From an optimization exercise on the open Yosys and OpenROAD flow, aimed at small area; shortcuts taken in it are not production practice. The RTL was checked by simulation tests, not by an equivalence proof against the original design. The series may have gaps, and a smaller design here may also do less where the tests do not look. Power is estimated from default activity; no workload was simulated.

===== flow/run.sh =====
#!/bin/bash
# synth_recipe.tcl (not shown) runs the flow's synth.tcl, then flattens the netlist and writes it again
# the make line also repeats each setting of config.mk as NAME=value (left out here)
make -C /OpenROAD-flow-scripts/flow DESIGN_CONFIG=/design/flow/config.mk WORK_HOME=/design/flow/orfs CLKGATE_MAP_FILE= SYNTH_SCRIPT=/design/flow/synth_recipe.tcl finish

===== flow/config.mk =====
export PLATFORM = sky130hd
export DESIGN_NAME = simpcpu
export DESIGN_NICKNAME = simpcpu
export VERILOG_FILES = /design/flow/design.v
export SDC_FILE = /design/flow/constraint.sdc
export NUM_CORES = 4
export LEC_CHECK = 0
export CAP_MARGIN = 20
export CORE_MARGIN = 2
export CORE_UTILIZATION = 40
export PLACE_DENSITY = 0.6
export SLEW_MARGIN = 20

===== flow/constraint.sdc =====
create_clock -name core_clock -period 12.0 [get_ports {clk}]
set_input_delay 2.4000 -clock core_clock [delete_from_list [all_inputs] [get_ports {clk}]]
set_output_delay 2.4000 -clock core_clock [all_outputs]
set_load 0.01 [all_outputs]

===== flow/design.v =====
`timescale 1ns / 1ps
module alu(
		input [4:0] op,
		input [W-1:0] in0,
		input [W-1:0] in1,
		output [W-1:0] out0,
		output [W-1:0] out1
    );
parameter W=16;
localparam	ZERO = 5'd0,
				ONE  = 5'd1,
				ADD  = 5'd2,
				SUB  = 5'd3,
				SHL  = 5'd4,
				SHR  = 5'd5,
				AND  = 5'd6,
				OR   = 5'd7,
				NOT  = 5'd8,
				XOR  = 5'd9,
				SWP  = 5'd10,
				DUP  = 5'd11,
				GZ   = 5'd12,
				GTH  = 5'd13,
				LTH  = 5'd14,
				ET   = 5'd15,
				DIR = 5'd16,
				INC = 5'd17,
				DEC = 5'd18;
reg [W-1:0] dout0,dout1;
assign out0=dout0;
assign out1=dout1;
always @ (*) begin
	case (op)
	ZERO:begin
		dout0 = 16'd0;
		dout1 = 16'd0;
	end
	ONE:begin
		dout0 = 16'd1;
		dout1 = 16'd1;
	end
	ADD:begin
		{dout1,dout0} = in0 + in1;
	end
	SUB:begin
		{dout1,dout0} = in0 - in1;
	end
	SHL:begin
		dout0 = in0 << in1;
		dout1 = 16'd0;
	end
	SHR:begin
		dout0 = in0 >> in1;
		dout1 = 16'd0;
	end
	AND:begin
		dout0 = in0 & in1;
		dout1 = 16'd0;
	end
	OR:begin
		dout0 = in0 | in1;
		dout1 = 16'd0;
	end
	XOR:begin
		dout0 = in0 ^ in1;
		dout1 = 16'd0;
	end
	NOT:begin
		dout0 = ~in0;
		dout1 = 16'd0;
	end
	SWP:begin
		dout0 = in1;
		dout1 = in0;
	end
	DUP:begin
		dout0 = in0;
		dout1 = in0;
	end
	GZ:begin
		dout0 = in0>0;
		dout1 = 16'd0;
	end
	GTH:begin
		dout0 = in0>in1;
		dout1 = 16'd0;
	end
	LTH:begin
		dout0 = in0==in1;
		dout1 = 16'd0;
	end
	ET:begin
		dout0 = in0==in1;
		dout1 = 16'd0;
	end
	DIR:begin
		dout0 = in0;
		dout1 = in1;
	end
	INC:begin
		dout0 = in0+1;
		dout1 = in0;
	end
	DEC:begin
		dout0 = in0-1;
		dout1 = in0;
	end
	ET:begin
		dout0 = in0-1;
		dout1 = in0;
	end
	default:begin
		dout0 = in0;
		dout1 = in1;
	end
	endcase
end
endmodule
`timescale 1ns / 1ps
module astack( 
		input clk,
		input cs,
		input rst,
		input [W-1:0] r0in,
		input [W-1:0] r1in,
		input [2:0] dsel,
		output [W-1:0] r0out,
		output [W-1:0] r1out,
		input [2:0] mode
    );
localparam NONE = 0,
	 PUSH = 1,
	POP = 2,
        REP1 = 3,
	REP2 = 4,
	POPREP = 5,
	BUB = 6;
parameter W = 16;
parameter D = 16;
reg [W-1:0] vals [D-1:0];
reg [W-1:0] vals_new [D-1:0];
assign r0out = vals[0];
assign r1out = vals[dsel];
integer cur;
integer k;
always @ (*) begin
	for(cur=0;cur<D;cur=cur+1) begin
		vals_new[cur] = vals[cur];
	end
	case(mode)
		NONE:begin
			for(cur=0;cur<D;cur=cur+1) begin
				vals_new[cur] = vals[cur];
			end
		end
		REP1:begin
			for(cur=1;cur<D;cur=cur+1) begin
				vals_new[cur] = vals[cur];
			end
			vals_new[0]=r0in;
		end
		REP2:begin
			for(cur=2;cur<D;cur=cur+1) begin
				vals_new[cur] = vals[cur];
			end
			vals_new[0]=r0in;
			vals_new[1]=r1in;
		end
		POPREP:begin
			vals_new[0] = r0in;
			for(cur=1;cur<D-1;cur=cur+1) begin
				vals_new[cur] = vals[cur+1];
			end
		end
		POP:begin
			for(cur=0;cur<D-1;cur=cur+1) begin
				vals_new[cur] = vals[cur+1];
			end
		end
		PUSH:begin
			vals_new[0] = r0in;
			for(cur=1;cur<D;cur=cur+1) begin
				vals_new[cur] = vals[cur-1];
			end
		end
		BUB:begin
			vals_new[0] = r0in;
			for(cur=1;cur<D;cur=cur+1) begin
				vals_new[cur] = vals[cur>dsel?cur:cur-1];
			end
		end
		default:begin
			for(cur=0;cur<D;cur=cur+1) begin
				vals_new[cur] = vals[cur];
			end
		end
	endcase
end
always @ (posedge clk) begin
	if (rst) begin
		for(k=0;k<D;k=k+1) begin
			vals[k] <=0;
		end
	end else if (cs) begin
		for(k=0;k<D;k=k+1) begin
			vals[k] <= vals_new[k];
		end
	end
end
endmodule
`timescale 1ns / 1ps
module simpcpu(
		input clk,
		input rst,
		input [15:0] datain,
		output [15:0] dataout,
		output [15:0] addrout,
		output datacs,
		output datawrite,
		input hold,
		output halted
    );
localparam	F_1    = 5'd0,
		F_2    = 5'd1,
		LIT_1  = 5'd2,
		LIT_2  = 5'd3,
		ALU_1  = 5'd4,
		DIN_1  = 5'd5,
		DIN_2  = 5'd6,
		DOUT_1 = 5'd7,
		DOUT_2 = 5'd8,
		CRET_1  = 5'd9,
		CALL_1 = 5'd10,
		RET_1  = 5'd11,
		HLT_1  = 5'd12,
		NOP_1  = 5'd13,
		JMPN_1 = 5'd14,
		PLS_1  = 5'd15,
		CST_1  = 5'd16;
localparam	OP_NOP = 4'd0,		 
				OP_LIT = 4'd1,		 
				OP_RD  = 4'd2,		 
				OP_WR  = 4'd3,		 
				OP_ALU = 4'd4,		 
				OP_CRT = 4'd5,		 
				OP_JMN = 4'd6,		 
				OP_CAL = 4'd7,		 
				OP_RET = 4'd8,		 
				OP_HLT = 4'd9,		 
				OP_PLS = 4'd10,		 
				OP_CST = 4'd11;		 
reg [4:0] state_d,state_q;							 
reg [15:0] ip_d,ip_q;								 
reg [15:0] op_d,op_q,op_src;							 
reg [15:0] d0in,d1in,c0in;							 
reg [2:0] csmode;										 
reg [2:0] dsmode;										 
reg [15:0] dout;										 
reg [15:0] aout;										 
reg wr;													 
reg hlt;													 
wire [15:0] d0out,d1out,c0out,a0out,a1out;	 
wire [4:0] aluop;										 
wire [3:0] mainop;									 
wire [2:0] stackop;
wire [2:0] stackd1;									 
assign dataout = dout;
assign addrout = aout;
assign datawrite = wr;
assign halted = hlt;
assign datacs = 1'b1;
assign mainop = op_src[3:0];
assign aluop  = op_src[8:4];
assign stackop = op_src[11:9];
assign stackd1 = op_src[14:12];
astack datstack (
	.r0in(d0in),
	.r1in(d1in),
	.r0out(d0out),
	.r1out(d1out),
	.clk(clk),
	.mode(dsmode),
	.cs(~hold),
	.dsel(stackd1),
	.rst(rst)
);
astack #(.D(16)) callstack (
	.r0in(c0in),
	.r1in(16'd0),
	.r0out(c0out),
	.clk(clk),
	.mode(csmode),
	.cs(~hold),
	.dsel(3'd1),
	.rst(rst)
);
alu thealu (
	.in0(d0out),
	.in1(d1out),
	.out0(a0out),
	.out1(a1out),
	.op(aluop)
);
always @ (*) begin
	state_d = state_q;
	op_d = op_q;
	op_src = op_q;
	ip_d = ip_q;
	aout = ip_q;
	dout = 16'd0;
	wr = 1'b0;
	hlt = 1'b0;
	dsmode = 3'd0;
	csmode = 3'd0;
	d0in = 16'd0;
	d1in = 16'd0;
	c0in = 16'd0;
	case (state_q)
	F_1:begin  
		state_d = F_2;
		op_d = op_q;
		aout = ip_q;
		dout = 16'd0;
		wr = 1'b0;
		hlt = 1'b0;
		dsmode = 3'd0;
		csmode = 3'd0;
		d0in = 16'd0;
		d1in = 16'd0;
		c0in = 16'd0;
		op_src = op_q;
		ip_d = ip_q;
	end
	F_2:begin  
		op_src = datain;
		case(mainop)
		OP_NOP:begin
			state_d = F_2;
			op_d = 16'd0;
			aout = ip_q+1;
			dout = 16'd0;
			wr = 1'd0;
			hlt = 1'd0;
			dsmode = 3'd0;
			csmode = 3'd0;
			d0in = 16'd0;
			d1in = 16'd0;
			c0in = 16'd0;
			ip_d = ip_q+1;
		end
		OP_LIT:begin
			state_d = LIT_2;
			op_d = datain;
			aout = ip_q + 1;
			dout = 16'd0;
			wr = 1'b0;
			hlt = 1'b0;
			dsmode = 3'd0;
			csmode = 3'd0;
			d0in = 16'd0;
			d1in = 16'd0;
			c0in = 16'd0;
			ip_d = ip_q + 1;
		end
		OP_RD:begin
			state_d = DIN_2;
			op_d = datain;
			aout = d0out;
			dout = 16'd0;
			wr = 1'b0;
			hlt = 1'b0;
			dsmode = 3'd0;
			csmode = 3'd0;
			d0in = datain;
			d1in = 16'd0;
			c0in = 16'd0;
			ip_d = ip_q + 1;
		end
		OP_WR:begin
			state_d = DOUT_2;
			op_d = datain;
			aout = d0out;
			dout = d1out;
			wr = 1'b1;
			hlt = 1'b0;
			dsmode = 3'd0;
			csmode = 3'd0;
			d0in = 16'd0;
			d1in = 16'd0;
			c0in = 16'd0;
			ip_d = ip_q;
		end
		OP_ALU:begin
			state_d = F_2;
			op_d = op_q;
			aout = ip_q + 1;
			dout = 16'd0;
			wr = 1'b0;
			hlt = 1'b0;
			dsmode = stackop;
			csmode = 3'd0;
			d0in = a0out;
			d1in = a1out;
			c0in = 16'd0;
			ip_d = ip_q + 1;
		end
		OP_CRT:begin
			state_d = F_2;
			op_d = op_q;
			aout=(a0out!=16'd0)?c0out:ip_q+1;
			dout = 16'd0;
			wr = 1'b0;
			hlt = 1'b0;
			dsmode = stackop;
			csmode = 3'd2;
			d0in = a0out;
			d1in = a1out;
			c0in = 16'd0;
			ip_d = (a0out!=16'd0)?c0out:ip_q+1;
		end
		OP_CAL:begin
			state_d = F_2;
			op_d = op_q;
			aout=d0out;
			dout = 16'd0;
			wr = 1'b0;
			hlt = 1'b0;
			dsmode = stackop;
			csmode = 3'd1;
			d0in = a0out;
			d1in = a1out;
			c0in = ip_q+1;
			ip_d = d0out;
		end
		OP_RET:begin
			state_d = F_2;
			op_d = op_q;
			aout=c0out;
			dout = 16'd0;
			wr = 1'b0;
			hlt = 1'b0;
			dsmode = stackop;
			csmode = 3'd2;
			d0in = a0out;
			d1in = a1out;
			c0in = 16'd0;
			ip_d =c0out;
		end
		OP_HLT:begin
			state_d = HLT_1;
			dout = 16'd0;
			ip_d = ip_q;
			aout = ip_q;
		end
		OP_JMN:begin
			state_d = F_2;
			op_d = op_q;
			aout=d0out;
			dout = 16'd0;
			wr = 1'b0;
			hlt = 1'b0;
			dsmode = stackop;
			csmode = 3'd0;
			d0in = a0out;
			d1in = a1out;
			c0in = 16'd0;
			ip_d = d0out;
		end
		OP_CST:begin
			state_d = F_2;
			op_d = op_q;
			aout=ip_q+1;
			dout = 16'd0;
			wr = 1'b0;
			hlt = 1'b0;
			dsmode = stackop;
			csmode = aluop[1:0];
			d0in = c0out;
			d1in = 16'd0;
			c0in = 16'd0;
			ip_d = ip_q+1;
		end
		OP_PLS:begin
			state_d = F_2;
			op_d = op_q;
			aout= ip_q+1;
			dout = 16'd0;
			wr = 1'b0;
			hlt = 1'b0;
			dsmode = stackop;
			csmode = 3'd1;
			d0in = a0out;
			d1in = a1out;
			c0in = ip_q;
			ip_d = ip_q+1;
		end		
		default:begin
			state_d = F_2;
			op_d = 16'd0;
			aout = ip_q+1;
			dout = 16'd0;
			wr = 1'd0;
			hlt = 1'd0;
			dsmode = 3'd0;
			csmode = 3'd0;
			d0in = 16'd0;
			d1in = 16'd0;
			c0in = 16'd0;
			ip_d = ip_q+1;
		end
		endcase
	end
	LIT_2:begin  
		state_d = F_2;
		op_d = op_q;
		aout=ip_q+1;
		dout = 16'd0;
		wr = 1'b0;
		hlt = 1'b0;
		dsmode = stackop;
		csmode = 3'd0;
		d0in = datain;
		d1in = 16'd0;
		c0in = 16'd0;
		op_src = op_q;
		ip_d = ip_q + 1;
	end
	DIN_2:begin  
		state_d = F_2;
		op_d = op_q;
		aout=ip_q;
		dout = 16'd0;
		wr = 1'b0;
		hlt = 1'b0;
		dsmode = stackop;
		csmode = 3'd0;
		d0in = datain;
		d1in = 16'd0;
		c0in = 16'd0;
		op_src = op_q;
		ip_d = ip_q;
	end
	DOUT_2:begin  
		state_d = F_1;
		op_d = op_q;
		aout = d0out;
		dout = d1out;
		wr = 1'b1;
		hlt = 1'b0;
		dsmode = stackop;
		csmode = 3'd0;
		d0in = 16'd0;
		d1in = 16'd0;
		c0in = 16'd0;
		op_src = op_q;
		ip_d = ip_q + 1;
	end
	HLT_1:begin	 
		state_d = HLT_1;
		op_d = op_q;
		aout=ip_q;
		dout = 16'd0;
		wr = 1'b0;
		hlt = 1'b1;
		dsmode = stackop;
		csmode = 3'd0;
		d0in = 16'd0;
		d1in = 16'd0;
		c0in = 16'd0;
		op_src = op_q;
		ip_d = ip_q;
	end
	default:begin	
		op_src = datain;
		state_d = F_2;
		op_d = 16'd0;
		aout = ip_q+1;
		dout = 16'd0;
		wr = 1'd0;
		hlt = 1'd0;
		dsmode = 3'd0;
		csmode = 3'd0;
		d0in = 16'd0;
		d1in = 16'd0;
		c0in = 16'd0;
		ip_d = ip_q+1;
	end
	endcase
end
always @ (posedge clk) begin
	if(!hold) begin
		state_q <= state_d;
		op_q <= op_d;
		ip_q <= ip_d;
	end
	if(rst) begin
		state_q <= F_1;
		op_q <= 0;
		ip_q <= 0;
	end
end
endmodule

Run 1, M1 wires:
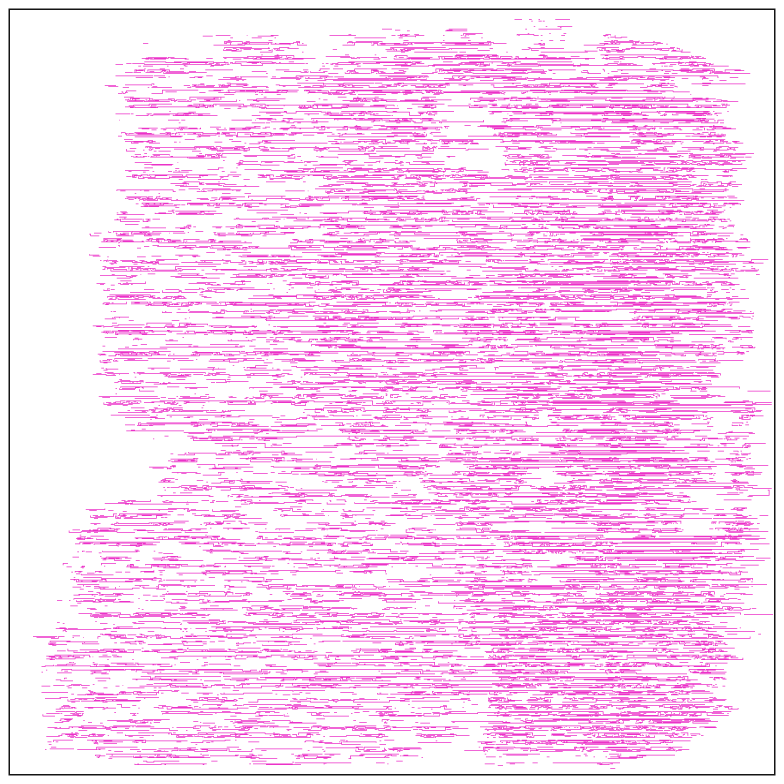
main direction: horizontal
wire length on this layer: 57.5 mm
GR Layer Usage met1: 0.403
Via Count: 33800
Routed WL: 129 mm

Run 1, clock distribution:
Scale bar: 100 um.
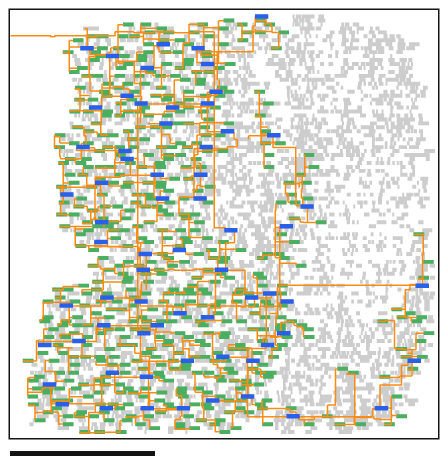
[clock wires] orange | length: 7540 um
[flip-flops] green | count: 547
[clock drivers] blue | count: 66
routed clock nets: 67
clk latency of the worst-skew pair: 0.65 ns
final setup skew: 0.0577 ns

Run 1, path with the least slack:
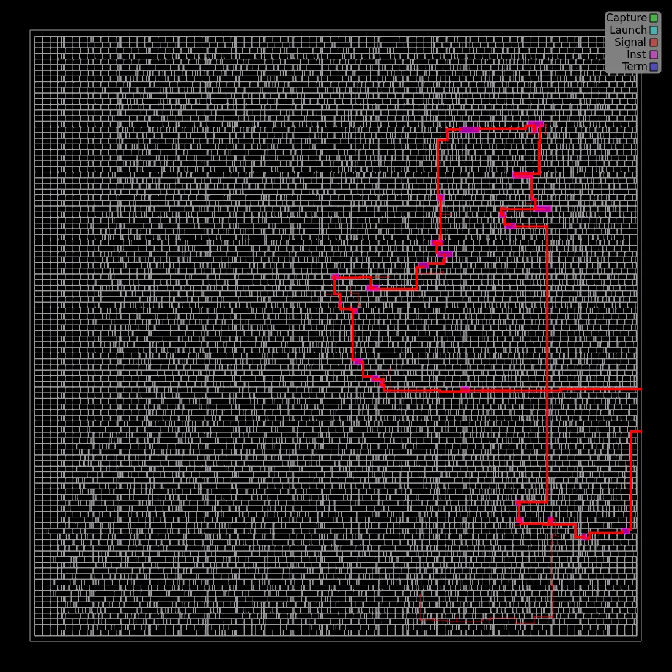
crit path time final: 11.77 ns
Cell Count, Final, Fillers Out: 5289
final design utilization: 0.460

Run 1, wires at chosen ports, followed through buffers:
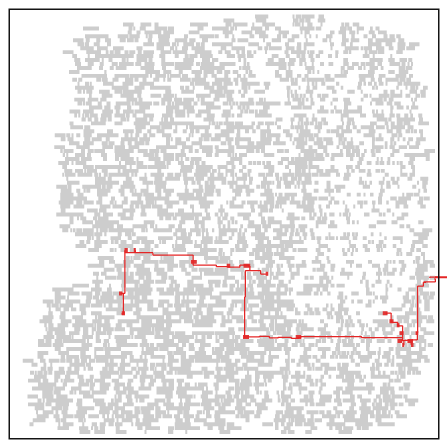
| port | colour | direction | edge | end cells | buffers | wire |
|---|---|---|---|---|---|---|
| hold | red | input | right | 20 | 2 | 437 um |
# IOs: 54
Port Buffers: 52

==> metrics.md, run 1 <==
| Metric | Value |
|---|---|
| Hpwl dp | between 90 and 100 mm |
| Max VDD drop | 0.0000986 V |
| M1 WL | 57.5 mm |
| Die H | between 200 and 300 um |
| Crit Path Category | in -> out |
| DR top layer | met5 |
| Register clock-pin slew on the reported worst setup and hold paths | 0.06 ns |
| Pre-CTS WS | -0.188 ns |
| Slew headroom | 0.234 |
| Hold path depth | 2 |
| Site row count | approximately 110 |
| Async S/R FF share, synth | 0 |
| CTS buffer count | 66 |
| DR WL met2 | about 53 mm |
| Setup violators final | 0 |
| Vias per inst | between 6 and 7 |
| Layout cells sized above 1 | 0.113 |
| Global Route Usage Sum | 0.287 |
| Congestion Overflow GR | 0 |
| FF-to-FF path depth | 27 |
| CP max FO | 13 |
| Drt first pass iters | 9 |
| Worst hold margin | 0.453 ns |
| Worst hold path startpoint | datstack.vals[15][1] |
| CTS tree | done |
| Crit start category | input pin |
| Status | timing/DRC/antenna clean |
| Iter 0 DRT Violations | around 4000 |
| RD Place Congestion | 1.05 |
| Final Hold Fails | 0 |
| Residual DRC count | 0 |
| Worst r2r dst | ip_q[6] |
| P&R area growth vs syn | 14.1% |
| Mapped Area | 33700 um2 |
| First-pass GRT wire length | around 200 mm |
| Max-cap viol count | 0 |
| Count of final max-slew check failures | 0 |
| H-tree Lvls | 3 |
| Ys Warns | 8 |
| Worst Hold Class | reg -> reg |
| Reg2reg start | state_q[3] |
| Core Box Area | around 84000 um2 |
| Synth Area per Inst | ~8.0 um2 |
| WL met3 | 10.4 mm |
| Longest Clk Path Bufs | 3 |
| Fmax | 0.0850 GHz |
| Post-Synthesis Cells | between 4000 and 5000 |
| Final setup TNS | 0 ns |
| Tot Pwr | 4.81 mW |
| DR WL/cell | 24.4 um |
| Synth Register Bits | 547 |
| Pwr Density | approximately 130 nW/um2 |
## run 1: synthesized netlist by cell type (45+ instances only)
cell type	count	area share
a211oi_1	480	0.11
a21oi_1	194	0.029
a221oi_1	56	0.015
a22oi_1	245	0.055
a31oi_1	55	0.010
clkbuf_1	344	0.038
dfxtp_1	547	0.33
ha_1	62	0.023
inv_1	70	0.0078
mux2i_1	277	0.082
nand2_1	231	0.026
nand3_1	98	0.015
nor2_1	632	0.070
nor3_1	53	0.0079
o21ai_0	125	0.019
o22ai_1	45	0.0084
## run 1: stage by stage
step / cell area, um2 / instances / util
global placement: 35900 / 5167 / 0.430
floorplan: 33700 / 4193 / -
CTS: 38300 / 5283 / 0.458
global route: 38400 / 5286 / 0.460
finish: 38400 / 5289 / 0.460
detailed placement: 35900 / 5167 / 0.430
## run 1: flip-flops by register name (all words and copies together) (netlist names)
register	count
op_q	15
ip_q	16
state_q	4
datstack.vals	256
callstack.vals	256
## run 1: critical path, cell delays in order
cell and delay, ns:
clkdlybuf4s50_1 0.57, inv_1 0.10, o32a_1 0.39, nand2_4 0.10
buf_4 0.12, nand2_1 0.07, o22a_1 0.25, a21oi_4 0.19
ha_1 0.20, inv_1 0.06, fa_1 0.40, nor2b_1 0.12
o21a_1 0.16, a211o_1 0.23, a311oi_4 0.13, and3_1 0.22
o31ai_1 0.21, or4b_4 0.51, a221oi_4 0.23, nand2_1 0.13
o31ai_4 0.29, o211ai_1 0.13, or4b_4 0.58, or3_1 0.43
buf_4 0.20, a31oi_1 0.27, a31oi_1 0.15, clkdlybuf4s50_1 0.53
## run 1: kinds of logic after synthesis
logic type / count (synthesis) / share of synthesized area
AOI/OAI and AO/OA: 1560 / 0.337
and+or+nand+nor: 1194 / 0.155
DFF: 547 / 0.325
buffers and inverters: 494 / 0.0601
muxes: 287 / 0.0858
adders and majority gates: 64 / 0.0242
xor gates and xnor gates: 46 / 0.0125
other: 1 / 0.000111
## run 1: cell type report
cell class,count,area [um2]
fill,8196,45100
multi-input combinational,3152,20900
sequential,547,11000
timing repair buffer,319,2660
clock buffer,88,1870
tap,1080,1350
clock inverter,26,439
inverter,74,278
antenna,3,7.51
## run 1: per-layer routing
layer	track usage	vias up
li1	-	15900
met1	0.403	15900
met2	0.411	1579
met3	0.0507	369
met4	0.167	2
met5	0	-
## run 1: repair_timing
item	CTS	global route
hold buffers	0	0
pin swaps	1	1
endpoints found under the hold margin	0	0
buffers inserted	2	2
setup endpoints to repair	13	16
gates resized for setup	6	20
## run 1: worst max path at each step
stage	startpoint	endpoint	slack [ns]	depth (start not counted)
global placement	datain[12]	addrout[8]	-0.11	25
global route	datain[14]	addrout[1]	0.009	28
finish	datain[14]	addrout[1]	0.23	28
CTS	datain[14]	addrout[7]	0.006	28
detailed placement	datain[12]	addrout[7]	-0.19	28
floorplan	datain[13]	addrout[5]	0.84	29
## run 1: cell usage in the layout, fill, tap and decap left out, types with 29 or more instances in the layout
cell / instances
dfxtp_1: 546
a22oi_1: 244
o21ai_0: 125
buf_4: 258
nor3_1: 52
o31ai_1: 29
a31oi_1: 52
clkbuf_16: 66
nand3_1: 98
xnor2_1: 39
nor2_1: 626
a21oi_1: 187
a211oi_1: 480
clkdlybuf4s50_1: 36
o22ai_1: 45
o211ai_1: 41
ha_1: 61
mux2i_1: 277
inv_1: 70
a221oi_1: 56
nand2_1: 231
## run 1: power by group
part,switching [mW],total [mW],internal [mW]
logic,0.554,0.848,0.294
clock network,0.853,2.08,1.23
registers,0.0341,1.88,1.85
Run 1, placement by cell class:
Scale bar: 100 um. Fill, decap, tap and diode cells in grey.
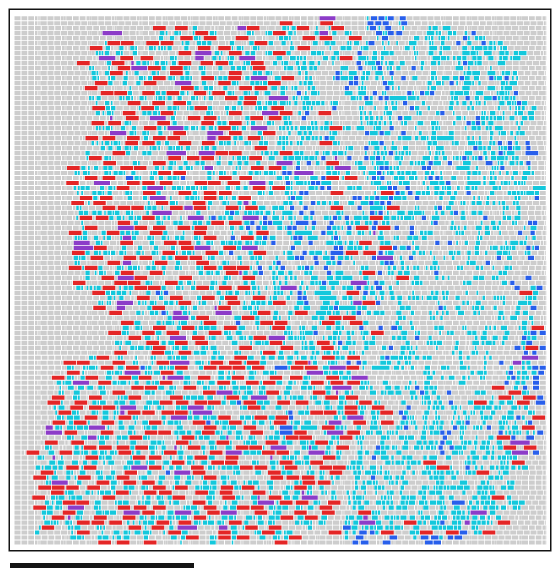

--- run 2 (changed files replaced; the others as in run 1) ---
removed: flow/run.sh
==> flow/design.v <==
module alu(
		input en,                
		input [4:0] op,
		input [W-1:0] in0,
		input [W-1:0] in1,
		output [W-1:0] out0,
		output [W-1:0] out1,
		output nz                
	);
parameter W = 16;
wire [31:0] opd = {31'd0, en} << op;
wire o_add = opd[2], o_sub = opd[3], o_shl = opd[4], o_shr = opd[5];
wire o_gth = opd[13], o_inc = opd[17], o_dec = opd[18];
wire o_gz = opd[12], o_eq = opd[14] | opd[15];
wire useb = o_add | o_sub | o_gth | o_eq;
wire inv  = o_sub | o_gth | o_eq | o_dec;
wire cin  = o_sub | o_gth | o_eq | o_inc;
wire [W-1:0] bop = (in1 & {W{useb}}) ^ {W{inv}};
wire [W-1:0] sum;
wire [4:0] cb;                           
wire [3:0] zb;                           
assign cb[0] = cin;
addc #(.N(4)) add_0 (.a(in0[3:0]), .b(bop[3:0]), .ci(cin), .s(sum[3:0]), .co(cb[1]));
assign zb[0] = ~|sum[3:0];
genvar i;
generate
	for (i = 1; i < 4; i = i + 1) begin : blk
		wire [3:0] s0, s1;
		wire c0, c1;
		addc #(.N(4)) add_a (.a(in0[4*i+3:4*i]), .b(bop[4*i+3:4*i]), .ci(1'b0), .s(s0), .co(c0));
		addc #(.N(4)) add_b (.a(in0[4*i+3:4*i]), .b(bop[4*i+3:4*i]), .ci(1'b1), .s(s1), .co(c1));
		assign sum[4*i+3:4*i] = cb[i] ? s1 : s0;
		assign cb[i+1] = cb[i] ? c1 : c0;
		assign zb[i] = cb[i] ? ~|s1 : ~|s0;
	end
endgenerate
wire cout = cb[4];
wire z = &zb;
wire big = |in1[W-1:4];
wire [W-1:0] x, t, rt;
generate
	for (i = 0; i < W; i = i + 1) begin : r
		assign x[i] = o_shr ? in0[W-1-i] : in0[i];
		assign rt[i] = t[W-1-i];
	end
endgenerate
assign t = x << in1[3:0];
wire shl_en = o_shl & ~big;
wire shr_en = o_shr & ~big;
reg [3:0] lut;
always @(*) begin
	case (op)
	5'd6:  lut = 4'b1000;           
	5'd7:  lut = 4'b1110;           
	5'd8:  lut = 4'b0011;           
	5'd9:  lut = 4'b0110;           
	5'd10: lut = 4'b1010;           
	5'd11, 5'd16, 5'd19, 5'd20, 5'd21, 5'd22, 5'd23, 5'd24, 5'd25, 5'd26,
	5'd27, 5'd28, 5'd29, 5'd30, 5'd31:
	       lut = 4'b1100;           
	default: lut = 4'b0000;
	endcase
	if (!en) lut = 4'b0000;
end
wire [W-1:0] lo;
generate
	for (i = 0; i < W; i = i + 1) begin : l
		assign lo[i] = lut[{in0[i], in1[i]}];
	end
endgenerate
wire sumop = o_add | o_sub | o_inc | o_dec;
wire flag = opd[1] | (o_gz & ~z) | (o_gth & cout & ~z) | (o_eq & z);
assign nz = (sumop & ~z) | ((shl_en | shr_en) & (|t)) | (|lo) | flag;
assign out0 = lo | (sum & {W{sumop}}) |
              (t & {W{shl_en}}) | (rt & {W{shr_en}}) | {{(W-1){1'b0}}, flag};
wire pa1 = opd[10] | opd[11] | o_inc | o_dec;
wire pb1 = opd[16] | (en & (op > 5'd18));
assign out1 = (in0 & {W{pa1}}) | (in1 & {W{pb1}}) | {W{o_sub & ~cout}} |
              {{(W-1){1'b0}}, opd[1] | (o_add & cout)};
endmodule
module addc #(
		parameter N = 8
	) (
		input [N-1:0] a,
		input [N-1:0] b,
		input ci,
		output [N-1:0] s,
		output co
	);
wire [N:0] c;
assign c[0] = ci;
genvar i;
generate
	for (i = 0; i < N; i = i + 1) begin : b_
		assign s[i] = a[i] ^ b[i] ^ c[i];
		assign c[i+1] = (a[i] & b[i]) | (c[i] & (a[i] ^ b[i]));
	end
endgenerate
assign co = c[N];
endmodule
module astack #(
		parameter W = 16,
		parameter D = 16,
		parameter SEL = 1        
	) (
		input clk,
		input p,
		input [D-1:0] k,
		input [D-1:0] u,
		input [D-1:0] d,
		input r1,
		input [W-1:0] in0,
		input [W-1:0] in1,
		input [7:0] dsel_oh,     
		output [W-1:0] r0out,
		output [W-1:0] r1out
	);
reg [W-1:0] vals [D-1:0];
wire [W-1:0] pw = {W{p}};
wire [W-1:0] in0p = in0 ^ pw;
wire [W-1:0] in1p = in1 ^ pw;
assign r0out = vals[0] ^ pw;
generate
	if (SEL) begin : rd1
		wire [W-1:0] r1s;
		ohsel #(.W(W), .N(8)) sel (
			.oh(dsel_oh),
			.v({vals[7], vals[6], vals[5], vals[4], vals[3], vals[2], vals[1], vals[0]}),
			.y(r1s)
		);
		assign r1out = r1s ^ pw;
	end else begin : nord1
		assign r1out = {W{1'b0}};
	end
endgenerate
genvar i;
generate
	for (i = 0; i < D; i = i + 1) begin : e
		wire [W-1:0] above = (i == 0) ? in0p : vals[(i == 0) ? 0 : i - 1];
		wire [W-1:0] below = (i == D - 1) ? {W{1'b0}} : vals[(i == D - 1) ? i : i + 1];
		wire [W-1:0] extra = (i == 1 && SEL) ? (in1p & {W{r1}}) : {W{1'b0}};
		always @(posedge clk)
			vals[i] <= ~((vals[i] & {W{k[i]}}) | (above & {W{u[i]}}) |
			             (below & {W{d[i]}}) | extra);
	end
endgenerate
endmodule
module ohsel #(
		parameter W = 16,
		parameter N = 8
	) (
		input [N-1:0] oh,
		input [W*N-1:0] v,
		output [W-1:0] y
	);
integer j;
reg [W-1:0] t;
always @(*) begin
	t = {W{1'b0}};
	for (j = 0; j < N; j = j + 1)
		t = t | (v[j*W +: W] & {W{oh[j]}});
end
assign y = t;
endmodule
module simpcpu(
		input clk,
		input rst,
		input [15:0] datain,
		output [15:0] dataout,
		output [15:0] addrout,
		output datacs,
		output datawrite,
		input hold,
		output halted
	);
localparam S_F1 = 3'd0, S_F2 = 3'd1, S_LIT = 3'd2, S_DIN = 3'd3,
           S_DOUT = 3'd4, S_HLT = 3'd5, S_FW = 3'd6;
reg [2:0] st;
reg [15:0] ip;
reg [5:0] opq;
reg pol;                     
wire f1   = (st == S_F1);
wire fw   = (st == S_FW);
wire f2   = (st == S_F2);
wire lit2 = (st == S_LIT);
wire din2 = (st == S_DIN);
wire dout2 = (st == S_DOUT);
wire hlt  = (st == S_HLT);
wire sec  = lit2 | din2 | dout2;
wire [3:0] mop = datain[3:0];
wire [15:0] mdec = 16'd1 << mop;
wire i_rd  = f2 & mdec[2];
wire i_wr  = f2 & mdec[3];
wire i_crt = f2 & mdec[5];
wire i_jmn = f2 & mdec[6];
wire i_cal = f2 & mdec[7];
wire i_ret = f2 & mdec[8];
wire i_hlt = f2 & mdec[9];
wire i_pls = f2 & mdec[10];
wire i_cst = f2 & mdec[11];
wire i_lit = f2 & mdec[1];
wire i_alu = f2 & (mdec[4] | mdec[5] | mdec[6] | mdec[7] | mdec[8] | mdec[10]);
wire [2:0] dsel  = f2 ? datain[14:12] : opq[5:3];
wire [2:0] dmode = (i_alu | i_cst) ? datain[11:9] : sec ? opq[2:0] : 3'd0;
wire [15:0] d0out, d1out, c0out, a0out, a1out;
wire a0nz;
wire [15:0] ipinc = ip + 16'd1;
alu thealu (
	.en(i_alu),
	.op(datain[8:4]),
	.in0(d0out),
	.in1(d1out),
	.out0(a0out),
	.out1(a1out),
	.nz(a0nz)
);
wire taken = i_crt & a0nz;
wire memop = i_rd | i_wr | dout2;
wire s_d  = memop | i_jmn | i_cal;
wire s_c  = i_ret | taken;
wire s_ip = f1 | hlt | i_hlt;
wire s_inc = ~(s_d | s_c | s_ip);
assign addrout = (ip & {16{s_ip}}) | (ipinc & {16{s_inc}}) |
                 (d0out & {16{s_d}}) | (c0out & {16{s_c}});
wire go = ~hold & ~rst;
wire ipk = ~rst & (hold | memop);
wire ipa = go & ~memop;
assign dataout = d1out;
assign datawrite = i_wr | dout2;
assign halted = hlt;
assign datacs = 1'b1;
wire m_push = dmode == 3'd1;
wire m_pop  = dmode == 3'd2;
wire m_rep1 = dmode == 3'd3;
wire m_rep2 = dmode == 3'd4;
wire m_poprep = dmode == 3'd5;
wire m_bub  = dmode == 3'd6;
wire m_w0 = m_push | m_rep1 | m_rep2 | m_poprep | m_bub;
wire [15:0] dk, du, dd;
genvar i;
generate
	for (i = 0; i < 16; i = i + 1) begin : ds
		wire up, dn;
		if (i == 0) begin
			assign up = m_w0;
			assign dn = m_pop;
		end else if (i == 1) begin
			assign up = m_push | (m_bub & (dsel != 3'd0));
			assign dn = m_pop | m_poprep;
		end else if (i < 8) begin
			assign up = m_push | (m_bub & (dsel >= i));
			assign dn = m_pop | m_poprep;
		end else if (i < 15) begin
			assign up = m_push;
			assign dn = m_pop | m_poprep;
		end else begin
			assign up = m_push;
			assign dn = 1'b0;
		end
		assign du[i] = go & up;
		assign dd[i] = go & dn;
		assign dk[i] = ~rst & ~(go & (up | dn | (i == 1 && m_rep2)));
	end
endgenerate
wire [15:0] d0in = a0out | (c0out & {16{i_cst}}) |
                   (datain & {16{lit2 | din2}});
wire [15:0] d1in = a1out;
astack #(.W(16), .D(16)) datstack (
	.clk(clk),
	.p(pol),
	.k(dk), .u(du), .d(dd), .r1(go & m_rep2),
	.in0(d0in), .in1(d1in),
	.dsel_oh(8'd1 << dsel),
	.r0out(d0out), .r1out(d1out)
);
wire [1:0] cmode = i_cst ? datain[5:4] : (i_cal | i_pls) ? 2'd1 :
                   (i_crt | i_ret) ? 2'd2 : 2'd0;
wire c_push = cmode == 2'd1;
wire c_pop  = cmode == 2'd2;
wire c_rep  = cmode == 2'd3;
wire [15:0] ck, cu, cd;
generate
	for (i = 0; i < 16; i = i + 1) begin : cs
		wire dn = (i == 15) ? 1'b0 : c_pop;
		assign cu[i] = go & (c_push | (i == 0 && c_rep));
		assign cd[i] = go & dn;
		assign ck[i] = ~rst & ~(cu[i] | cd[i]);
	end
endgenerate
wire [15:0] c0in = (ipinc & {16{i_cal}}) | (ip & {16{i_pls}});
astack #(.W(16), .D(16), .SEL(0)) callstack (
	.clk(clk),
	.p(pol),
	.k(ck), .u(cu), .d(cd), .r1(1'b0),
	.in0(c0in), .in1(16'd0),
	.dsel_oh(8'd0),
	.r0out(c0out), .r1out()
);
always @(posedge clk) begin
	if (rst) begin
		st <= S_F1;
	end else if (!hold) begin
		case (st)
		S_F2: st <= mdec[1] ? S_LIT : mdec[2] ? S_DIN : mdec[3] ? S_DOUT :
		            mdec[9] ? S_HLT : S_F2;
		S_DOUT: st <= S_FW;
		S_HLT: st <= S_HLT;
		default: st <= S_F2;
		endcase
	end
	pol <= rst | ~pol;
	ip <= (ip & {16{ipk}}) | (addrout & {16{ipa}});
	if (!hold && f2)
		opq <= {datain[14:12], datain[11:9]};
end
endmodule
==> flow/flow/run.sh <==
#!/bin/bash
# Own layout flow: the standard flow (standard.sh, unchanged synthesis) with
# two settings changed through the environment the ORFS scripts read:
#  - every input and output port is still buffered, with sky130_fd_sc_hd__buf_2
#    (the default picks clkdlybuf4s50_1, a slow delay buffer)
#  - clock tree synthesis clusters up to 30 sinks within 100 um per leaf buffer
#    and adds no dummy loads
# The make output goes to standard.log; each ORFS step logs under orfs/logs.
set -euo pipefail
export BUFFER_PORTS_ARGS="-buffer_cell sky130_fd_sc_hd__buf_2"
export CTS_ARGS="-sink_clustering_enable -repair_clock_nets -sink_clustering_size 30 -sink_clustering_max_diameter 100 -dont_use_dummy_load"
bash standard.sh > standard.log 2>&1
==> flow/standard.sh <==
#!/bin/bash
# synth_recipe.tcl (not shown) runs the flow's synth.tcl, then flattens the netlist and writes it again
# the make line also repeats each setting of config.mk as NAME=value (left out here)
make -C /OpenROAD-flow-scripts/flow DESIGN_CONFIG=/design/flow/config.mk WORK_HOME=/design/flow/orfs CLKGATE_MAP_FILE= SYNTH_SCRIPT=/design/flow/synth_recipe.tcl "${@:-finish}"
==> flow/config.mk <==
export PLATFORM = sky130hd
export DESIGN_NAME = simpcpu
export DESIGN_NICKNAME = simpcpu
export VERILOG_FILES = /design/flow/design.v
export SDC_FILE = /design/flow/constraint.sdc
export NUM_CORES = 4
export LEC_CHECK = 0
export CAP_MARGIN = 20
export CORE_MARGIN = 2
export CORE_UTILIZATION = 40
export PLACE_DENSITY = 0.6
export SETUP_SLACK_MARGIN = 0.15
export SLEW_MARGIN = 20
export SYNTH_HIERARCHICAL = 1
Run 2, placement by cell class:
Scale bar: 50 um. Fill, decap, tap and diode cells in grey.
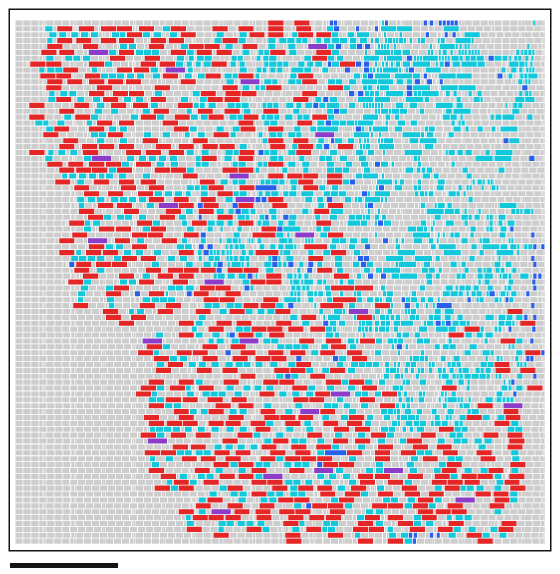
| class | colour | cells | share of their area |
|---|---|---|---|
| combinational and other logic | cyan | 1485 | 50% |
| remaining buffers and delay cells | blue | 136 | 3.8% |
| sequential cells | red | 538 | 44% |
| clock drivers | purple | 24 | 2.4% |
Core Box Area: 59200 um2
site row count: 89

==> run 2 against run 1 <==
Compared with the run above: total power decreased by 16%; final area is 33% lower; fmax up 1.3%; critical endpoint is now addrout[8]; synthesized cell count down 47%; largest cell class unchanged; first-iteration DRC count increased by 11%; combinational power is 12% higher.
==> metrics.md, run 2 <==
| Metric | Value |
|---|---|
| Status | timing/DRC/antenna clean |
| Final Cycle Share | 0.968 |
| Starting Density | 0.407 |
| CP max FO | 20 (+7) |
| Hpwl dp | 48.5 mm (-46%) |
| Storage cell area | 10800 um2 (-1.1%) |
| Longest Clk Path Bufs | 3 (unchanged) |
| Initial antenna violation count | 3 |
| Ys Warns | 13 (+5) |
| Max-cap viol count | 0 (unchanged) |
| Die width | about 250 um |
| Iter 0 DRT Violations | 4445 (+11%) |
| Fmax | 0.0861 GHz (+1.3%) |
| Mapped Area | 24100 um2 (-28%) |
| Crit Path Category | in -> out |
| Crit-path max cell delay | 0.63 ns (+0.05 ns) |
| Synth Area per Inst | 10.9 um2 (+36%) |
| Register clock-pin slew on the reported worst setup and hold paths | 0.08 ns (+0.02 ns) |
| Most frequent cells in the layout | 531 x dfxtp_1, 490 x a222oi_1, 111 x a22oi_1 |
| Leak Pwr | between 9 and 10 nW |
| RD Place Congestion | 0.991 (-5.8%) |
| Crit. End Element | primary output |
| Vias in the first global route | 18400 |
| Crit path time final | 11.61 ns (-0.155 ns) |
| Congestion Overflow GR | 0 (unchanged) |
| P&R area growth vs syn | 7.01% |
| Via Count | 20600 (-39%) |
| Slowest cell on the critical path | or4b_2 |
| Post-Synthesis Cells | 2211 (-47%) |
| Setup violators final | 0 (unchanged) |
| Pint | 2.75 mW (-18%) |
| H-tree Lvls | 1 (-2) |
| Slew headroom | 0.244 (+0.0104) |
| Logic pwr share | 0.235 (+0.059) |
| Largest registers | callstack.vals (256), datstack.vals (256), ip (16) |
| P_sw | 1.27 mW (-12%) |
| Residual DRC count | 0 (unchanged) |
| Routed WL | 71.0 mm (-45%) |
| Port Buffers | 52 (unchanged) |
| Final setup TNS | 0 ns (unchanged) |
| Largest net degree at the start of global routing | 114 |
| WP data arrival | approximately 9.2 ns |
| Drt first pass iters | 17 (+8) |
| Commonest non-fill, non-tap cell in the layout | dfxtp_1 |
| NumNets Final | 2237 |
| Final setup skew | 0.0734 ns (+0.0157 ns) |
| Max VDD drop | 0.0000817 V (-17%) |
| DR WL/cell | 24.0 um (-1.4%) |
| Vias per inst | 6.98 (+9.3%) |
| Root buf cell | clkbuf_16 |
| Clock sinks | 538 |
| Critical Path RT | between 9 and 10 ns |
| Flop pwr share | 0.544 (+0.153) |
| Global Route Usage Sum | 0.215 (-0.0725) |
| Count of final max-slew check failures | 0 (unchanged) |
| Layout cells sized above 1 | 0.112 (-0.00118) |
| Switching Share | 0.315 (+0.0159) |
| Post-DRT Antenna Nets | 0 |
| Die H | 249 um (-15%) |
| Worst Hold Class | reg -> reg |
| # IOs | 54 (unchanged) |
| Pwr Density | 156 nW/um2 (+25%) |
| Tightest Pin Transition | roughly 1.1 ns |
| Crit start category | input pin |
| First-pass GRT wire length | 110 mm (-44%) |
| Final Hold Fails | 0 (unchanged) |
| Multi-input gate area | 12100 um2 (-42%) |
| CTS tree | done |
| CTS buffer count | 24 (-64%) |
| Post-CTS Hold Fix Bufs | 0 (unchanged) |
| Worst hold margin | 0.415 ns (-0.0374 ns) |
| Number of fill cells | 5635 (-31%) |
Run 2, clock distribution:
Scale bar: 50 um.
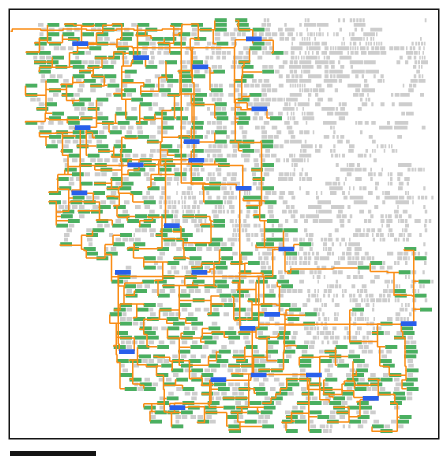
[clock drivers] blue | count: 24
[clock wires] orange | length: 5530 um
[flip-flops] green | count: 538
routed clock nets: 25
clk latency of the worst-skew pair: 0.58 ns
clock share of power: 0.221

==> run 2: worst paths after layout <==
check / startpoint / end / slack, ns / cells after the start
worst min register to register: callstack.vals[15][3] / callstack.vals[14][3] / 0.42 / 1
worst max-delay path: datain[13] / addrout[8] / 0.39 / 31
worst max register to register: st[1] / ip[7] / 3.88 / 29
worst min-delay path: callstack.vals[15][3] / callstack.vals[14][3] / 0.42 / 1
==> run 2: what timing repair did <==
| action | CTS | global route |
|---|---|---|
| gates resized for setup | 1 | 14 |
| pin swaps | 0 | 3 |
| buffers inserted | 0 | 5 |
| setup endpoints to repair | 11 | 16 |
==> run 2: metrics by stage <==
stage                     power [mW]   util  instance area (um2)  setup WS, ns  std cells
after floorplan                 2.81      -                24100         0.854       2215
after global placement          3.13  0.422                25000         0.249       2925
after detailed placement        3.14  0.422                25000        0.0217       2925
after CTS                       4.03  0.432                25600         0.179       2949
after global routing            4.22  0.435                25800         0.136       2957
final                           4.02  0.435                25800         0.387       2957
==> run 2: power groups by stage <==
stage / logic [mW] / registers, mW / clock network, mW
2_1_floorplan: 0.655 / 2.16 / 0
3_3_place_gp: 0.915 / 2.21 / 0
3_5_place_dp: 0.923 / 2.22 / 0
4_1_cts: 0.927 / 2.18 / 0.929
5_1_grt: 1.02 / 2.21 / 0.985
6_report: 0.946 / 2.19 / 0.889
==> run 2: layout make-up <==
cell class              instances  share of cell area
diodes                          1           0.0000971
clock buffers                  24              0.0233
inverters                      88              0.0129
multi-input cells            1397               0.469
flip-flops and latches        538               0.420
well taps                     773              0.0375
repair buffers                136              0.0366
==> run 2: per-layer routing <==
| layer | wire (um) | part of all wire | GRT usage |
|---|---|---|---|
| met1 | 32600 | 0.46 | 0.317 |
| met2 | 31700 | 0.45 | 0.327 |
| met3 | 4850 | 0.068 | 0.0276 |
| met4 | 1820 | 0.026 | 0.0614 |
| met5 | 18 | 0.00025 | 0 |
==> run 2: critical path, delay by kind of cell <==
family / cells / cell delay [ns]
adder cells (fa/ha/maj): 4 / 1.09
AND/OR/NAND/NOR: 9 / 1.87
XOR/XNOR: 1 / 0.22
AO/OA/AOI/OAI: 6 / 1.59
buffers and inverters: 8 / 1.09
multiplexers: 3 / 0.93
Run 2, path with the least slack:
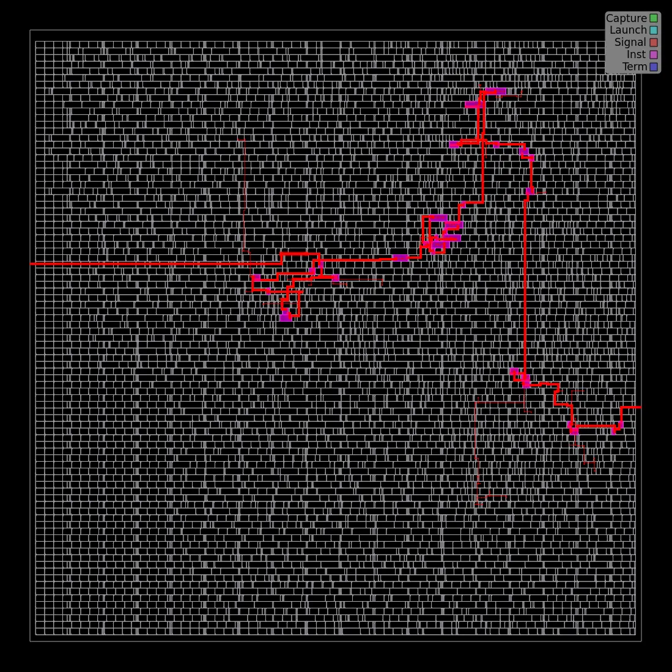

==> run 3: changes to the inputs <==
--- a/flow/design.v
+++ b/flow/design.v
@@ -1,3 +1,3 @@
 module alu(
-		input en,                
+		input en,
 		input [4:0] op,
@@ -7,3 +7,3 @@
 		output [W-1:0] out1,
-		output nz                
+		output nz
 	);
@@ -17,34 +17,13 @@
 wire cin  = o_sub | o_gth | o_eq | o_inc;
-wire [W-1:0] bop = (in1 & {W{useb}}) ^ {W{inv}};
 wire [W-1:0] sum;
-wire [4:0] cb;                           
-wire [3:0] zb;                           
-assign cb[0] = cin;
-addc #(.N(4)) add_0 (.a(in0[3:0]), .b(bop[3:0]), .ci(cin), .s(sum[3:0]), .co(cb[1]));
-assign zb[0] = ~|sum[3:0];
-genvar i;
-generate
-	for (i = 1; i < 4; i = i + 1) begin : blk
-		wire [3:0] s0, s1;
-		wire c0, c1;
-		addc #(.N(4)) add_a (.a(in0[4*i+3:4*i]), .b(bop[4*i+3:4*i]), .ci(1'b0), .s(s0), .co(c0));
-		addc #(.N(4)) add_b (.a(in0[4*i+3:4*i]), .b(bop[4*i+3:4*i]), .ci(1'b1), .s(s1), .co(c1));
-		assign sum[4*i+3:4*i] = cb[i] ? s1 : s0;
-		assign cb[i+1] = cb[i] ? c1 : c0;
-		assign zb[i] = cb[i] ? ~|s1 : ~|s0;
-	end
-endgenerate
-wire cout = cb[4];
-wire z = &zb;
-wire big = |in1[W-1:4];
-wire [W-1:0] x, t, rt;
-generate
-	for (i = 0; i < W; i = i + 1) begin : r
-		assign x[i] = o_shr ? in0[W-1-i] : in0[i];
-		assign rt[i] = t[W-1-i];
-	end
-endgenerate
-assign t = x << in1[3:0];
-wire shl_en = o_shl & ~big;
-wire shr_en = o_shr & ~big;
+wire cout, z;
+addsub #(.W(W)) add (
+	.a(in0), .b(in1), .useb(useb), .inv(inv), .cin(cin),
+	.s(sum), .co(cout), .z(z)
+);
+wire [W-1:0] sh;
+wire shnz;
+shifter #(.W(W)) shf (
+	.a(in0), .b(in1), .l(o_shl), .r(o_shr), .y(sh), .nz(shnz)
+);
 reg [3:0] lut;
@@ -65,12 +44,7 @@
 wire [W-1:0] lo;
-generate
-	for (i = 0; i < W; i = i + 1) begin : l
-		assign lo[i] = lut[{in0[i], in1[i]}];
-	end
-endgenerate
+bitop #(.W(W)) bop (.a(in0), .b(in1), .lut(lut), .y(lo));
 wire sumop = o_add | o_sub | o_inc | o_dec;
 wire flag = opd[1] | (o_gz & ~z) | (o_gth & cout & ~z) | (o_eq & z);
-assign nz = (sumop & ~z) | ((shl_en | shr_en) & (|t)) | (|lo) | flag;
-assign out0 = lo | (sum & {W{sumop}}) |
-              (t & {W{shl_en}}) | (rt & {W{shr_en}}) | {{(W-1){1'b0}}, flag};
+assign nz = (sumop & ~z) | shnz | (|lo) | flag;
+assign out0 = lo | (sum & {W{sumop}}) | sh | {{(W-1){1'b0}}, flag};
 wire pa1 = opd[10] | opd[11] | o_inc | o_dec;
@@ -80,2 +54,25 @@
 endmodule
+module addsub #(
+		parameter W = 16
+	) (
+		input [W-1:0] a,
+		input [W-1:0] b,
+		input useb,
+		input inv,
+		input cin,
+		output [W-1:0] s,
+		output co,
+		output z
+	);
+localparam H = W / 2;
+wire [W-1:0] bb = (b & {W{useb}}) ^ {W{inv}};
+wire cl, c0, c1;
+wire [W-1:H] s0, s1;
+addc #(.N(H)) add_l (.a(a[H-1:0]), .b(bb[H-1:0]), .ci(cin), .s(s[H-1:0]), .co(cl));
+addc #(.N(W-H)) add_0 (.a(a[W-1:H]), .b(bb[W-1:H]), .ci(1'b0), .s(s0), .co(c0));
+addc #(.N(W-H)) add_1 (.a(a[W-1:H]), .b(bb[W-1:H]), .ci(1'b1), .s(s1), .co(c1));
+assign s[W-1:H] = cl ? s1 : s0;
+assign co = cl ? c1 : c0;
+assign z = ~|s[H-1:0] & (cl ? ~|s1 : ~|s0);
+endmodule
 module addc #(
@@ -100,2 +97,57 @@
 endmodule
+module shifter #(
+		parameter W = 16
+	) (
+		input [W-1:0] a,
+		input [W-1:0] b,
+		input l,
+		input r,
+		output [W-1:0] y,
+		output nz
+	);
+wire big = |b[W-1:4];
+wire [W-1:0] s1, s2, s3, t;
+shstage #(.W(W), .K(1), .INV(0)) st0 (.x(a),  .sl(b[0] & ~r), .sr(b[0] & r), .sn(~b[0]), .y(s1));
+shstage #(.W(W), .K(2), .INV(1)) st1 (.x(s1), .sl(b[1] & ~r), .sr(b[1] & r), .sn(~b[1]), .y(s2));
+shstage #(.W(W), .K(4), .INV(0)) st2 (.x(s2), .sl(b[2] & ~r), .sr(b[2] & r), .sn(~b[2]), .y(s3));
+shstage #(.W(W), .K(8), .INV(1)) st3 (.x(s3), .sl(b[3] & ~r), .sr(b[3] & r), .sn(~b[3]), .y(t));
+wire en = (l | r) & ~big;
+assign y = t & {W{en}};
+assign nz = en & (|t);
+endmodule
+module shstage #(
+		parameter W = 16,
+		parameter K = 1,
+		parameter INV = 0
+	) (
+		input [W-1:0] x,
+		input sl,
+		input sr,
+		input sn,
+		output [W-1:0] y
+	);
+genvar i;
+generate
+	for (i = 0; i < W; i = i + 1) begin : b_
+		wire xl = (i >= K) ? x[(i >= K) ? i - K : 0] : INV[0];
+		wire xr = (i + K < W) ? x[(i + K < W) ? i + K : 0] : INV[0];
+		assign y[i] = ~((sl & xl) | (sr & xr) | (sn & x[i]));
+	end
+endgenerate
+endmodule
+module bitop #(
+		parameter W = 16
+	) (
+		input [W-1:0] a,
+		input [W-1:0] b,
+		input [3:0] lut,
+		output [W-1:0] y
+	);
+genvar i;
+generate
+	for (i = 0; i < W; i = i + 1) begin : l
+		assign y[i] = lut[{a[i], b[i]}];
+	end
+endgenerate
+endmodule
 module astack #(
@@ -178,3 +230,3 @@
 reg [2:0] st;
-reg [15:0] ip;
+wire [15:0] ip, ipinc;
 reg [5:0] opq;
@@ -206,3 +258,2 @@
 wire a0nz;
-wire [15:0] ipinc = ip + 16'd1;
 alu thealu (
@@ -222,4 +273,2 @@
 wire s_inc = ~(s_d | s_c | s_ip);
-assign addrout = (ip & {16{s_ip}}) | (ipinc & {16{s_inc}}) |
-                 (d0out & {16{s_d}}) | (c0out & {16{s_c}});
 wire go = ~hold & ~rst;
@@ -227,2 +276,10 @@
 wire ipa = go & ~memop;
+ipdp dp (
+	.clk(clk),
+	.s_ip(s_ip), .s_inc(s_inc), .s_d(s_d), .s_c(s_c),
+	.ipk(ipk), .ipa(ipa),
+	.cal(i_cal), .pls(i_pls), .cst(i_cst), .ld(lit2 | din2),
+	.d0out(d0out), .c0out(c0out), .a0out(a0out), .datain(datain),
+	.ip(ip), .ipinc(ipinc), .addrout(addrout), .c0in(c0in), .d0in(d0in)
+);
 assign dataout = d1out;
@@ -264,4 +321,3 @@
 endgenerate
-wire [15:0] d0in = a0out | (c0out & {16{i_cst}}) |
-                   (datain & {16{lit2 | din2}});
+wire [15:0] d0in, c0in;
 wire [15:0] d1in = a1out;
@@ -289,3 +345,2 @@
 endgenerate
-wire [15:0] c0in = (ipinc & {16{i_cal}}) | (ip & {16{i_pls}});
 astack #(.W(16), .D(16), .SEL(0)) callstack (
@@ -311,3 +366,2 @@
 	pol <= rst | ~pol;
-	ip <= (ip & {16{ipk}}) | (addrout & {16{ipa}});
 	if (!hold && f2)
@@ -316 +370,30 @@
 endmodule
+module ipdp(
+		input clk,
+		input s_ip, s_inc, s_d, s_c,    
+		input ipk, ipa,                 
+		input cal, pls,                 
+		input cst, ld,                  
+		input [15:0] d0out, c0out, a0out, datain,
+		output reg [15:0] ip,
+		output [15:0] ipinc,
+		output [15:0] addrout,
+		output [15:0] c0in,
+		output [15:0] d0in
+	);
+wire [16:0] ipc;
+assign ipc[0] = 1'b1;
+genvar j;
+generate
+	for (j = 0; j < 16; j = j + 1) begin : inc
+		assign ipinc[j] = ip[j] ^ ipc[j];
+		assign ipc[j+1] = ip[j] & ipc[j];
+	end
+endgenerate
+assign addrout = (ip & {16{s_ip}}) | (ipinc & {16{s_inc}}) |
+                 (d0out & {16{s_d}}) | (c0out & {16{s_c}});
+assign c0in = (ipinc & {16{cal}}) | (ip & {16{pls}});
+assign d0in = a0out | (c0out & {16{cst}}) | (datain & {16{ld}});
+always @(posedge clk)
+	ip <= (ip & {16{ipk}}) | (addrout & {16{ipa}});
+endmodule
==> flow/flow/run.sh (replaced) <==
#!/bin/bash
# Own layout flow: the standard flow (standard.sh, unchanged synthesis) with
# a few settings changed through the environment the ORFS scripts read:
#  - every input and output port is still buffered, with sky130_fd_sc_hd__buf_2
#    (the default picks clkdlybuf4s50_1, a slow delay buffer)
#  - clock tree synthesis clusters up to 30 sinks within 100 um per leaf buffer
#    and adds no dummy loads
#  - placement, resizing, CTS and global routing see a max fanout of 50
#    (flow/fanout.tcl), so buffer trees split the stacks' wide select nets
# The make output goes to standard.log; each ORFS step logs under orfs/logs.
set -euo pipefail
here=$(pwd)
export BUFFER_PORTS_ARGS="-buffer_cell sky130_fd_sc_hd__buf_2"
export CTS_ARGS="-sink_clustering_enable -repair_clock_nets -sink_clustering_size 30 -sink_clustering_max_diameter 100 -dont_use_dummy_load"
for step in GLOBAL_PLACE RESIZE CTS GLOBAL_ROUTE; do
	export PRE_${step}_TCL="$here/flow/fanout.tcl"
done
bash standard.sh > standard.log 2>&1
==> flow/flow/fanout.tcl (new file) <==
set_max_fanout 50 [current_design]
Run 3, path with the least slack:
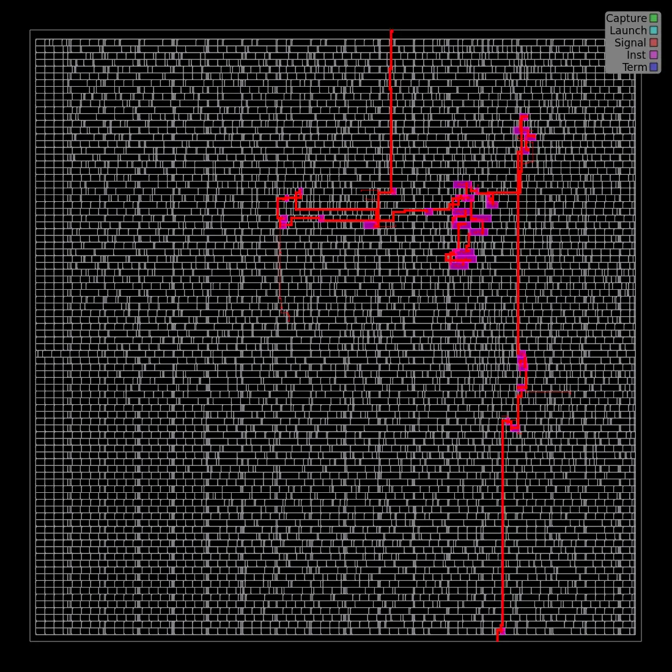
crit path time final: 11.59 ns
Cell Count, Final, Fillers Out: 2767
final setup TNS: 0 ns

Run 3, placement by cell class:
Scale bar: 50 um. Fill, decap, tap and diode cells in grey.
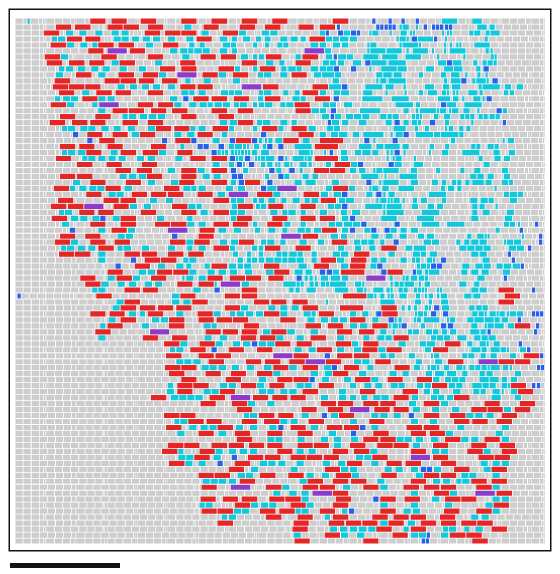
| class | colour | cells | share of their area |
|---|---|---|---|
| sequential cells | red | 538 | 45% |
| clock drivers | purple | 22 | 2.3% |
| combinational and other logic | cyan | 1288 | 48% |
| remaining buffers and delay cells | blue | 154 | 4.3% |
final design utilization: 0.432
site row count: 88
Core Box Area: 57700 um2
Non-Filler Cell Area, Final: 24900 um2
Seq area share: 0.435

==> run 3 against run 2 <==
Compared with the run above: synthesized cell count is 8.7% lower; clock power is 4.3% lower; via count is 6.3% lower; global-route usage is 1.5 points lower; final area is 3.4% lower; clock-buffer cell count is 2 lower; sequential power hardly changed; fmax is 0.16% higher; total power is 3.4% lower; non-clock buffer count is 18 higher; clock skew is 0.0071 ns lower; die area is 2.9% lower; critical endpoint is now addrout[0]; largest cell class unchanged.
==> metrics.md, run 3 <==
| Metric | Value |
|---|---|
| Status | timing/DRC/antenna clean |
| Most frequent cells in the layout | 532 x dfxtp_1, 514 x a222oi_1, 134 x a22oi_1 |
| Register clock-pin slew on the reported worst setup and hold paths | 0.10 ns (+0.02 ns) |
| Crit Path Category | in -> out |
| Longest Clk Path Bufs | 3 (unchanged) |
| Fmax | 0.0862 GHz (+0.16%) |
| CTS buffer count | 22 (-8.3%) |
| Post-CTS Setup Repair Bufs | 0 (unchanged) |
| Tot Pwr | 3.89 mW (-3.4%) |
| Clock share of power | 0.219 (-0.002) |
| Commonest non-fill, non-tap cell in the layout | dfxtp_1 |
| Starting Density | 0.405 (-0.00144) |
| Clk latency of the worst-skew pair | 0.58 ns (about the same) |
| Largest net degree at the start of global routing | 51 (-55%) |
| First-pass GRT wire length | 99.8 mm (-9.2%) |
| Count of final max-slew check failures | 0 (unchanged) |
| Clock sinks | 538 (unchanged) |
| H-tree Lvls | 1 (unchanged) |
| Largest registers | callstack.vals (256), datstack.vals (256), dp.ip (16) |
| Initial antenna violation count | 0 (-3) |
| Mapped Area | 23400 um2 (-3.0%) |
| Worst Hold Class | reg -> reg |
| Die width | 246 um (-1.5%) |
| Die area | around 60000 um2 |
| Switching Share | 0.308 (-0.00781) |
| P&R area growth vs syn | 6.55% |
| Slew headroom | 0.229 (-0.0154) |
| Max-cap viol count | 0 (unchanged) |
| Routed WL | 64.2 mm (-9.5%) |
| Drt first pass iters | 14 (-3) |
| # diodes | 0 (-1) |
| Global Route Usage Sum | 0.200 (-0.0147) |
| Storage cell area | 10800 um2 (about the same) |
| RD Place Congestion | 0.967 (-2.4%) |
| Setup violators final | 0 (unchanged) |
| Iter 0 DRT Violations | 4427 (-0.40%) |
| RSZ-0062 raised after global routing | false |
| Hpwl dp | 44.9 mm (-7.4%) |
| Layout cells sized above 1 | 0.140 (+0.0276) |
| Root buf cell | clkbuf_16 |
| Logic pwr share | 0.223 (-0.012) |
| Tightest Pin Transition | 1.15 ns (+0.0250 ns) |
| Multi-input gate area | 11400 um2 (-5.8%) |
| Die H | 246 um (-1.5%) |
| Leak Pwr | 9.05 nW (-2.3%) |
| Final Cycle Share | 0.966 (-0.00152) |
| Pwr Density | 156 nW/um2 (about the same) |
| Via Count | 19300 (-6.3%) |
| Slowest cell on the critical path | fa_1 |
| Congestion Overflow GR | 0 (unchanged) |
| CP dominant cell by count | fa_1 |
| Final Hold Fails | 0 (unchanged) |
| Ys Warns | 14 (+1) |
| Crit start category | input pin |
| Residual DRC count | 0 (unchanged) |
| Flop pwr share | 0.558 (+0.014) |
| # IOs | 54 (unchanged) |
| WP data arrival | 9.19 ns (-0.02 ns) |
| CP max FO | 8 (-60%) |
| Crit-path max cell delay | 0.41 ns (-0.22 ns) |
| Pint | 2.69 mW (-2.3%) |
| DR WL/cell | 23.2 um (-3.3%) |
| Vias per inst | 6.98 (+0.11%) |
| NumNets Final | 2065 (-7.7%) |
| Post-Synthesis Cells | 2018 (-8.7%) |
| Port Buffers | 52 (unchanged) |
| Max VDD drop | 0.000101 V (+24%) |
| Vias in the first global route | 17100 (-6.8%) |
| P_sw | 1.20 mW (-5.7%) |
| Number of fill cells | 5475 (-2.8%) |
| Crit. End Element | primary output |
| Final setup skew | 0.0663 ns (-0.00713 ns) |
| Post-DRT Antenna Nets | 0 (unchanged) |
| Critical Path RT | 9.60 ns (about the same) |
| CTS tree | done |
| Synth Area per Inst | 11.6 um2 (+6.3%) |
## run 3: power groups by stage
| stage | registers, mW | clock network [mW] | logic, mW |
|---|---|---|---|
| after floorplan | 2.15 | 0 | 0.619 |
| after global placement | 2.19 | 0 | 0.838 |
| after detailed placement | 2.20 | 0 | 0.845 |
| after CTS | 2.16 | 0.888 | 0.849 |
| after global routing | 2.19 | 0.946 | 0.932 |
| final | 2.17 | 0.851 | 0.868 |
## run 3: repair_timing
action	in CTS	in global routing
gates resized for setup	1	30
pin swaps	0	9
gates cloned	0	1
endpoints found under the setup margin	3	16
hold buffers	0	0
## run 3: path summary, 6_finish.rpt
| path | from | to | slack [ns] | cells after the start |
|---|---|---|---|---|
| worst min-delay path | datstack.vals[15][6] | datstack.vals[14][6] | 0.45 | 1 |
| worst min register to register | datstack.vals[15][6] | datstack.vals[14][6] | 0.45 | 1 |
| worst max register to register | st[1] | dp.ip[15] | 3.77 | 34 |
| worst max-delay path | datain[13] | addrout[0] | 0.41 | 35 |
## run 3: worst max-delay path, delay by kind of cell
kind | cells | cell delay [ns]
buffers and inverters | 8 | 1.00
muxes | 2 | 0.31
and+or+nand+nor | 9 | 1.27
adders and majority gates | 8 | 2.80
AOI/OAI and AO/OA | 6 | 1.00
xor gates and xnor gates | 2 | 0.40
## run 3: area by class of cell
type,count,area share
multi-input combinational,1247,0.457
tap,765,0.0384
inverter,41,0.00618
timing repair buffer,154,0.0411
clock buffer,22,0.0221
sequential,538,0.435
## run 3: metal layers
layer | GRT usage | share of wire
met3 | 0.0196 | 0.063
met5 | 0 | 0
met2 | 0.321 | 0.46
met1 | 0.293 | 0.46
met4 | 0.0381 | 0.017
## run 3: metrics by stage
| step | setup slack (ns) | util | hold WS (ns) | area [um2] | instances |
|---|---|---|---|---|---|
| 2_1_floorplan | 0.544 | - | 0.407 | 23400 | 2018 |
| 3_3_place_gp | 0.284 | 0.419 | 0.423 | 24200 | 2744 |
| 3_5_place_dp | 0.139 | 0.420 | 0.429 | 24200 | 2744 |
| 4_1_cts | 0.199 | 0.429 | 0.447 | 24800 | 2766 |
| 5_1_grt | 0.108 | 0.432 | 0.468 | 24900 | 2767 |
| 6_report | 0.405 | 0.432 | 0.446 | 24900 | 2767 |
Run 3, M1 wires:
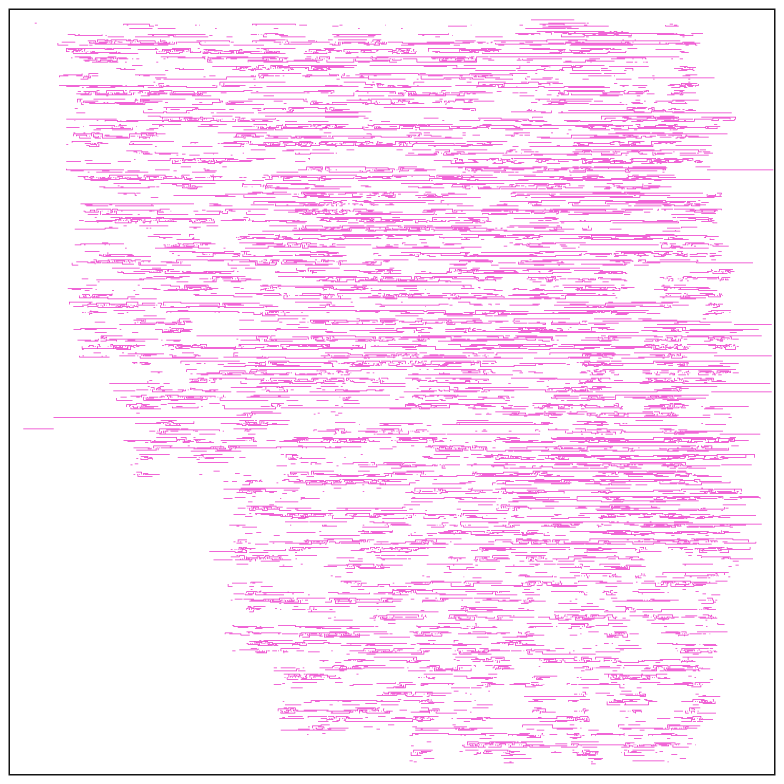

==> run 4: changes to the inputs <==
--- a/flow/design.v
+++ b/flow/design.v
@@ -5,2 +5,6 @@
 		input [W-1:0] in1,
+		input [W-1:0] x0,        
+		input xs0,
+		input [W-1:0] x1,        
+		input xs1,
 		output [W-1:0] out0,
@@ -24,5 +28,5 @@
 wire [W-1:0] sh;
-wire shnz;
+wire shen, shnz;
 shifter #(.W(W)) shf (
-	.a(in0), .b(in1), .l(o_shl), .r(o_shr), .y(sh), .nz(shnz)
+	.a(in0), .b(in1), .l(o_shl), .r(o_shr), .y(sh), .en(shen), .nz(shnz)
 );
@@ -48,3 +52,4 @@
 assign nz = (sumop & ~z) | shnz | (|lo) | flag;
-assign out0 = lo | (sum & {W{sumop}}) | sh | {{(W-1){1'b0}}, flag};
+assign out0 = lo | (sum & {W{sumop}}) | (sh & {W{shen}}) | {{(W-1){1'b0}}, flag} |
+              (x0 & {W{xs0}}) | (x1 & {W{xs1}});
 wire pa1 = opd[10] | opd[11] | o_inc | o_dec;
@@ -105,2 +110,3 @@
 		output [W-1:0] y,
+		output en,
 		output nz
@@ -113,4 +119,4 @@
 shstage #(.W(W), .K(8), .INV(1)) st3 (.x(s3), .sl(b[3] & ~r), .sr(b[3] & r), .sn(~b[3]), .y(t));
-wire en = (l | r) & ~big;
-assign y = t & {W{en}};
+assign en = (l | r) & ~big;
+assign y = t;
 assign nz = en & (|t);
@@ -263,2 +269,4 @@
 	.in1(d1out),
+	.x0(c0out), .xs0(i_cst),
+	.x1(datain), .xs1(lit2 | din2),
 	.out0(a0out),
@@ -280,5 +288,5 @@
 	.ipk(ipk), .ipa(ipa),
-	.cal(i_cal), .pls(i_pls), .cst(i_cst), .ld(lit2 | din2),
-	.d0out(d0out), .c0out(c0out), .a0out(a0out), .datain(datain),
-	.ip(ip), .ipinc(ipinc), .addrout(addrout), .c0in(c0in), .d0in(d0in)
+	.cal(i_cal), .pls(i_pls),
+	.d0out(d0out), .c0out(c0out),
+	.ip(ip), .ipinc(ipinc), .addrout(addrout), .c0in(c0in)
 );
@@ -321,3 +329,4 @@
 endgenerate
-wire [15:0] d0in, c0in;
+wire [15:0] c0in;
+wire [15:0] d0in = a0out;      
 wire [15:0] d1in = a1out;
@@ -375,4 +384,3 @@
 		input cal, pls,                 
-		input cst, ld,                  
-		input [15:0] d0out, c0out, a0out, datain,
+		input [15:0] d0out, c0out,
 		output reg [15:0] ip,
@@ -380,4 +388,3 @@
 		output [15:0] addrout,
-		output [15:0] c0in,
-		output [15:0] d0in
+		output [15:0] c0in
 	);
@@ -395,3 +402,2 @@
 assign c0in = (ipinc & {16{cal}}) | (ip & {16{pls}});
-assign d0in = a0out | (c0out & {16{cst}}) | (datain & {16{ld}});
 always @(posedge clk)
Run 4, M1 wires:
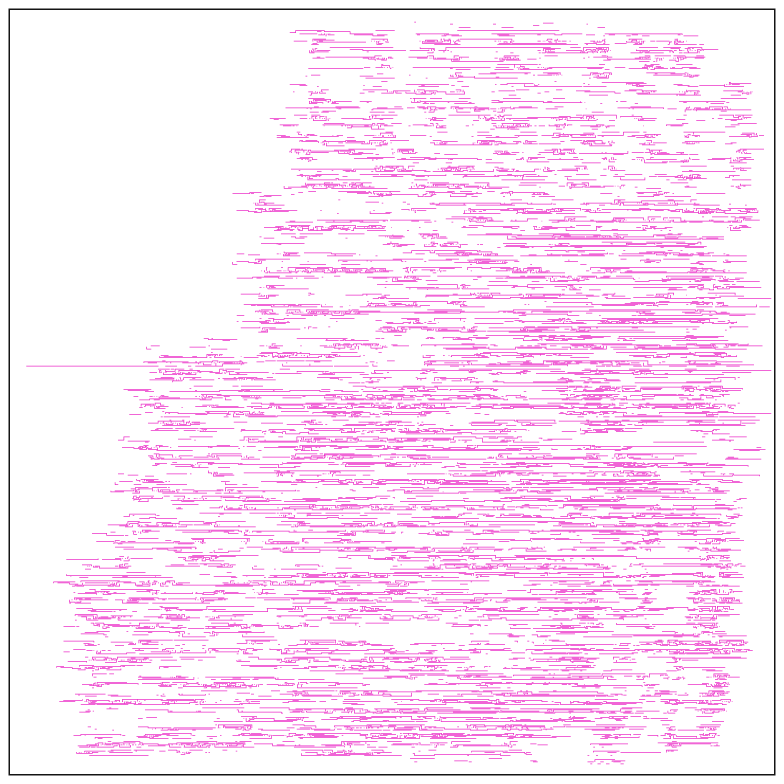
nets with wire on the layer: 2010
wire length on this layer: 29.3 mm
Routed WL: 62.7 mm
Via Count: 19300
GR Layer Usage met1: 0.288

==> run 4 against run 3 <==
Compared with the run above: still clean; via count is 0.14% lower; sequential cell count stayed put; clock power is 2.8% higher; combinational power fell by 1%; fmax hardly changed; synthesized area shrank 0.24%; clock-buffer cell count grew 1; wire length fell by 2.4%; first-iteration DRC count is 4.3% lower; sequential power about the same; critical path type unchanged.
==> metrics.md, run 4 <==
| Metric | Value |
|---|---|
| Die area | 60300 um2 (-0.24%) |
| P_sw | 1.20 mW (+0.24%) |
| Pint | 2.70 mW (+0.47%) |
| Crit-path max cell delay | 0.42 ns (about the same) |
| Fmax | 0.0863 GHz (about the same) |
| Setup violators final | 0 (unchanged) |
| Die H | 245 um (-0.12%) |
| Number of fill cells | 5474 (-0.018%) |
| Worst r2r dst | dp.ip[15] |
| Iter 0 DRT Violations | 4235 (-4.3%) |
| RD Place Congestion | 0.951 (-1.7%) |
| Final design utilization | 0.432 (about the same) |
| Max-cap viol count | 0 (unchanged) |
| Status | timing/DRC/antenna clean |
| Vias in the first global route | 17400 (+1.5%) |
| Longest Clk Path Bufs | 3 (unchanged) |
| Post-Synthesis Cells | 2031 (+0.64%) |
| First-pass GRT wire length | 99.0 mm (-0.80%) |
| Site row count | 88 (unchanged) |
| Crit Path Category | in -> out |
| Slew headroom | 0.261 (+0.0325) |
| Slowest cell on the critical path | fa_1 |
| Post-DRT Antenna Nets | 0 (unchanged) |
| CTS tree | done |
| Clock sinks | 538 (unchanged) |
| Critical Path RT | 9.60 ns (about the same) |
| Flop pwr share | 0.556 (-0.002) |
| Max VDD drop | 0.0000836 V (-17%) |
| Vias per inst | 6.95 (-0.46%) |
| Clock share of power | 0.224 (+0.005) |
| Largest registers | callstack.vals (256), datstack.vals (256), dp.ip (16) |
| H-tree Lvls | 1 (unchanged) |
| Final Cycle Share | 0.966 (about the same) |
| Worst Hold Class | reg -> reg |
| WP data arrival | 9.19 ns (about the same) |
| Switching Share | 0.307 (-0.000495) |
| P&R area growth vs syn | 6.85% |
| Hpwl dp | 43.6 mm (-2.9%) |
| Final setup TNS | 0 ns (unchanged) |
| Residual DRC count | 0 (unchanged) |
| Crit path time final | 11.59 ns (-0.00685 ns) |
| FF-to-FF path depth | 34 (unchanged) |
| Die width | 245 um (-0.12%) |
| Logic pwr share | 0.220 (-0.003) |
| CP Buf/Inv Count | 7 (-1) |
| Commonest non-fill, non-tap cell in the layout | dfxtp_1 |
| Critical Path End | addrout[3] |
| Ys Warns | 14 (unchanged) |
| Most frequent cells in the layout | 532 x dfxtp_1, 515 x a222oi_1, 149 x a22oi_1 |
| Crit start category | input pin |
| Crit-path leading delay family | adder cells |
| Pwr Density | 157 nW/um2 (+0.36%) |
| Tightest Pin Transition | 1.10 ns (-0.0486 ns) |
| Pre-CTS WS | 0.0776 ns (-0.0610 ns) |
| Leak Pwr | 8.85 nW (-2.2%) |
| R2R setup slack | 3.82 ns (+0.05 ns) |
| Largest net degree at the start of global routing | 51 (unchanged) |
| Initial antenna violation count | 2 (+2) |
| Count of final max-slew check failures | 0 (unchanged) |
| # IOs | 54 (unchanged) |
| Setup WS post-layout | 0.412 ns (+0.00685 ns) |
| Layout cells sized above 1 | 0.141 (+0.000936) |
| Crit. End Element | primary output |
| Core Box Area | 57700 um2 (unchanged) |
| Drt first pass iters | 17 (+3) |
| RSZ-0062 raised after global routing | false |
| Global Route Usage Sum | 0.197 (-0.00290) |
| CP Depth | 35 (unchanged) |
| CTS buffer count | 23 (+4.5%) |
| NumNets Final | 2073 (+0.39%) |
| DR WL/cell | 22.6 um (-2.7%) |
| Root buf cell | clkbuf_16 |
| Synth Area per Inst | 11.5 um2 (-0.88%) |
| CP dominant cell by count | fa_2 |
| Starting Density | 0.404 (-0.000976) |
| Mapped Area | 23300 um2 (-0.24%) |
| CP max FO | 8 (unchanged) |
| Clk latency of the worst-skew pair | 0.58 ns (about the same) |
| Congestion Overflow GR | 0 (unchanged) |
| Cells after DPL | 2743 (-0.036%) |
| Reg2reg start | st[0] |
| Cell Count, Final, Fillers Out | 2776 (+0.33%) |
| Register clock-pin slew on the reported worst setup and hold paths | 0.11 ns (about the same) |
| Worst Setup SP | datain[13] |
| Port Buffers | 52 (unchanged) |
| Final Hold Fails | 0 (unchanged) |
Run 4, clock distribution:
Scale bar: 50 um.
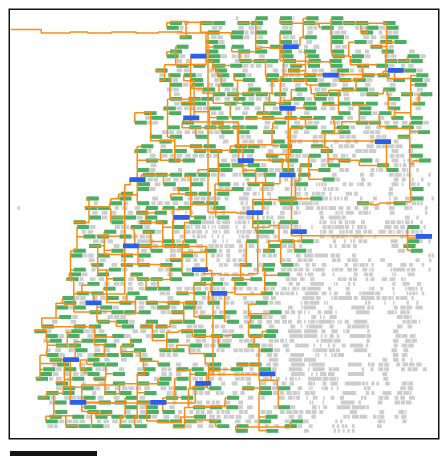
[clock wires] orange | length: 5540 um
[flip-flops] green | count: 538
[clock drivers] blue | count: 23
routed clock nets: 24
flops lie: widely spread
Clk power: 875 uW
final setup skew: 0.0770 ns

==> run 4: worst reg2reg max path, delay by kind of cell (launching register included) <==
family                   cells  cell delay [ns]
XOR/XNOR                     2             0.41
adder cells (fa/ha/maj)      8             2.66
multiplexers                 1             0.42
AND/OR/NAND/NOR              9             2.04
AO/OA/AOI/OAI                9             1.63
buffers and inverters        5             0.47
flip-flops                   1             0.47
==> run 4: power by group through the flow <==
stage               Sequential [mW]  Clock (mW)  Combinational (mW)
finish                         2.17       0.875               0.858
global route                   2.20       0.971               0.926
CTS                            2.16       0.909               0.834
floorplan                      2.15           0               0.623
global placement               2.19           0               0.814
detailed placement             2.20           0               0.831
==> run 4: metrics by stage <==
step | instance area, um2 | hold WS, ns | total power [mW]
6_report | 24900 | 0.407 | 3.90
5_1_grt | 24900 | 0.436 | 4.09
4_1_cts | 24700 | 0.406 | 3.90
3_5_place_dp | 24100 | 0.430 | 3.03
3_3_place_gp | 24100 | 0.423 | 3.01
2_1_floorplan | 23300 | 0.407 | 2.77
==> run 4: how the worst min path moves through the flow <==
stage / startpoint / end / slack, ns / depth (start not counted)
CTS: datstack.vals[15][8] / datstack.vals[14][8] / 0.41 / 1
floorplan: pol / pol / 0.41 / 1
finish: datstack.vals[15][8] / datstack.vals[14][8] / 0.41 / 1
detailed placement: datstack.vals[15][15] / datstack.vals[15][15] / 0.43 / 1
global route: datstack.vals[15][8] / datstack.vals[14][8] / 0.44 / 1
global placement: datstack.vals[15][15] / datstack.vals[15][15] / 0.42 / 1
==> run 4: per-layer routing <==
| metal | wire length, um | share of wire | up-vias | global-route usage |
|---|---|---|---|---|
| met4 | 1770 | 0.028 | 2 | 0.0578 |
| met1 | 29300 | 0.47 | 9668 | 0.288 |
| met3 | 3830 | 0.061 | 94 | 0.0229 |
| met2 | 27800 | 0.44 | 748 | 0.306 |
| li1 | - | - | 8787 | - |
| met5 | 11 | 0.00018 | - | 0 |
==> run 4: final cells by class <==
type | instances | area (um2) | share of cell area
inverter | 56 | 214 | 0.00859
clock buffer | 23 | 576 | 0.0231
tap | 765 | 957 | 0.0384
timing repair buffer | 147 | 997 | 0.0400
sequential | 538 | 10800 | 0.435
multi-input combinational | 1246 | 11300 | 0.455
antenna | 1 | 2.50 | 0.000100
==> run 4: what timing repair did <==
action                                  in CTS  in global routing
endpoints found under the setup margin      13                 16
pin swaps                                    1                 16
setup buffers                                0                  7
gates cloned                                 0                  1
hold buffers                                 0                  0
gates resized for setup                      3                 47
Run 4, placement by cell class:
Scale bar: 50 um. Fill, decap, tap and diode cells in grey.
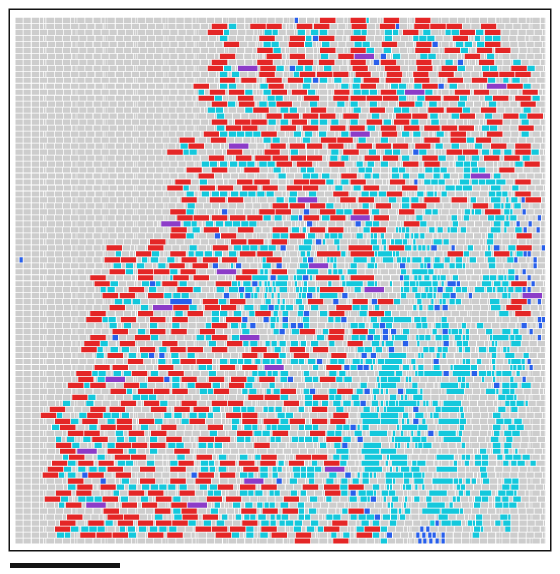

==> run 5: changes to the inputs <==
--- a/flow/design.v
+++ b/flow/design.v
@@ -47,9 +47,13 @@
 end
-wire [W-1:0] lo;
-bitop #(.W(W)) bop (.a(in0), .b(in1), .lut(lut), .y(lo));
+wire [W-1:0] lon;                        
+bitop #(.W(W)) bop (.a(in0), .b(in1), .lut(~lut), .y(lon));
 wire sumop = o_add | o_sub | o_inc | o_dec;
 wire flag = opd[1] | (o_gz & ~z) | (o_gth & cout & ~z) | (o_eq & z);
-assign nz = (sumop & ~z) | shnz | (|lo) | flag;
-assign out0 = lo | (sum & {W{sumop}}) | (sh & {W{shen}}) | {{(W-1){1'b0}}, flag} |
-              (x0 & {W{xs0}}) | (x1 & {W{xs1}});
+assign nz = (sumop & ~z) | shnz | ~(&lon) | flag;
+wire [W-1:0] o0;
+aomux #(.W(W)) om (
+	.lon(lon), .a(sum), .sa(sumop), .b(sh), .sb(shen),
+	.c(x0), .sc(xs0), .d(x1), .sd(xs1), .y(o0)
+);
+assign out0 = o0 | {{(W-1){1'b0}}, flag};
 wire pa1 = opd[10] | opd[11] | o_inc | o_dec;
@@ -143,2 +147,18 @@
 endmodule
+module aomux #(
+		parameter W = 16
+	) (
+		input [W-1:0] lon,
+		input [W-1:0] a,
+		input sa,
+		input [W-1:0] b,
+		input sb,
+		input [W-1:0] c,
+		input sc,
+		input [W-1:0] d,
+		input sd,
+		output [W-1:0] y
+	);
+assign y = ~(lon & ~((a & {W{sa}}) | (b & {W{sb}})) & ~((c & {W{sc}}) | (d & {W{sd}})));
+endmodule
 module bitop #(
@@ -213,10 +233,17 @@
 	);
-integer j;
-reg [W-1:0] t;
-always @(*) begin
-	t = {W{1'b0}};
-	for (j = 0; j < N; j = j + 1)
-		t = t | (v[j*W +: W] & {W{oh[j]}});
-end
-assign y = t;
+wire [W-1:0] g0, g1, g2;
+aoi3 #(.W(W)) a0 (.s(oh[2:0]), .v(v[3*W-1:0]), .y(g0));
+aoi3 #(.W(W)) a1 (.s(oh[5:3]), .v(v[6*W-1:3*W]), .y(g1));
+aoi3 #(.W(W)) a2 (.s({1'b0, oh[7:6]}), .v({{W{1'b0}}, v[8*W-1:6*W]}), .y(g2));
+assign y = ~(g0 & g1 & g2);
+endmodule
+module aoi3 #(
+		parameter W = 16
+	) (
+		input [2:0] s,
+		input [3*W-1:0] v,
+		output [W-1:0] y
+	);
+assign y = ~((v[W-1:0] & {W{s[0]}}) | (v[2*W-1:W] & {W{s[1]}}) |
+             (v[3*W-1:2*W] & {W{s[2]}}));
 endmodule
--- a/flow/config.mk
+++ b/flow/config.mk
@@ -11,3 +11,3 @@
 export PLACE_DENSITY = 0.6
-export SETUP_SLACK_MARGIN = 0.15
+export SETUP_SLACK_MARGIN = 0.05
 export SLEW_MARGIN = 20
Run 5, placement by cell class:
Scale bar: 50 um. Fill, decap, tap and diode cells in grey.
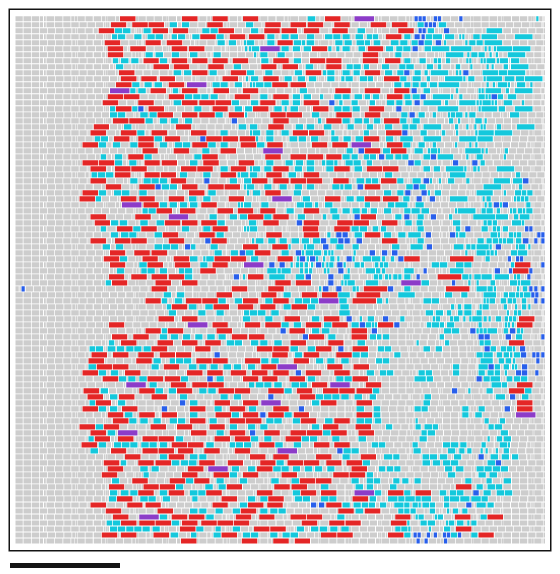
| class | colour | cells | share of their area |
|---|---|---|---|
| clock drivers | purple | 23 | 2.4% |
| remaining buffers and delay cells | blue | 169 | 4.7% |
| sequential cells | red | 538 | 45% |
| combinational and other logic | cyan | 1297 | 48% |
Seq area share: 0.432
Core Box Area: 57500 um2
Non-Filler Cell Area, Final: 25100 um2
final design utilization: 0.436

==> run 5 against run 4 <==
Compared with the run above: sequential power hardly changed; clock-buffer cell count stayed put; highest routed layer is now met4; still clean; combinational power is 1% higher.
==> metrics.md, run 5 <==
| Metric | Value |
|---|---|
| H-tree Lvls | 1 (unchanged) |
| Via Count | 19300 (+0.16%) |
| Worst hold path startpoint | callstack.vals[14][14] |
| Crit-path max cell delay | 0.39 ns (-0.03 ns) |
| Reg2reg start | st[0] |
| Slew headroom | 0.144 (-0.118) |
| Final setup skew | 0.0503 ns (-0.0267 ns) |
| Most frequent cells in the layout | 578 x a222oi_1, 532 x dfxtp_1, 117 x buf_4 |
| Residual DRC count | 0 (unchanged) |
| Max VDD drop | 0.0000947 V (+13%) |
| Commonest non-fill, non-tap cell in the layout | a222oi_1 |
| RD Place Congestion | 0.969 (+1.9%) |
| Ys Warns | 13 (-1) |
| Slowest cell on the critical path | a222oi_1 |
| Status | timing/DRC/antenna clean |
| Site row count | 88 (unchanged) |
| P&R area growth vs syn | 8.14% |
| Cell Count, Final, Fillers Out | 2793 (+0.61%) |
| Flop pwr share | 0.555 (about the same) |
| Hpwl dp | 46.6 mm (+6.7%) |
| Post-CTS Hold Fix Bufs | 0 (unchanged) |
| Clk latency of the worst-skew pair | 0.58 ns (about the same) |
| First-pass GRT wire length | 102 mm (+3.2%) |
| Worst Setup SP | datain[13] |
| Register clock-pin slew on the reported worst setup and hold paths | 0.10 ns (about the same) |
| Pint | 2.70 mW (about the same) |
| Global Route Usage Sum | 0.208 (+0.0107) |
| Layout cells sized above 1 | 0.146 (+0.00474) |
| Pwr Density | 156 nW/um2 (-0.22%) |
| Setup violators final | 0 (unchanged) |
| P_sw | 1.21 mW (+0.95%) |
| Drt first pass iters | 19 (+2) |
| Clock share of power | 0.223 (about the same) |
| Die width | 245 um (-0.32%) |
| Vias in the first global route | 17100 (-1.7%) |
| Vias per inst | 6.92 (-0.45%) |
| Initial antenna violation count | 0 (-2) |
| Final setup TNS | 0 ns (unchanged) |
| NumNets Final | 2090 (+0.82%) |
| Die H | 245 um (-0.32%) |
| Starting Density | 0.403 (-0.00111) |
| Crit Path Category | in -> out |
| Final Hold Fails | 0 (unchanged) |
| Clock sinks | 538 (unchanged) |
| Tightest Pin Transition | 1.28 ns (+0.176 ns) |
| Fmax | 0.0860 GHz (-0.37%) |
| Crit path time final | 11.63 ns (+0.0435 ns) |
| Longest Clk Path Bufs | 3 (unchanged) |
| Cells after DPL | 2768 (+0.91%) |
| CP max FO | 8 (unchanged) |
| Count of final max-slew check failures | 0 (unchanged) |
| CTS tree | done |
| DR WL/cell | 23.7 um (+4.8%) |
| Congestion Overflow GR | 0 (unchanged) |
| Critical Path RT | 9.60 ns (about the same) |
| Final Cycle Share | 0.969 (+0.00363) |
| # IOs | 54 (unchanged) |
| Crit start category | input pin |
| Root buf cell | clkbuf_16 |
| Largest net degree at the start of global routing | 51 (unchanged) |
| Mapped Area | 23200 um2 (-0.65%) |
| Routed WL | 66.1 mm (+5.4%) |
| Tot Pwr | 3.91 mW (+0.33%) |
| Iter 0 DRT Violations | 4753 (+12%) |
| Max-cap viol count | 0 (unchanged) |
| CTS buffer count | 23 (unchanged) |
| Die area | 59900 um2 (-0.64%) |
| DP Area | 24300 um2 (+0.98%) |
| Logic pwr share | 0.222 (+0.002) |
| Switching Share | 0.309 (+0.00190) |
| WP data arrival | 9.23 ns (+0.04 ns) |
| Leak Pwr | 9.06 nW (+2.3%) |
| CP dominant cell by count | fa_2 |
| Post-Synthesis Cells | 1996 (-1.7%) |
| Synth Area per Inst | 11.6 um2 (+1.1%) |
| Port Buffers | 52 (unchanged) |
| Worst hold margin | 0.423 ns (+0.0165 ns) |
| RSZ-0062 raised after global routing | false |
| Worst Hold Class | reg -> reg |
| Largest registers | callstack.vals (256), datstack.vals (256), dp.ip (16) |
| Post-DRT Antenna Nets | 0 (unchanged) |
| Crit. End Element | primary output |
Run 5, wires at chosen ports, followed through buffers:
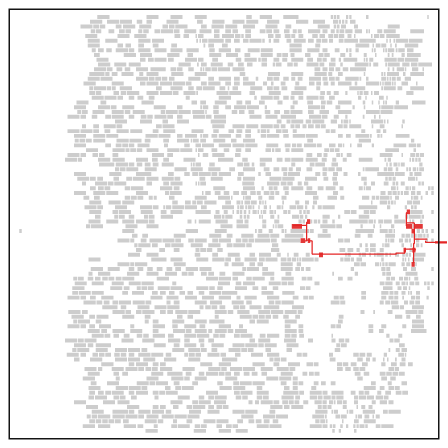
| port | colour | direction | edge | end cells | buffers | wire |
|---|---|---|---|---|---|---|
| hold | red | input | right | 12 | 1 | 145 um |

[run 5: cell types whose count changed in the layout (fill, tap and decap cells not counted), moves of 17 or more]
cell      before  now
a22oi_1      149   71
a222oi_1     515  578
nand3_1        7   41
buf_4         93  117
conb_1         3   26
a21oi_1       33   14
nand2_1       55   73
o211ai_1      17    0
[run 5: final timing paths]
check / end / slack (ns) / cells past startpoint
worst max-delay path: addrout[15] / 0.37 / 35
worst min-delay path: callstack.vals[13][14] / 0.42 / 1
worst max register to register: dp.ip[15] / 3.72 / 35
worst min register to register: callstack.vals[13][14] / 0.42 / 1
[run 5: routing by layer]
metal / wire [um] / track usage / up-vias
li1: - / - / 8822
met1: 29800 / 0.304 / 9494
met2: 28100 / 0.304 / 892
met3: 4490 / 0.0175 / 122
met4: 3720 / 0.109 / 0
met5: 0 / 0 / -
[run 5: metrics by stage]
step / worst slack (ns) / util
after floorplan: 0.631 / -
after global placement: -0.108 / 0.422
after detailed placement: -0.337 / 0.423
after CTS: 0.0815 / 0.433
after global routing: 0.00168 / 0.436
final: 0.369 / 0.436
[run 5: timing repair]
action                     in CTS  in global routing
pin swaps                       0                 13
setup buffers                   0                  1
setup endpoints to repair      16                 16
gates resized for setup         5                 29
[run 5: area by class of cell]
type | count | area [um2]
Tap cell | 765 | 957
Fill cell | 5422 | 32400
Multi-Input combinational cell | 1257 | 11400
Clock buffer | 23 | 576
Antenna cell | 1 | 2.50
Sequential cell | 538 | 10800
Inverter | 40 | 150
Timing Repair Buffer | 169 | 1140
[run 5: critical path, delay by kind of cell]
family,cells,cell delay (ns)
adder cells (fa/ha/maj),8,2.49
multiplexers,1,0.29
AO/OA/AOI/OAI,8,1.83
buffers and inverters,9,0.94
AND/OR/NAND/NOR,7,0.83
XOR/XNOR,2,0.43
[run 5: power by group through the flow]
stage	sequential (mW)	clock, mW	combinational [mW]
after global routing	2.20	0.971	0.933
after floorplan	2.15	0	0.595
after CTS	2.16	0.912	0.846
after detailed placement	2.21	0	0.841
after global placement	2.20	0	0.840
final	2.17	0.872	0.870
Run 5, path with the least slack:
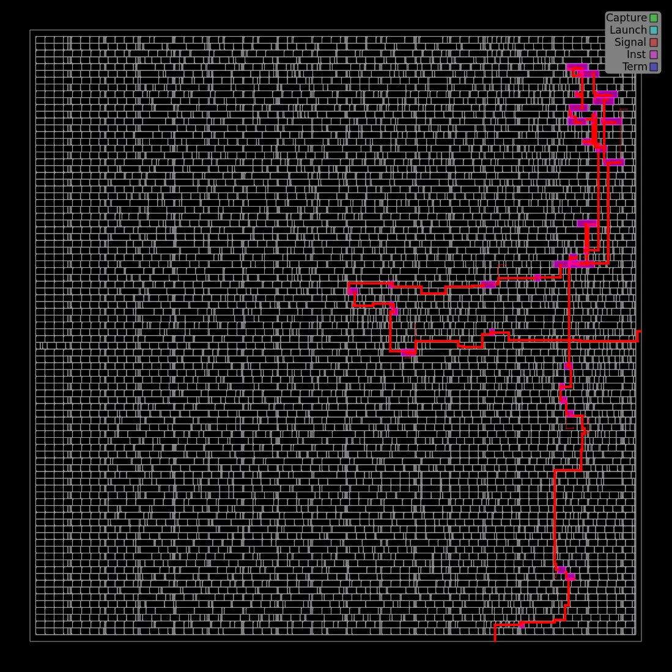

==> run 6: changes to the inputs <==
--- a/flow/design.v
+++ b/flow/design.v
@@ -5,2 +5,4 @@
 		input [W-1:0] in1,
+		input [W-1:0] in1r,      
+		input p,
 		input [W-1:0] x0,        
@@ -24,3 +26,3 @@
 addsub #(.W(W)) add (
-	.a(in0), .b(in1), .useb(useb), .inv(inv), .cin(cin),
+	.a(in0), .b(in1r), .useb(useb), .inv(inv ^ (p & useb)), .cin(cin),
 	.s(sum), .co(cout), .z(z)
@@ -193,3 +195,4 @@
 		output [W-1:0] r0out,
-		output [W-1:0] r1out
+		output [W-1:0] r1out,
+		output [W-1:0] r1raw      
 	);
@@ -209,4 +212,6 @@
 		assign r1out = r1s ^ pw;
+		assign r1raw = r1s;
 	end else begin : nord1
 		assign r1out = {W{1'b0}};
+		assign r1raw = {W{1'b0}};
 	end
@@ -289,3 +294,3 @@
 wire [2:0] dmode = (i_alu | i_cst) ? datain[11:9] : sec ? opq[2:0] : 3'd0;
-wire [15:0] d0out, d1out, c0out, a0out, a1out;
+wire [15:0] d0out, d1out, d1raw, c0out, a0out, a1out;
 wire a0nz;
@@ -296,2 +301,4 @@
 	.in1(d1out),
+	.in1r(d1raw),
+	.p(pol),
 	.x0(c0out), .xs0(i_cst),
@@ -365,3 +372,3 @@
 	.dsel_oh(8'd1 << dsel),
-	.r0out(d0out), .r1out(d1out)
+	.r0out(d0out), .r1out(d1out), .r1raw(d1raw)
 );
@@ -387,3 +394,3 @@
 	.dsel_oh(8'd0),
-	.r0out(c0out), .r1out()
+	.r0out(c0out), .r1out(), .r1raw()
 );
--- a/flow/flow/run.sh
+++ b/flow/flow/run.sh
@@ -5,3 +5,3 @@
 #    (the default picks clkdlybuf4s50_1, a slow delay buffer)
-#  - clock tree synthesis clusters up to 30 sinks within 100 um per leaf buffer
+#  - clock tree synthesis clusters up to 27 sinks within 90 um per leaf buffer
 #    and adds no dummy loads
@@ -13,3 +13,3 @@
 export BUFFER_PORTS_ARGS="-buffer_cell sky130_fd_sc_hd__buf_2"
-export CTS_ARGS="-sink_clustering_enable -repair_clock_nets -sink_clustering_size 30 -sink_clustering_max_diameter 100 -dont_use_dummy_load"
+export CTS_ARGS="-sink_clustering_enable -repair_clock_nets -sink_clustering_size 27 -sink_clustering_max_diameter 90 -dont_use_dummy_load"
 for step in GLOBAL_PLACE RESIZE CTS GLOBAL_ROUTE; do
Run 6, path with the least slack:
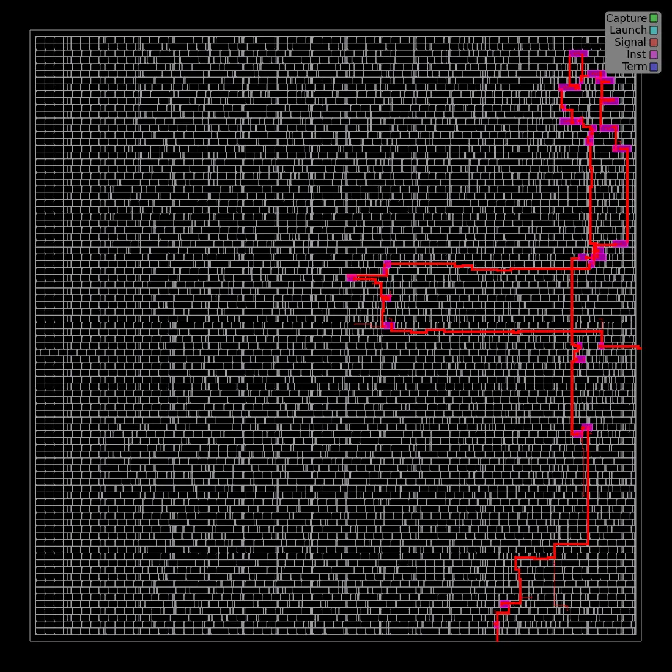
crit path time final: 11.57 ns
Cell Count, Final, Fillers Out: 2773
final design utilization: 0.432
Setup WS post-layout: 0.433 ns

Run 6, M1 wires:
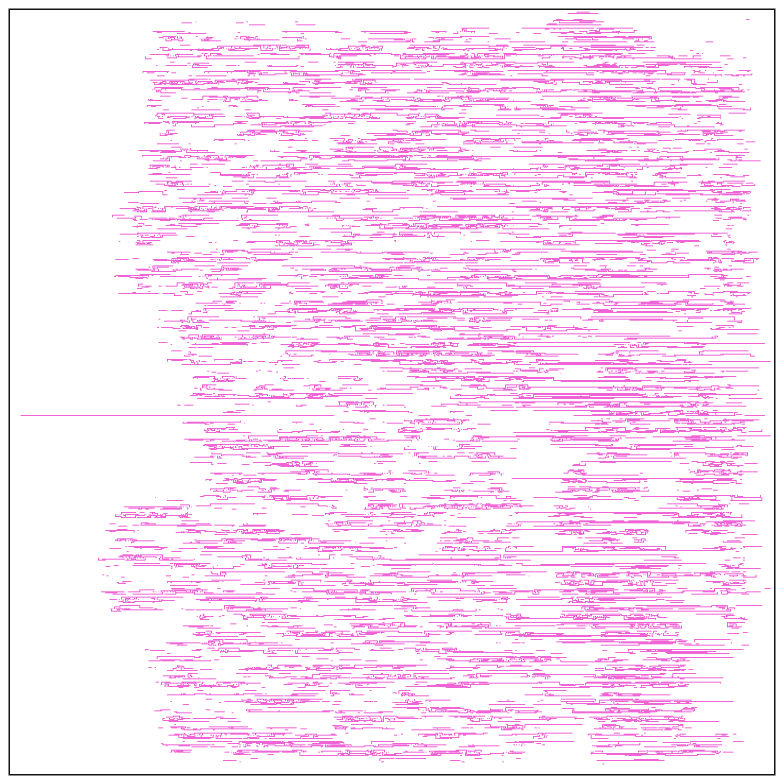
longest straight run: 100 um
share of all routed wire: 47%
wire length on this layer: 30.5 mm
Routed WL: 65.2 mm
Via Count: 19400
GR Layer Usage met1: 0.306

==> run 6 against run 5 <==
Compared with the run above: still clean; wire length fell by 1.4%; clock-buffer cell count rose by 3; setup slack improved by 0.065 ns; combinational power fell by 3.3%; largest power group unchanged.
==> metrics.md, run 6 <==
| Metric | Value |
|---|---|
| Core Box Area | 57500 um2 (unchanged) |
| Fmax | 0.0865 GHz (+0.56%) |
| Initial antenna violation count | 0 (unchanged) |
| Layout cells sized above 1 | 0.126 (-0.0190) |
| Root buf cell | clkbuf_16 |
| P&R area growth vs syn | 7.26% |
| Clk latency of the worst-skew pair | 0.58 ns (about the same) |
| Status | timing/DRC/antenna clean |
| Reg2reg start | st[2] |
| Crit. End Element | primary output |
| Residual DRC count | 0 (unchanged) |
| Critical Path RT | 9.60 ns (about the same) |
| Crit-path max cell delay | 0.43 ns (+0.04 ns) |
| Ys Warns | 13 (unchanged) |
| Hpwl dp | 45.9 mm (-1.4%) |
| Met3 Resource Use GR | 0.0169 (-0.000547) |
| Post-CTS Hold Fix Bufs | 0 (unchanged) |
| Number of fill cells | 5451 (+0.53%) |
| NumNets Final | 2071 (-0.91%) |
| RSZ-0062 raised after global routing | false |
| Tightest Pin Transition | 1.24 ns (-0.0391 ns) |
| Port Buffers | 52 (unchanged) |
| Post-Synthesis Cells | 1997 (+0.050%) |
| Synth Area per Inst | 11.6 um2 (about the same) |
| Final setup skew | 0.0508 ns (+0.000523 ns) |
| # diodes | 0 (-1) |
| Vias in the first global route | 16900 (-1.1%) |
| RD Place Congestion | 0.963 (-0.55%) |
| Die area | 59900 um2 (about the same) |
| Worst Hold Class | reg -> reg |
| Crit Path Category | in -> out |
| # IOs | 54 (unchanged) |
| Worst Setup SP | datain[13] |
| Die H | 245 um (about the same) |
| Die width | 245 um (about the same) |
| Post-DRT Antenna Nets | 0 (unchanged) |
| Pwr Density | 158 nW/um2 (+1.3%) |
| Final Hold Fails | 0 (unchanged) |
| Largest registers | callstack.vals (256), datstack.vals (256), dp.ip (16) |
| Largest net degree at the start of global routing | 51 (unchanged) |
| Global Route Usage Sum | 0.204 (-0.00381) |
| Slowest cell on the critical path | fa_1 |
| CTS buffer count | 26 (+13%) |
| Site row count | 88 (unchanged) |
| Longest Clk Path Bufs | 3 (unchanged) |
| Register clock-pin slew on the reported worst setup and hold paths | 0.09 ns (about the same) |
| Starting Density | 0.403 (about the same) |
| CP max FO | 8 (unchanged) |
| Vias per inst | 6.98 (+0.83%) |
| Max-cap viol count | 0 (unchanged) |
| Clock sinks | 538 (unchanged) |
| Max VDD drop | 0.0000997 V (+5.2%) |
| Worst hold path startpoint | callstack.vals[14][4] |
| Count of final max-slew check failures | 0 (unchanged) |
| Final Cycle Share | 0.964 (-0.00541) |
| First-pass GRT wire length | 101 mm (-1.6%) |
| Crit start category | input pin |
| WP data arrival | 9.17 ns (-0.06 ns) |
| Setup violators final | 0 (unchanged) |
| Iter 0 DRT Violations | 4743 (-0.21%) |
| Most frequent cells in the layout | 578 x a222oi_1, 532 x dfxtp_1, 99 x xor2_1 |
| Busiest layer in global routing | met1 |
| Final setup TNS | 0 ns (unchanged) |
| Leak Pwr | 8.98 nW (-0.90%) |
| Pre-CTS WS | 0.160 ns (+0.497 ns) |
| Commonest non-fill, non-tap cell in the layout | a222oi_1 |
| DR WL/cell | 23.5 um (-0.68%) |
| CP dominant cell by count | fa_1 |
| H-tree Lvls | 1 (unchanged) |
| Drt first pass iters | 15 (-4) |
| Mapped Area | 23200 um2 (about the same) |
run 6: path summary, 6_finish.rpt:
path | to | slack, ns | cells past startpoint
setup reg to reg | dp.ip[13] | 3.86 | 34
hold reg to reg | callstack.vals[15][4] | 0.42 | 1
setup / recovery | addrout[15] | 0.43 | 33
hold / removal | callstack.vals[15][4] | 0.42 | 1
run 6: layout make-up:
class                      count  area [um2]  share of cell area
multi-input combinational   1258       11300               0.454
sequential                   538       10800               0.436
timing repair buffer         146         970              0.0390
tap                          765         957              0.0385
clock buffer                  26         651              0.0262
inverter                      40         154             0.00619
run 6: repair_timing:
item,CTS,global route
setup endpoints to repair,0,16
buffers inserted,0,5
resized for setup,0,17
run 6: critical path, delay by kind of cell:
family,cells,cell delay [ns]
xor gates and xnor gates,1,0.10
and+or+nand+nor,8,0.87
adders and majority gates,8,2.92
AOI/OAI and AO/OA,7,1.58
buffers and inverters,8,0.95
muxes,1,0.33
run 6: report_power, final:
group / internal, mW / switching, mW / total (mW) / leakage (nW)
combinational: 0.356 / 0.484 / 0.841 / 4.14
clock: 0.387 / 0.533 / 0.920 / 0.320
sequential: 1.99 / 0.182 / 2.17 / 4.52
run 6: per-stage QoR:
stage	power [mW]	area, um2	utilization	hold slack, ns	cells
after floorplan	2.74	23300	-	0.414	2019
after global placement	3.01	24100	0.419	0.423	2739
after detailed placement	3.02	24100	0.419	0.433	2739
after CTS	3.94	24700	0.430	0.402	2765
after global routing	4.11	24900	0.432	0.428	2773
final	3.93	24900	0.432	0.416	2773
run 6: layer usage:
metal	share of wire	vias to the layer above
li1	-	8805
met1	0.47	9599
met2	0.42	851
met3	0.065	96
met4	0.044	0
met5	0	-
Run 6, wires at chosen ports, followed through buffers:
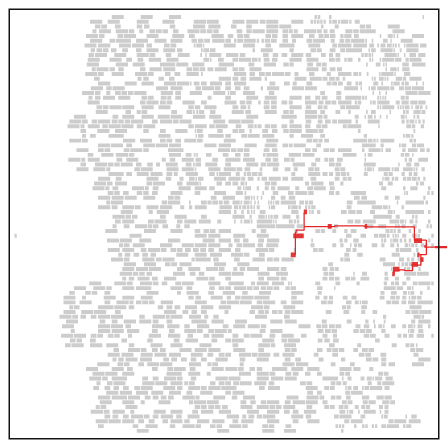

==> run 7: changes to the inputs <==
--- a/flow/config.mk
+++ b/flow/config.mk
@@ -10,2 +10,3 @@
 export CORE_UTILIZATION = 40
+export GPL_ROUTABILITY_DRIVEN = 0
 export PLACE_DENSITY = 0.6
Run 7, wires at chosen ports, followed through buffers:
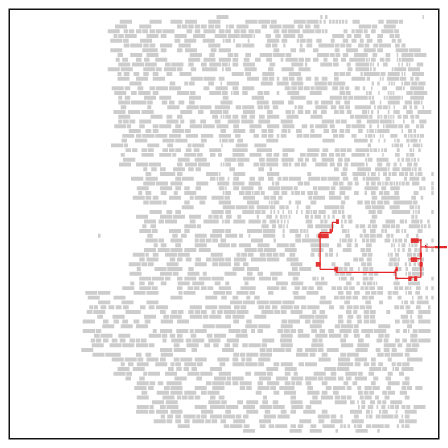
| port | colour | direction | edge | end cells | buffers | wire |
|---|---|---|---|---|---|---|
| hold | red | input | right | 12 | 1 | 151 um |

Run 7, placement by cell class:
Scale bar: 50 um. Fill, decap, tap and diode cells in grey.
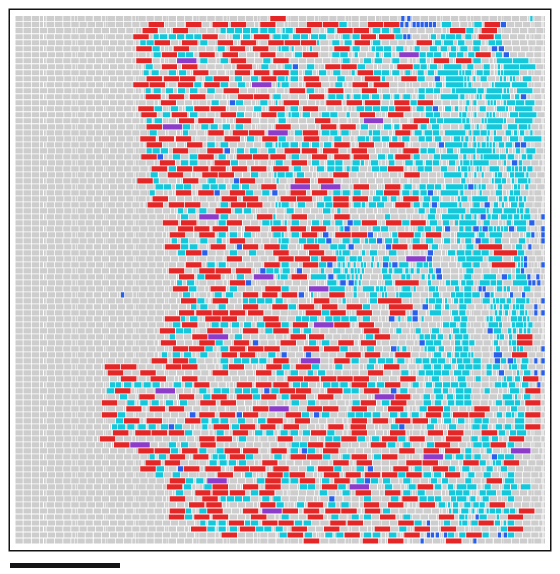
| class | colour | cells | share of their area |
|---|---|---|---|
| clock drivers | purple | 24 | 2.5% |
| combinational and other logic | cyan | 1298 | 48% |
| remaining buffers and delay cells | blue | 134 | 3.7% |
| sequential cells | red | 538 | 46% |
Non-Filler Cell Area, Final: 24700 um2
Seq area share: 0.438
final design utilization: 0.430

==> run 7 against run 6 <==
Compared with the run above: still clean; total power fell by 1.4%; sequential cell count is the same; synthesized cell count stayed put; utilization is 0.21 points lower; die area did not move; fmax decreased by 0.51%; critical endpoint unchanged; largest cell class unchanged.
==> metrics.md, run 7 <==
| Metric | Value |
|---|---|
| Ys Warns | 13 (unchanged) |
| H-tree Lvls | 1 (unchanged) |
| Crit. End Element | primary output |
| Routed WL | 63.8 mm (-2.2%) |
| CP dominant cell by count | fa_1 |
| Residual DRC count | 0 (unchanged) |
| Number of fill cells | 5447 (-0.073%) |
| Leak Pwr | 8.89 nW (-0.94%) |
| Slew headroom | 0.151 |
| Storage cell area | 10800 um2 (unchanged) |
| First-pass GRT wire length | 98.5 mm (-2.0%) |
| Clock share of power | 0.229 (-0.005) |
| Pre-CTS WS | 0.178 ns (+0.0175 ns) |
| Root buf cell | clkbuf_16 |
| Drt first pass iters | 17 (+2) |
| Mapped Area | 23200 um2 (unchanged) |
| WP data arrival | 9.23 ns (+0.06 ns) |
| Pint | 2.69 mW (-1.5%) |
| P_sw | 1.18 mW (-1.3%) |
| Die H | 245 um (unchanged) |
| Layout cells sized above 1 | 0.122 (-0.00413) |
| CTS tree | done |
| Post-Synthesis Cells | 1997 (unchanged) |
| Final Cycle Share | 0.969 (+0.00490) |
| Final Hold Fails | 0 (unchanged) |
| Count of final max-slew check failures | 0 (unchanged) |
| FF-to-FF path depth | 33 (-2.9%) |
| Register clock-pin slew on the reported worst setup and hold paths | 0.10 ns (about the same) |
| Max VDD drop | 0.000101 V (+1.7%) |
| Via Count | 19600 (+1.2%) |
| Critical Path RT | 9.60 ns (about the same) |
| Largest net degree at the start of global routing | 51 (unchanged) |
| Cells after DPL | 2729 (-0.37%) |
| CTS buffer count | 24 (-7.7%) |
| Max-cap viol count | 0 (unchanged) |
| Crit Path Category | in -> out |
| Synth Area per Inst | 11.6 um2 (unchanged) |
| NumNets Final | 2057 (-0.68%) |
| RSZ-0062 raised after global routing | false |
| Final setup skew | 0.0376 ns (-0.0132 ns) |
| Vias per inst | 7.10 (+1.7%) |
| Congestion Overflow GR | 0 |
| Clk latency of the worst-skew pair | 0.56 ns (-0.02 ns) |
| # IOs | 54 (unchanged) |
| Post-DRT Antenna Nets | 0 (unchanged) |
| Setup violators final | 0 (unchanged) |
| Global Route Usage Sum | 0.198 (-0.00602) |
| Status | timing/DRC/antenna clean |
| GR Layer Usage met1 | 0.284 (-0.0215) |
| # diodes | 0 (unchanged) |
| Crit start category | input pin |
| Crit-path max cell delay | 0.41 ns (-0.02 ns) |
| Clock sinks | 538 (unchanged) |
| Crit path time final | 11.63 ns (+0.0588 ns) |
| Logic pwr share | 0.211 (-0.003) |
| P&R area growth vs syn | 6.73% |
| Switching Share | 0.306 (+0.000373) |
| Pwr Density | 157 nW/um2 (-0.96%) |
| Die width | 245 um (unchanged) |
| Final setup TNS | 0 ns (unchanged) |
| CP max FO | 8 (unchanged) |
| Met3 Resource Use GR | 0.0211 (+0.00415) |
| Hpwl dp | 44.1 mm (-4.0%) |
| Commonest non-fill, non-tap cell in the layout | a222oi_1 |
| Iter 0 DRT Violations | 5049 (+6.5%) |
| Flop pwr share | 0.561 (+0.009) |
| Hold path depth | 1 (unchanged) |
| GRT met2 Usage | 0.301 |
| Starting Density | 0.403 (unchanged) |
| Longest Clk Path Bufs | 3 (unchanged) |
| Initial antenna violation count | 1 (+1) |
| Setup WS post-layout | 0.375 ns (-0.0588 ns) |
| Die area | 59900 um2 (unchanged) |
| Multi-input gate area | 11300 um2 (+0.17%) |
| Core Box Area | 57500 um2 (unchanged) |
| Tightest Pin Transition | 1.27 ns (+0.0275 ns) |
| Largest registers | callstack.vals (256), datstack.vals (256), dp.ip (16) |
| Fmax | 0.0860 GHz (-0.51%) |
| Vias in the first global route | 16900 (+0.10%) |
| Port Buffers | 52 (unchanged) |
| Site row count | 88 (unchanged) |
| Most frequent cells in the layout | 578 x a222oi_1, 532 x dfxtp_1, 99 x xor2_1 |
| Slowest cell on the critical path | fa_1 |
| Busiest layer in global routing | met2 |
| DR WL/cell | 23.1 um (-1.7%) |
| Worst Hold Class | reg -> reg |
| Cell Count, Final, Fillers Out | 2759 (-0.50%) |
[run 7: metal layers]
layer  vias up  share of wire
met5         -        0.00020
met4         2          0.047
met3       134          0.078
met2      1047           0.43
met1      9660           0.45
li1       8737              -
[run 7: final cells by class]
class	count	share of cell area
Multi-Input combinational cell	1258	0.457
Timing Repair Buffer	134	0.0356
Sequential cell	538	0.438
Tap cell	765	0.0387
Inverter	40	0.00622
Clock buffer	24	0.0243
[run 7: what timing repair did]
item | in CTS | in global routing
setup buffers | 0 | 5
gates resized for setup | 0 | 20
hold buffers | 0 | 0
endpoints found under the setup margin | 0 | 16
[run 7: through the flow]
step           hold slack, ns   util  area (um2)  power (mW)
2_1_floorplan           0.414      -       23300        2.74
3_3_place_gp            0.424  0.417       24000        2.96
3_5_place_dp            0.430  0.417       24000        2.98
4_1_cts                 0.419  0.428       24600        3.87
5_1_grt                 0.457  0.430       24700        4.05
6_report                0.423  0.430       24700        3.88
[run 7: final timing paths]
| path | end | start | slack (ns) |
|---|---|---|---|
| setup / recovery | addrout[15] | datain[12] | 0.37 |
| hold / removal | callstack.vals[12][4] | callstack.vals[13][4] | 0.42 |
| hold reg to reg | callstack.vals[12][4] | callstack.vals[13][4] | 0.42 |
| setup reg to reg | dp.ip[15] | st[1] | 4.11 |
[run 7: critical path: cells and delay by family]
family	cells	cell delay [ns]
buffers and inverters	7	0.79
muxes	1	0.32
xor gates and xnor gates	1	0.12
adders and majority gates	8	2.81
AOI/OAI and AO/OA	7	1.67
and+or+nand+nor	8	1.09
[run 7: power groups by stage]
stage	logic [mW]	clock network [mW]	registers (mW)
after floorplan	0.592	0	2.15
after global placement	0.758	0	2.20
after detailed placement	0.777	0	2.21
after CTS	0.782	0.924	2.16
after global routing	0.865	0.983	2.20
final	0.816	0.886	2.17

==> notes/layouts.md <==
Pictures saved along the way, in no particular order.

M1 wires.
image #1
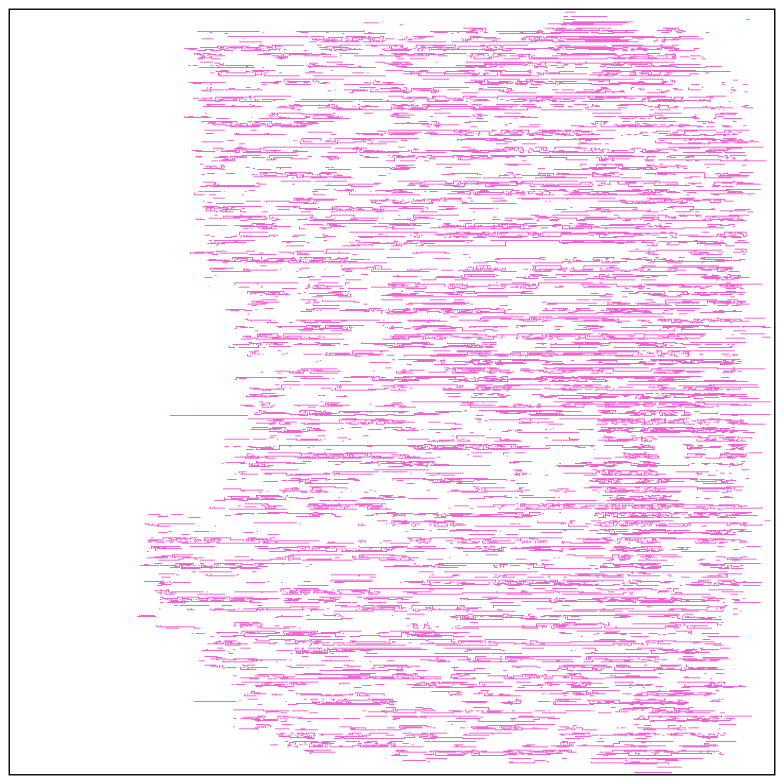
image #2
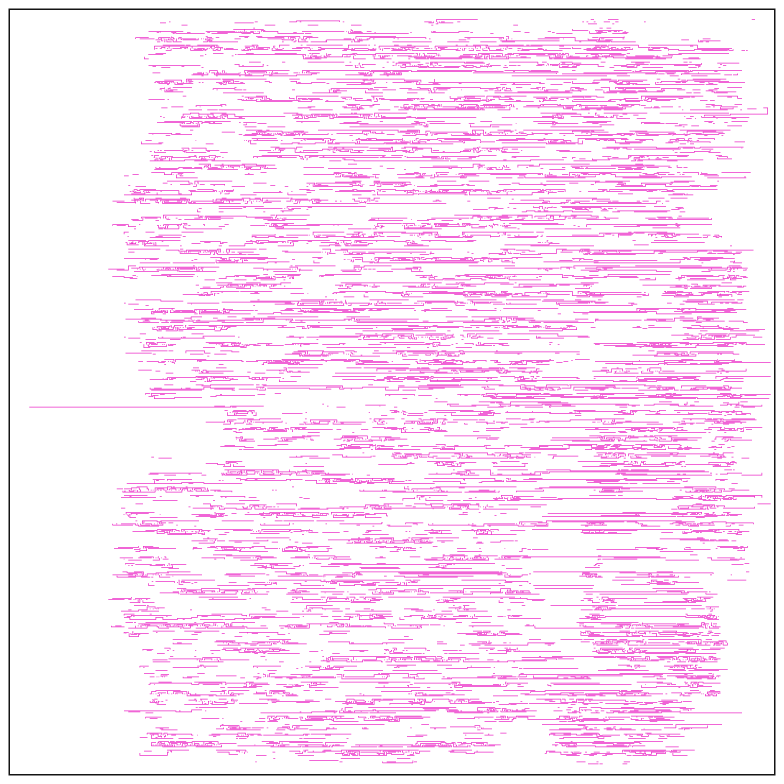
image #3
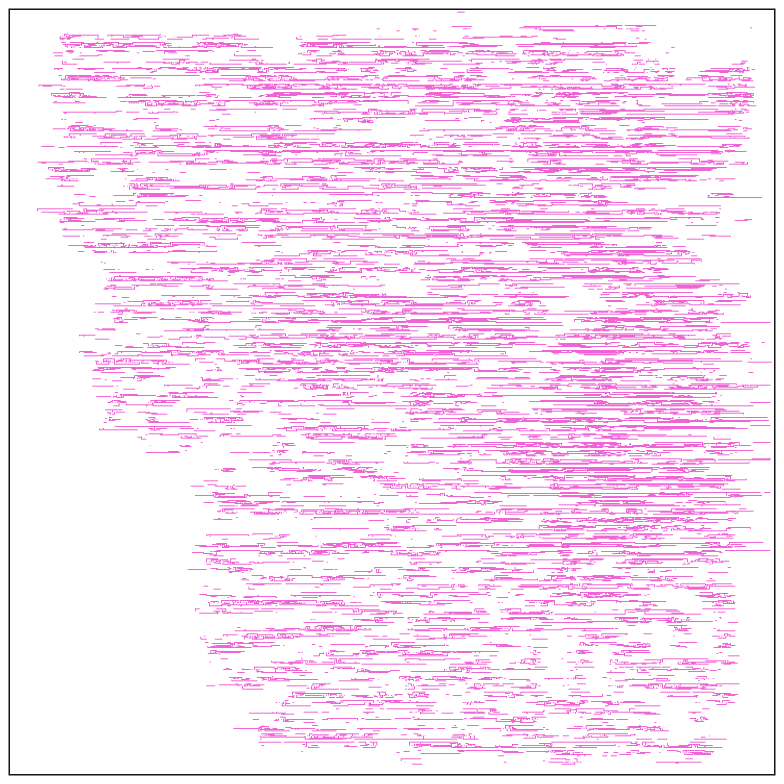
| picture | from |
|---|---|
| image #3 | run 2 |
| image #1 | run 7 |
| image #2 | run 5 |


==> gallery <==
Clock distribution.
Scale bar: 50 um.
picture 1
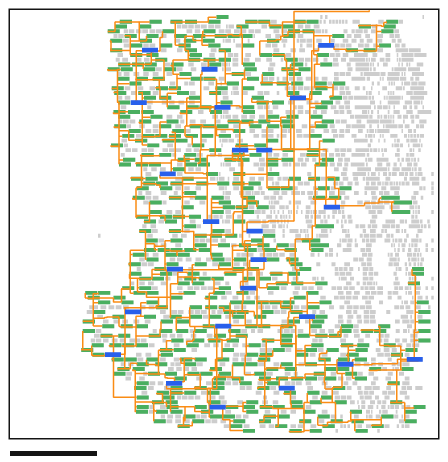
picture 2
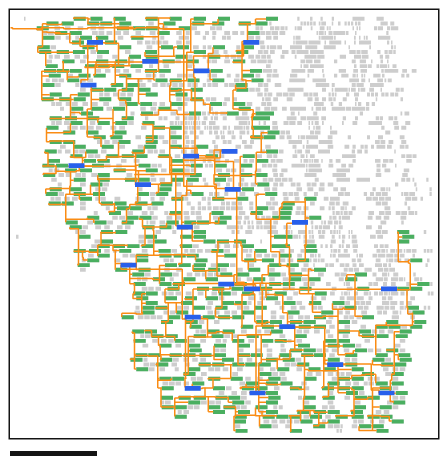
| from | picture |
|---|---|
| run 7 | picture 1 |
| run 3 | picture 2 |

Key to picture 2:
[clock drivers] blue | count: 22
[flip-flops] green | count: 538
[clock wires] orange | length: 5340 um
flops lie: widely spread
routed clock nets: 23

==> what the ideal ports hide <==
The results above use ideal ports. As a check the final layouts listed here were re-extracted and re-timed, cells and wires unchanged. Step 1 assumes that a clkbuf_16 drives the clock port and a buf_2 every other input. Step 2 also shifts input and output timing later by t, the mid clock arrival at the registers, as if the neighbouring blocks saw the same clock. Three values: ideal ports, drivers, drivers and shift; two values: the first two.
run | t, ns | slack for setup (ns) | clock arrival spread, ns | worst register clock-pin slew, ns | worst data-port slew with drivers (ns)
run 1 | 0.691 | 0.231 / 0.122 / 0.122 | 0.058 / 0.058 | 0.06 / 0.06 | 0.13
run 2 | 0.613 | 0.387 / 0.307 / 0.307 | 0.074 / 0.073 | 0.11 / 0.11 | 0.11
run 3 | 0.610 | 0.405 / 0.343 / 0.343 | 0.066 / 0.066 | 0.12 / 0.12 | 0.07
run 4 | 0.607 | 0.412 / 0.373 / 0.373 | 0.077 / 0.077 | 0.12 / 0.12 | 0.10
run 5 | 0.603 | 0.369 / 0.308 / 0.308 | 0.050 / 0.051 | 0.11 / 0.11 | 0.08
run 6 | 0.605 | 0.433 / 0.402 / 0.402 | 0.052 / 0.052 | 0.10 / 0.10 | 0.04
run 7 | 0.601 | 0.375 / 0.336 / 0.336 | 0.045 / 0.045 | 0.10 / 0.10 | 0.05
After both steps setup and hold are still met in every run listed. For run 1, which loses most, drivers alone change the setup slack by -0.109 ns; drivers and shift together by -0.109 ns.
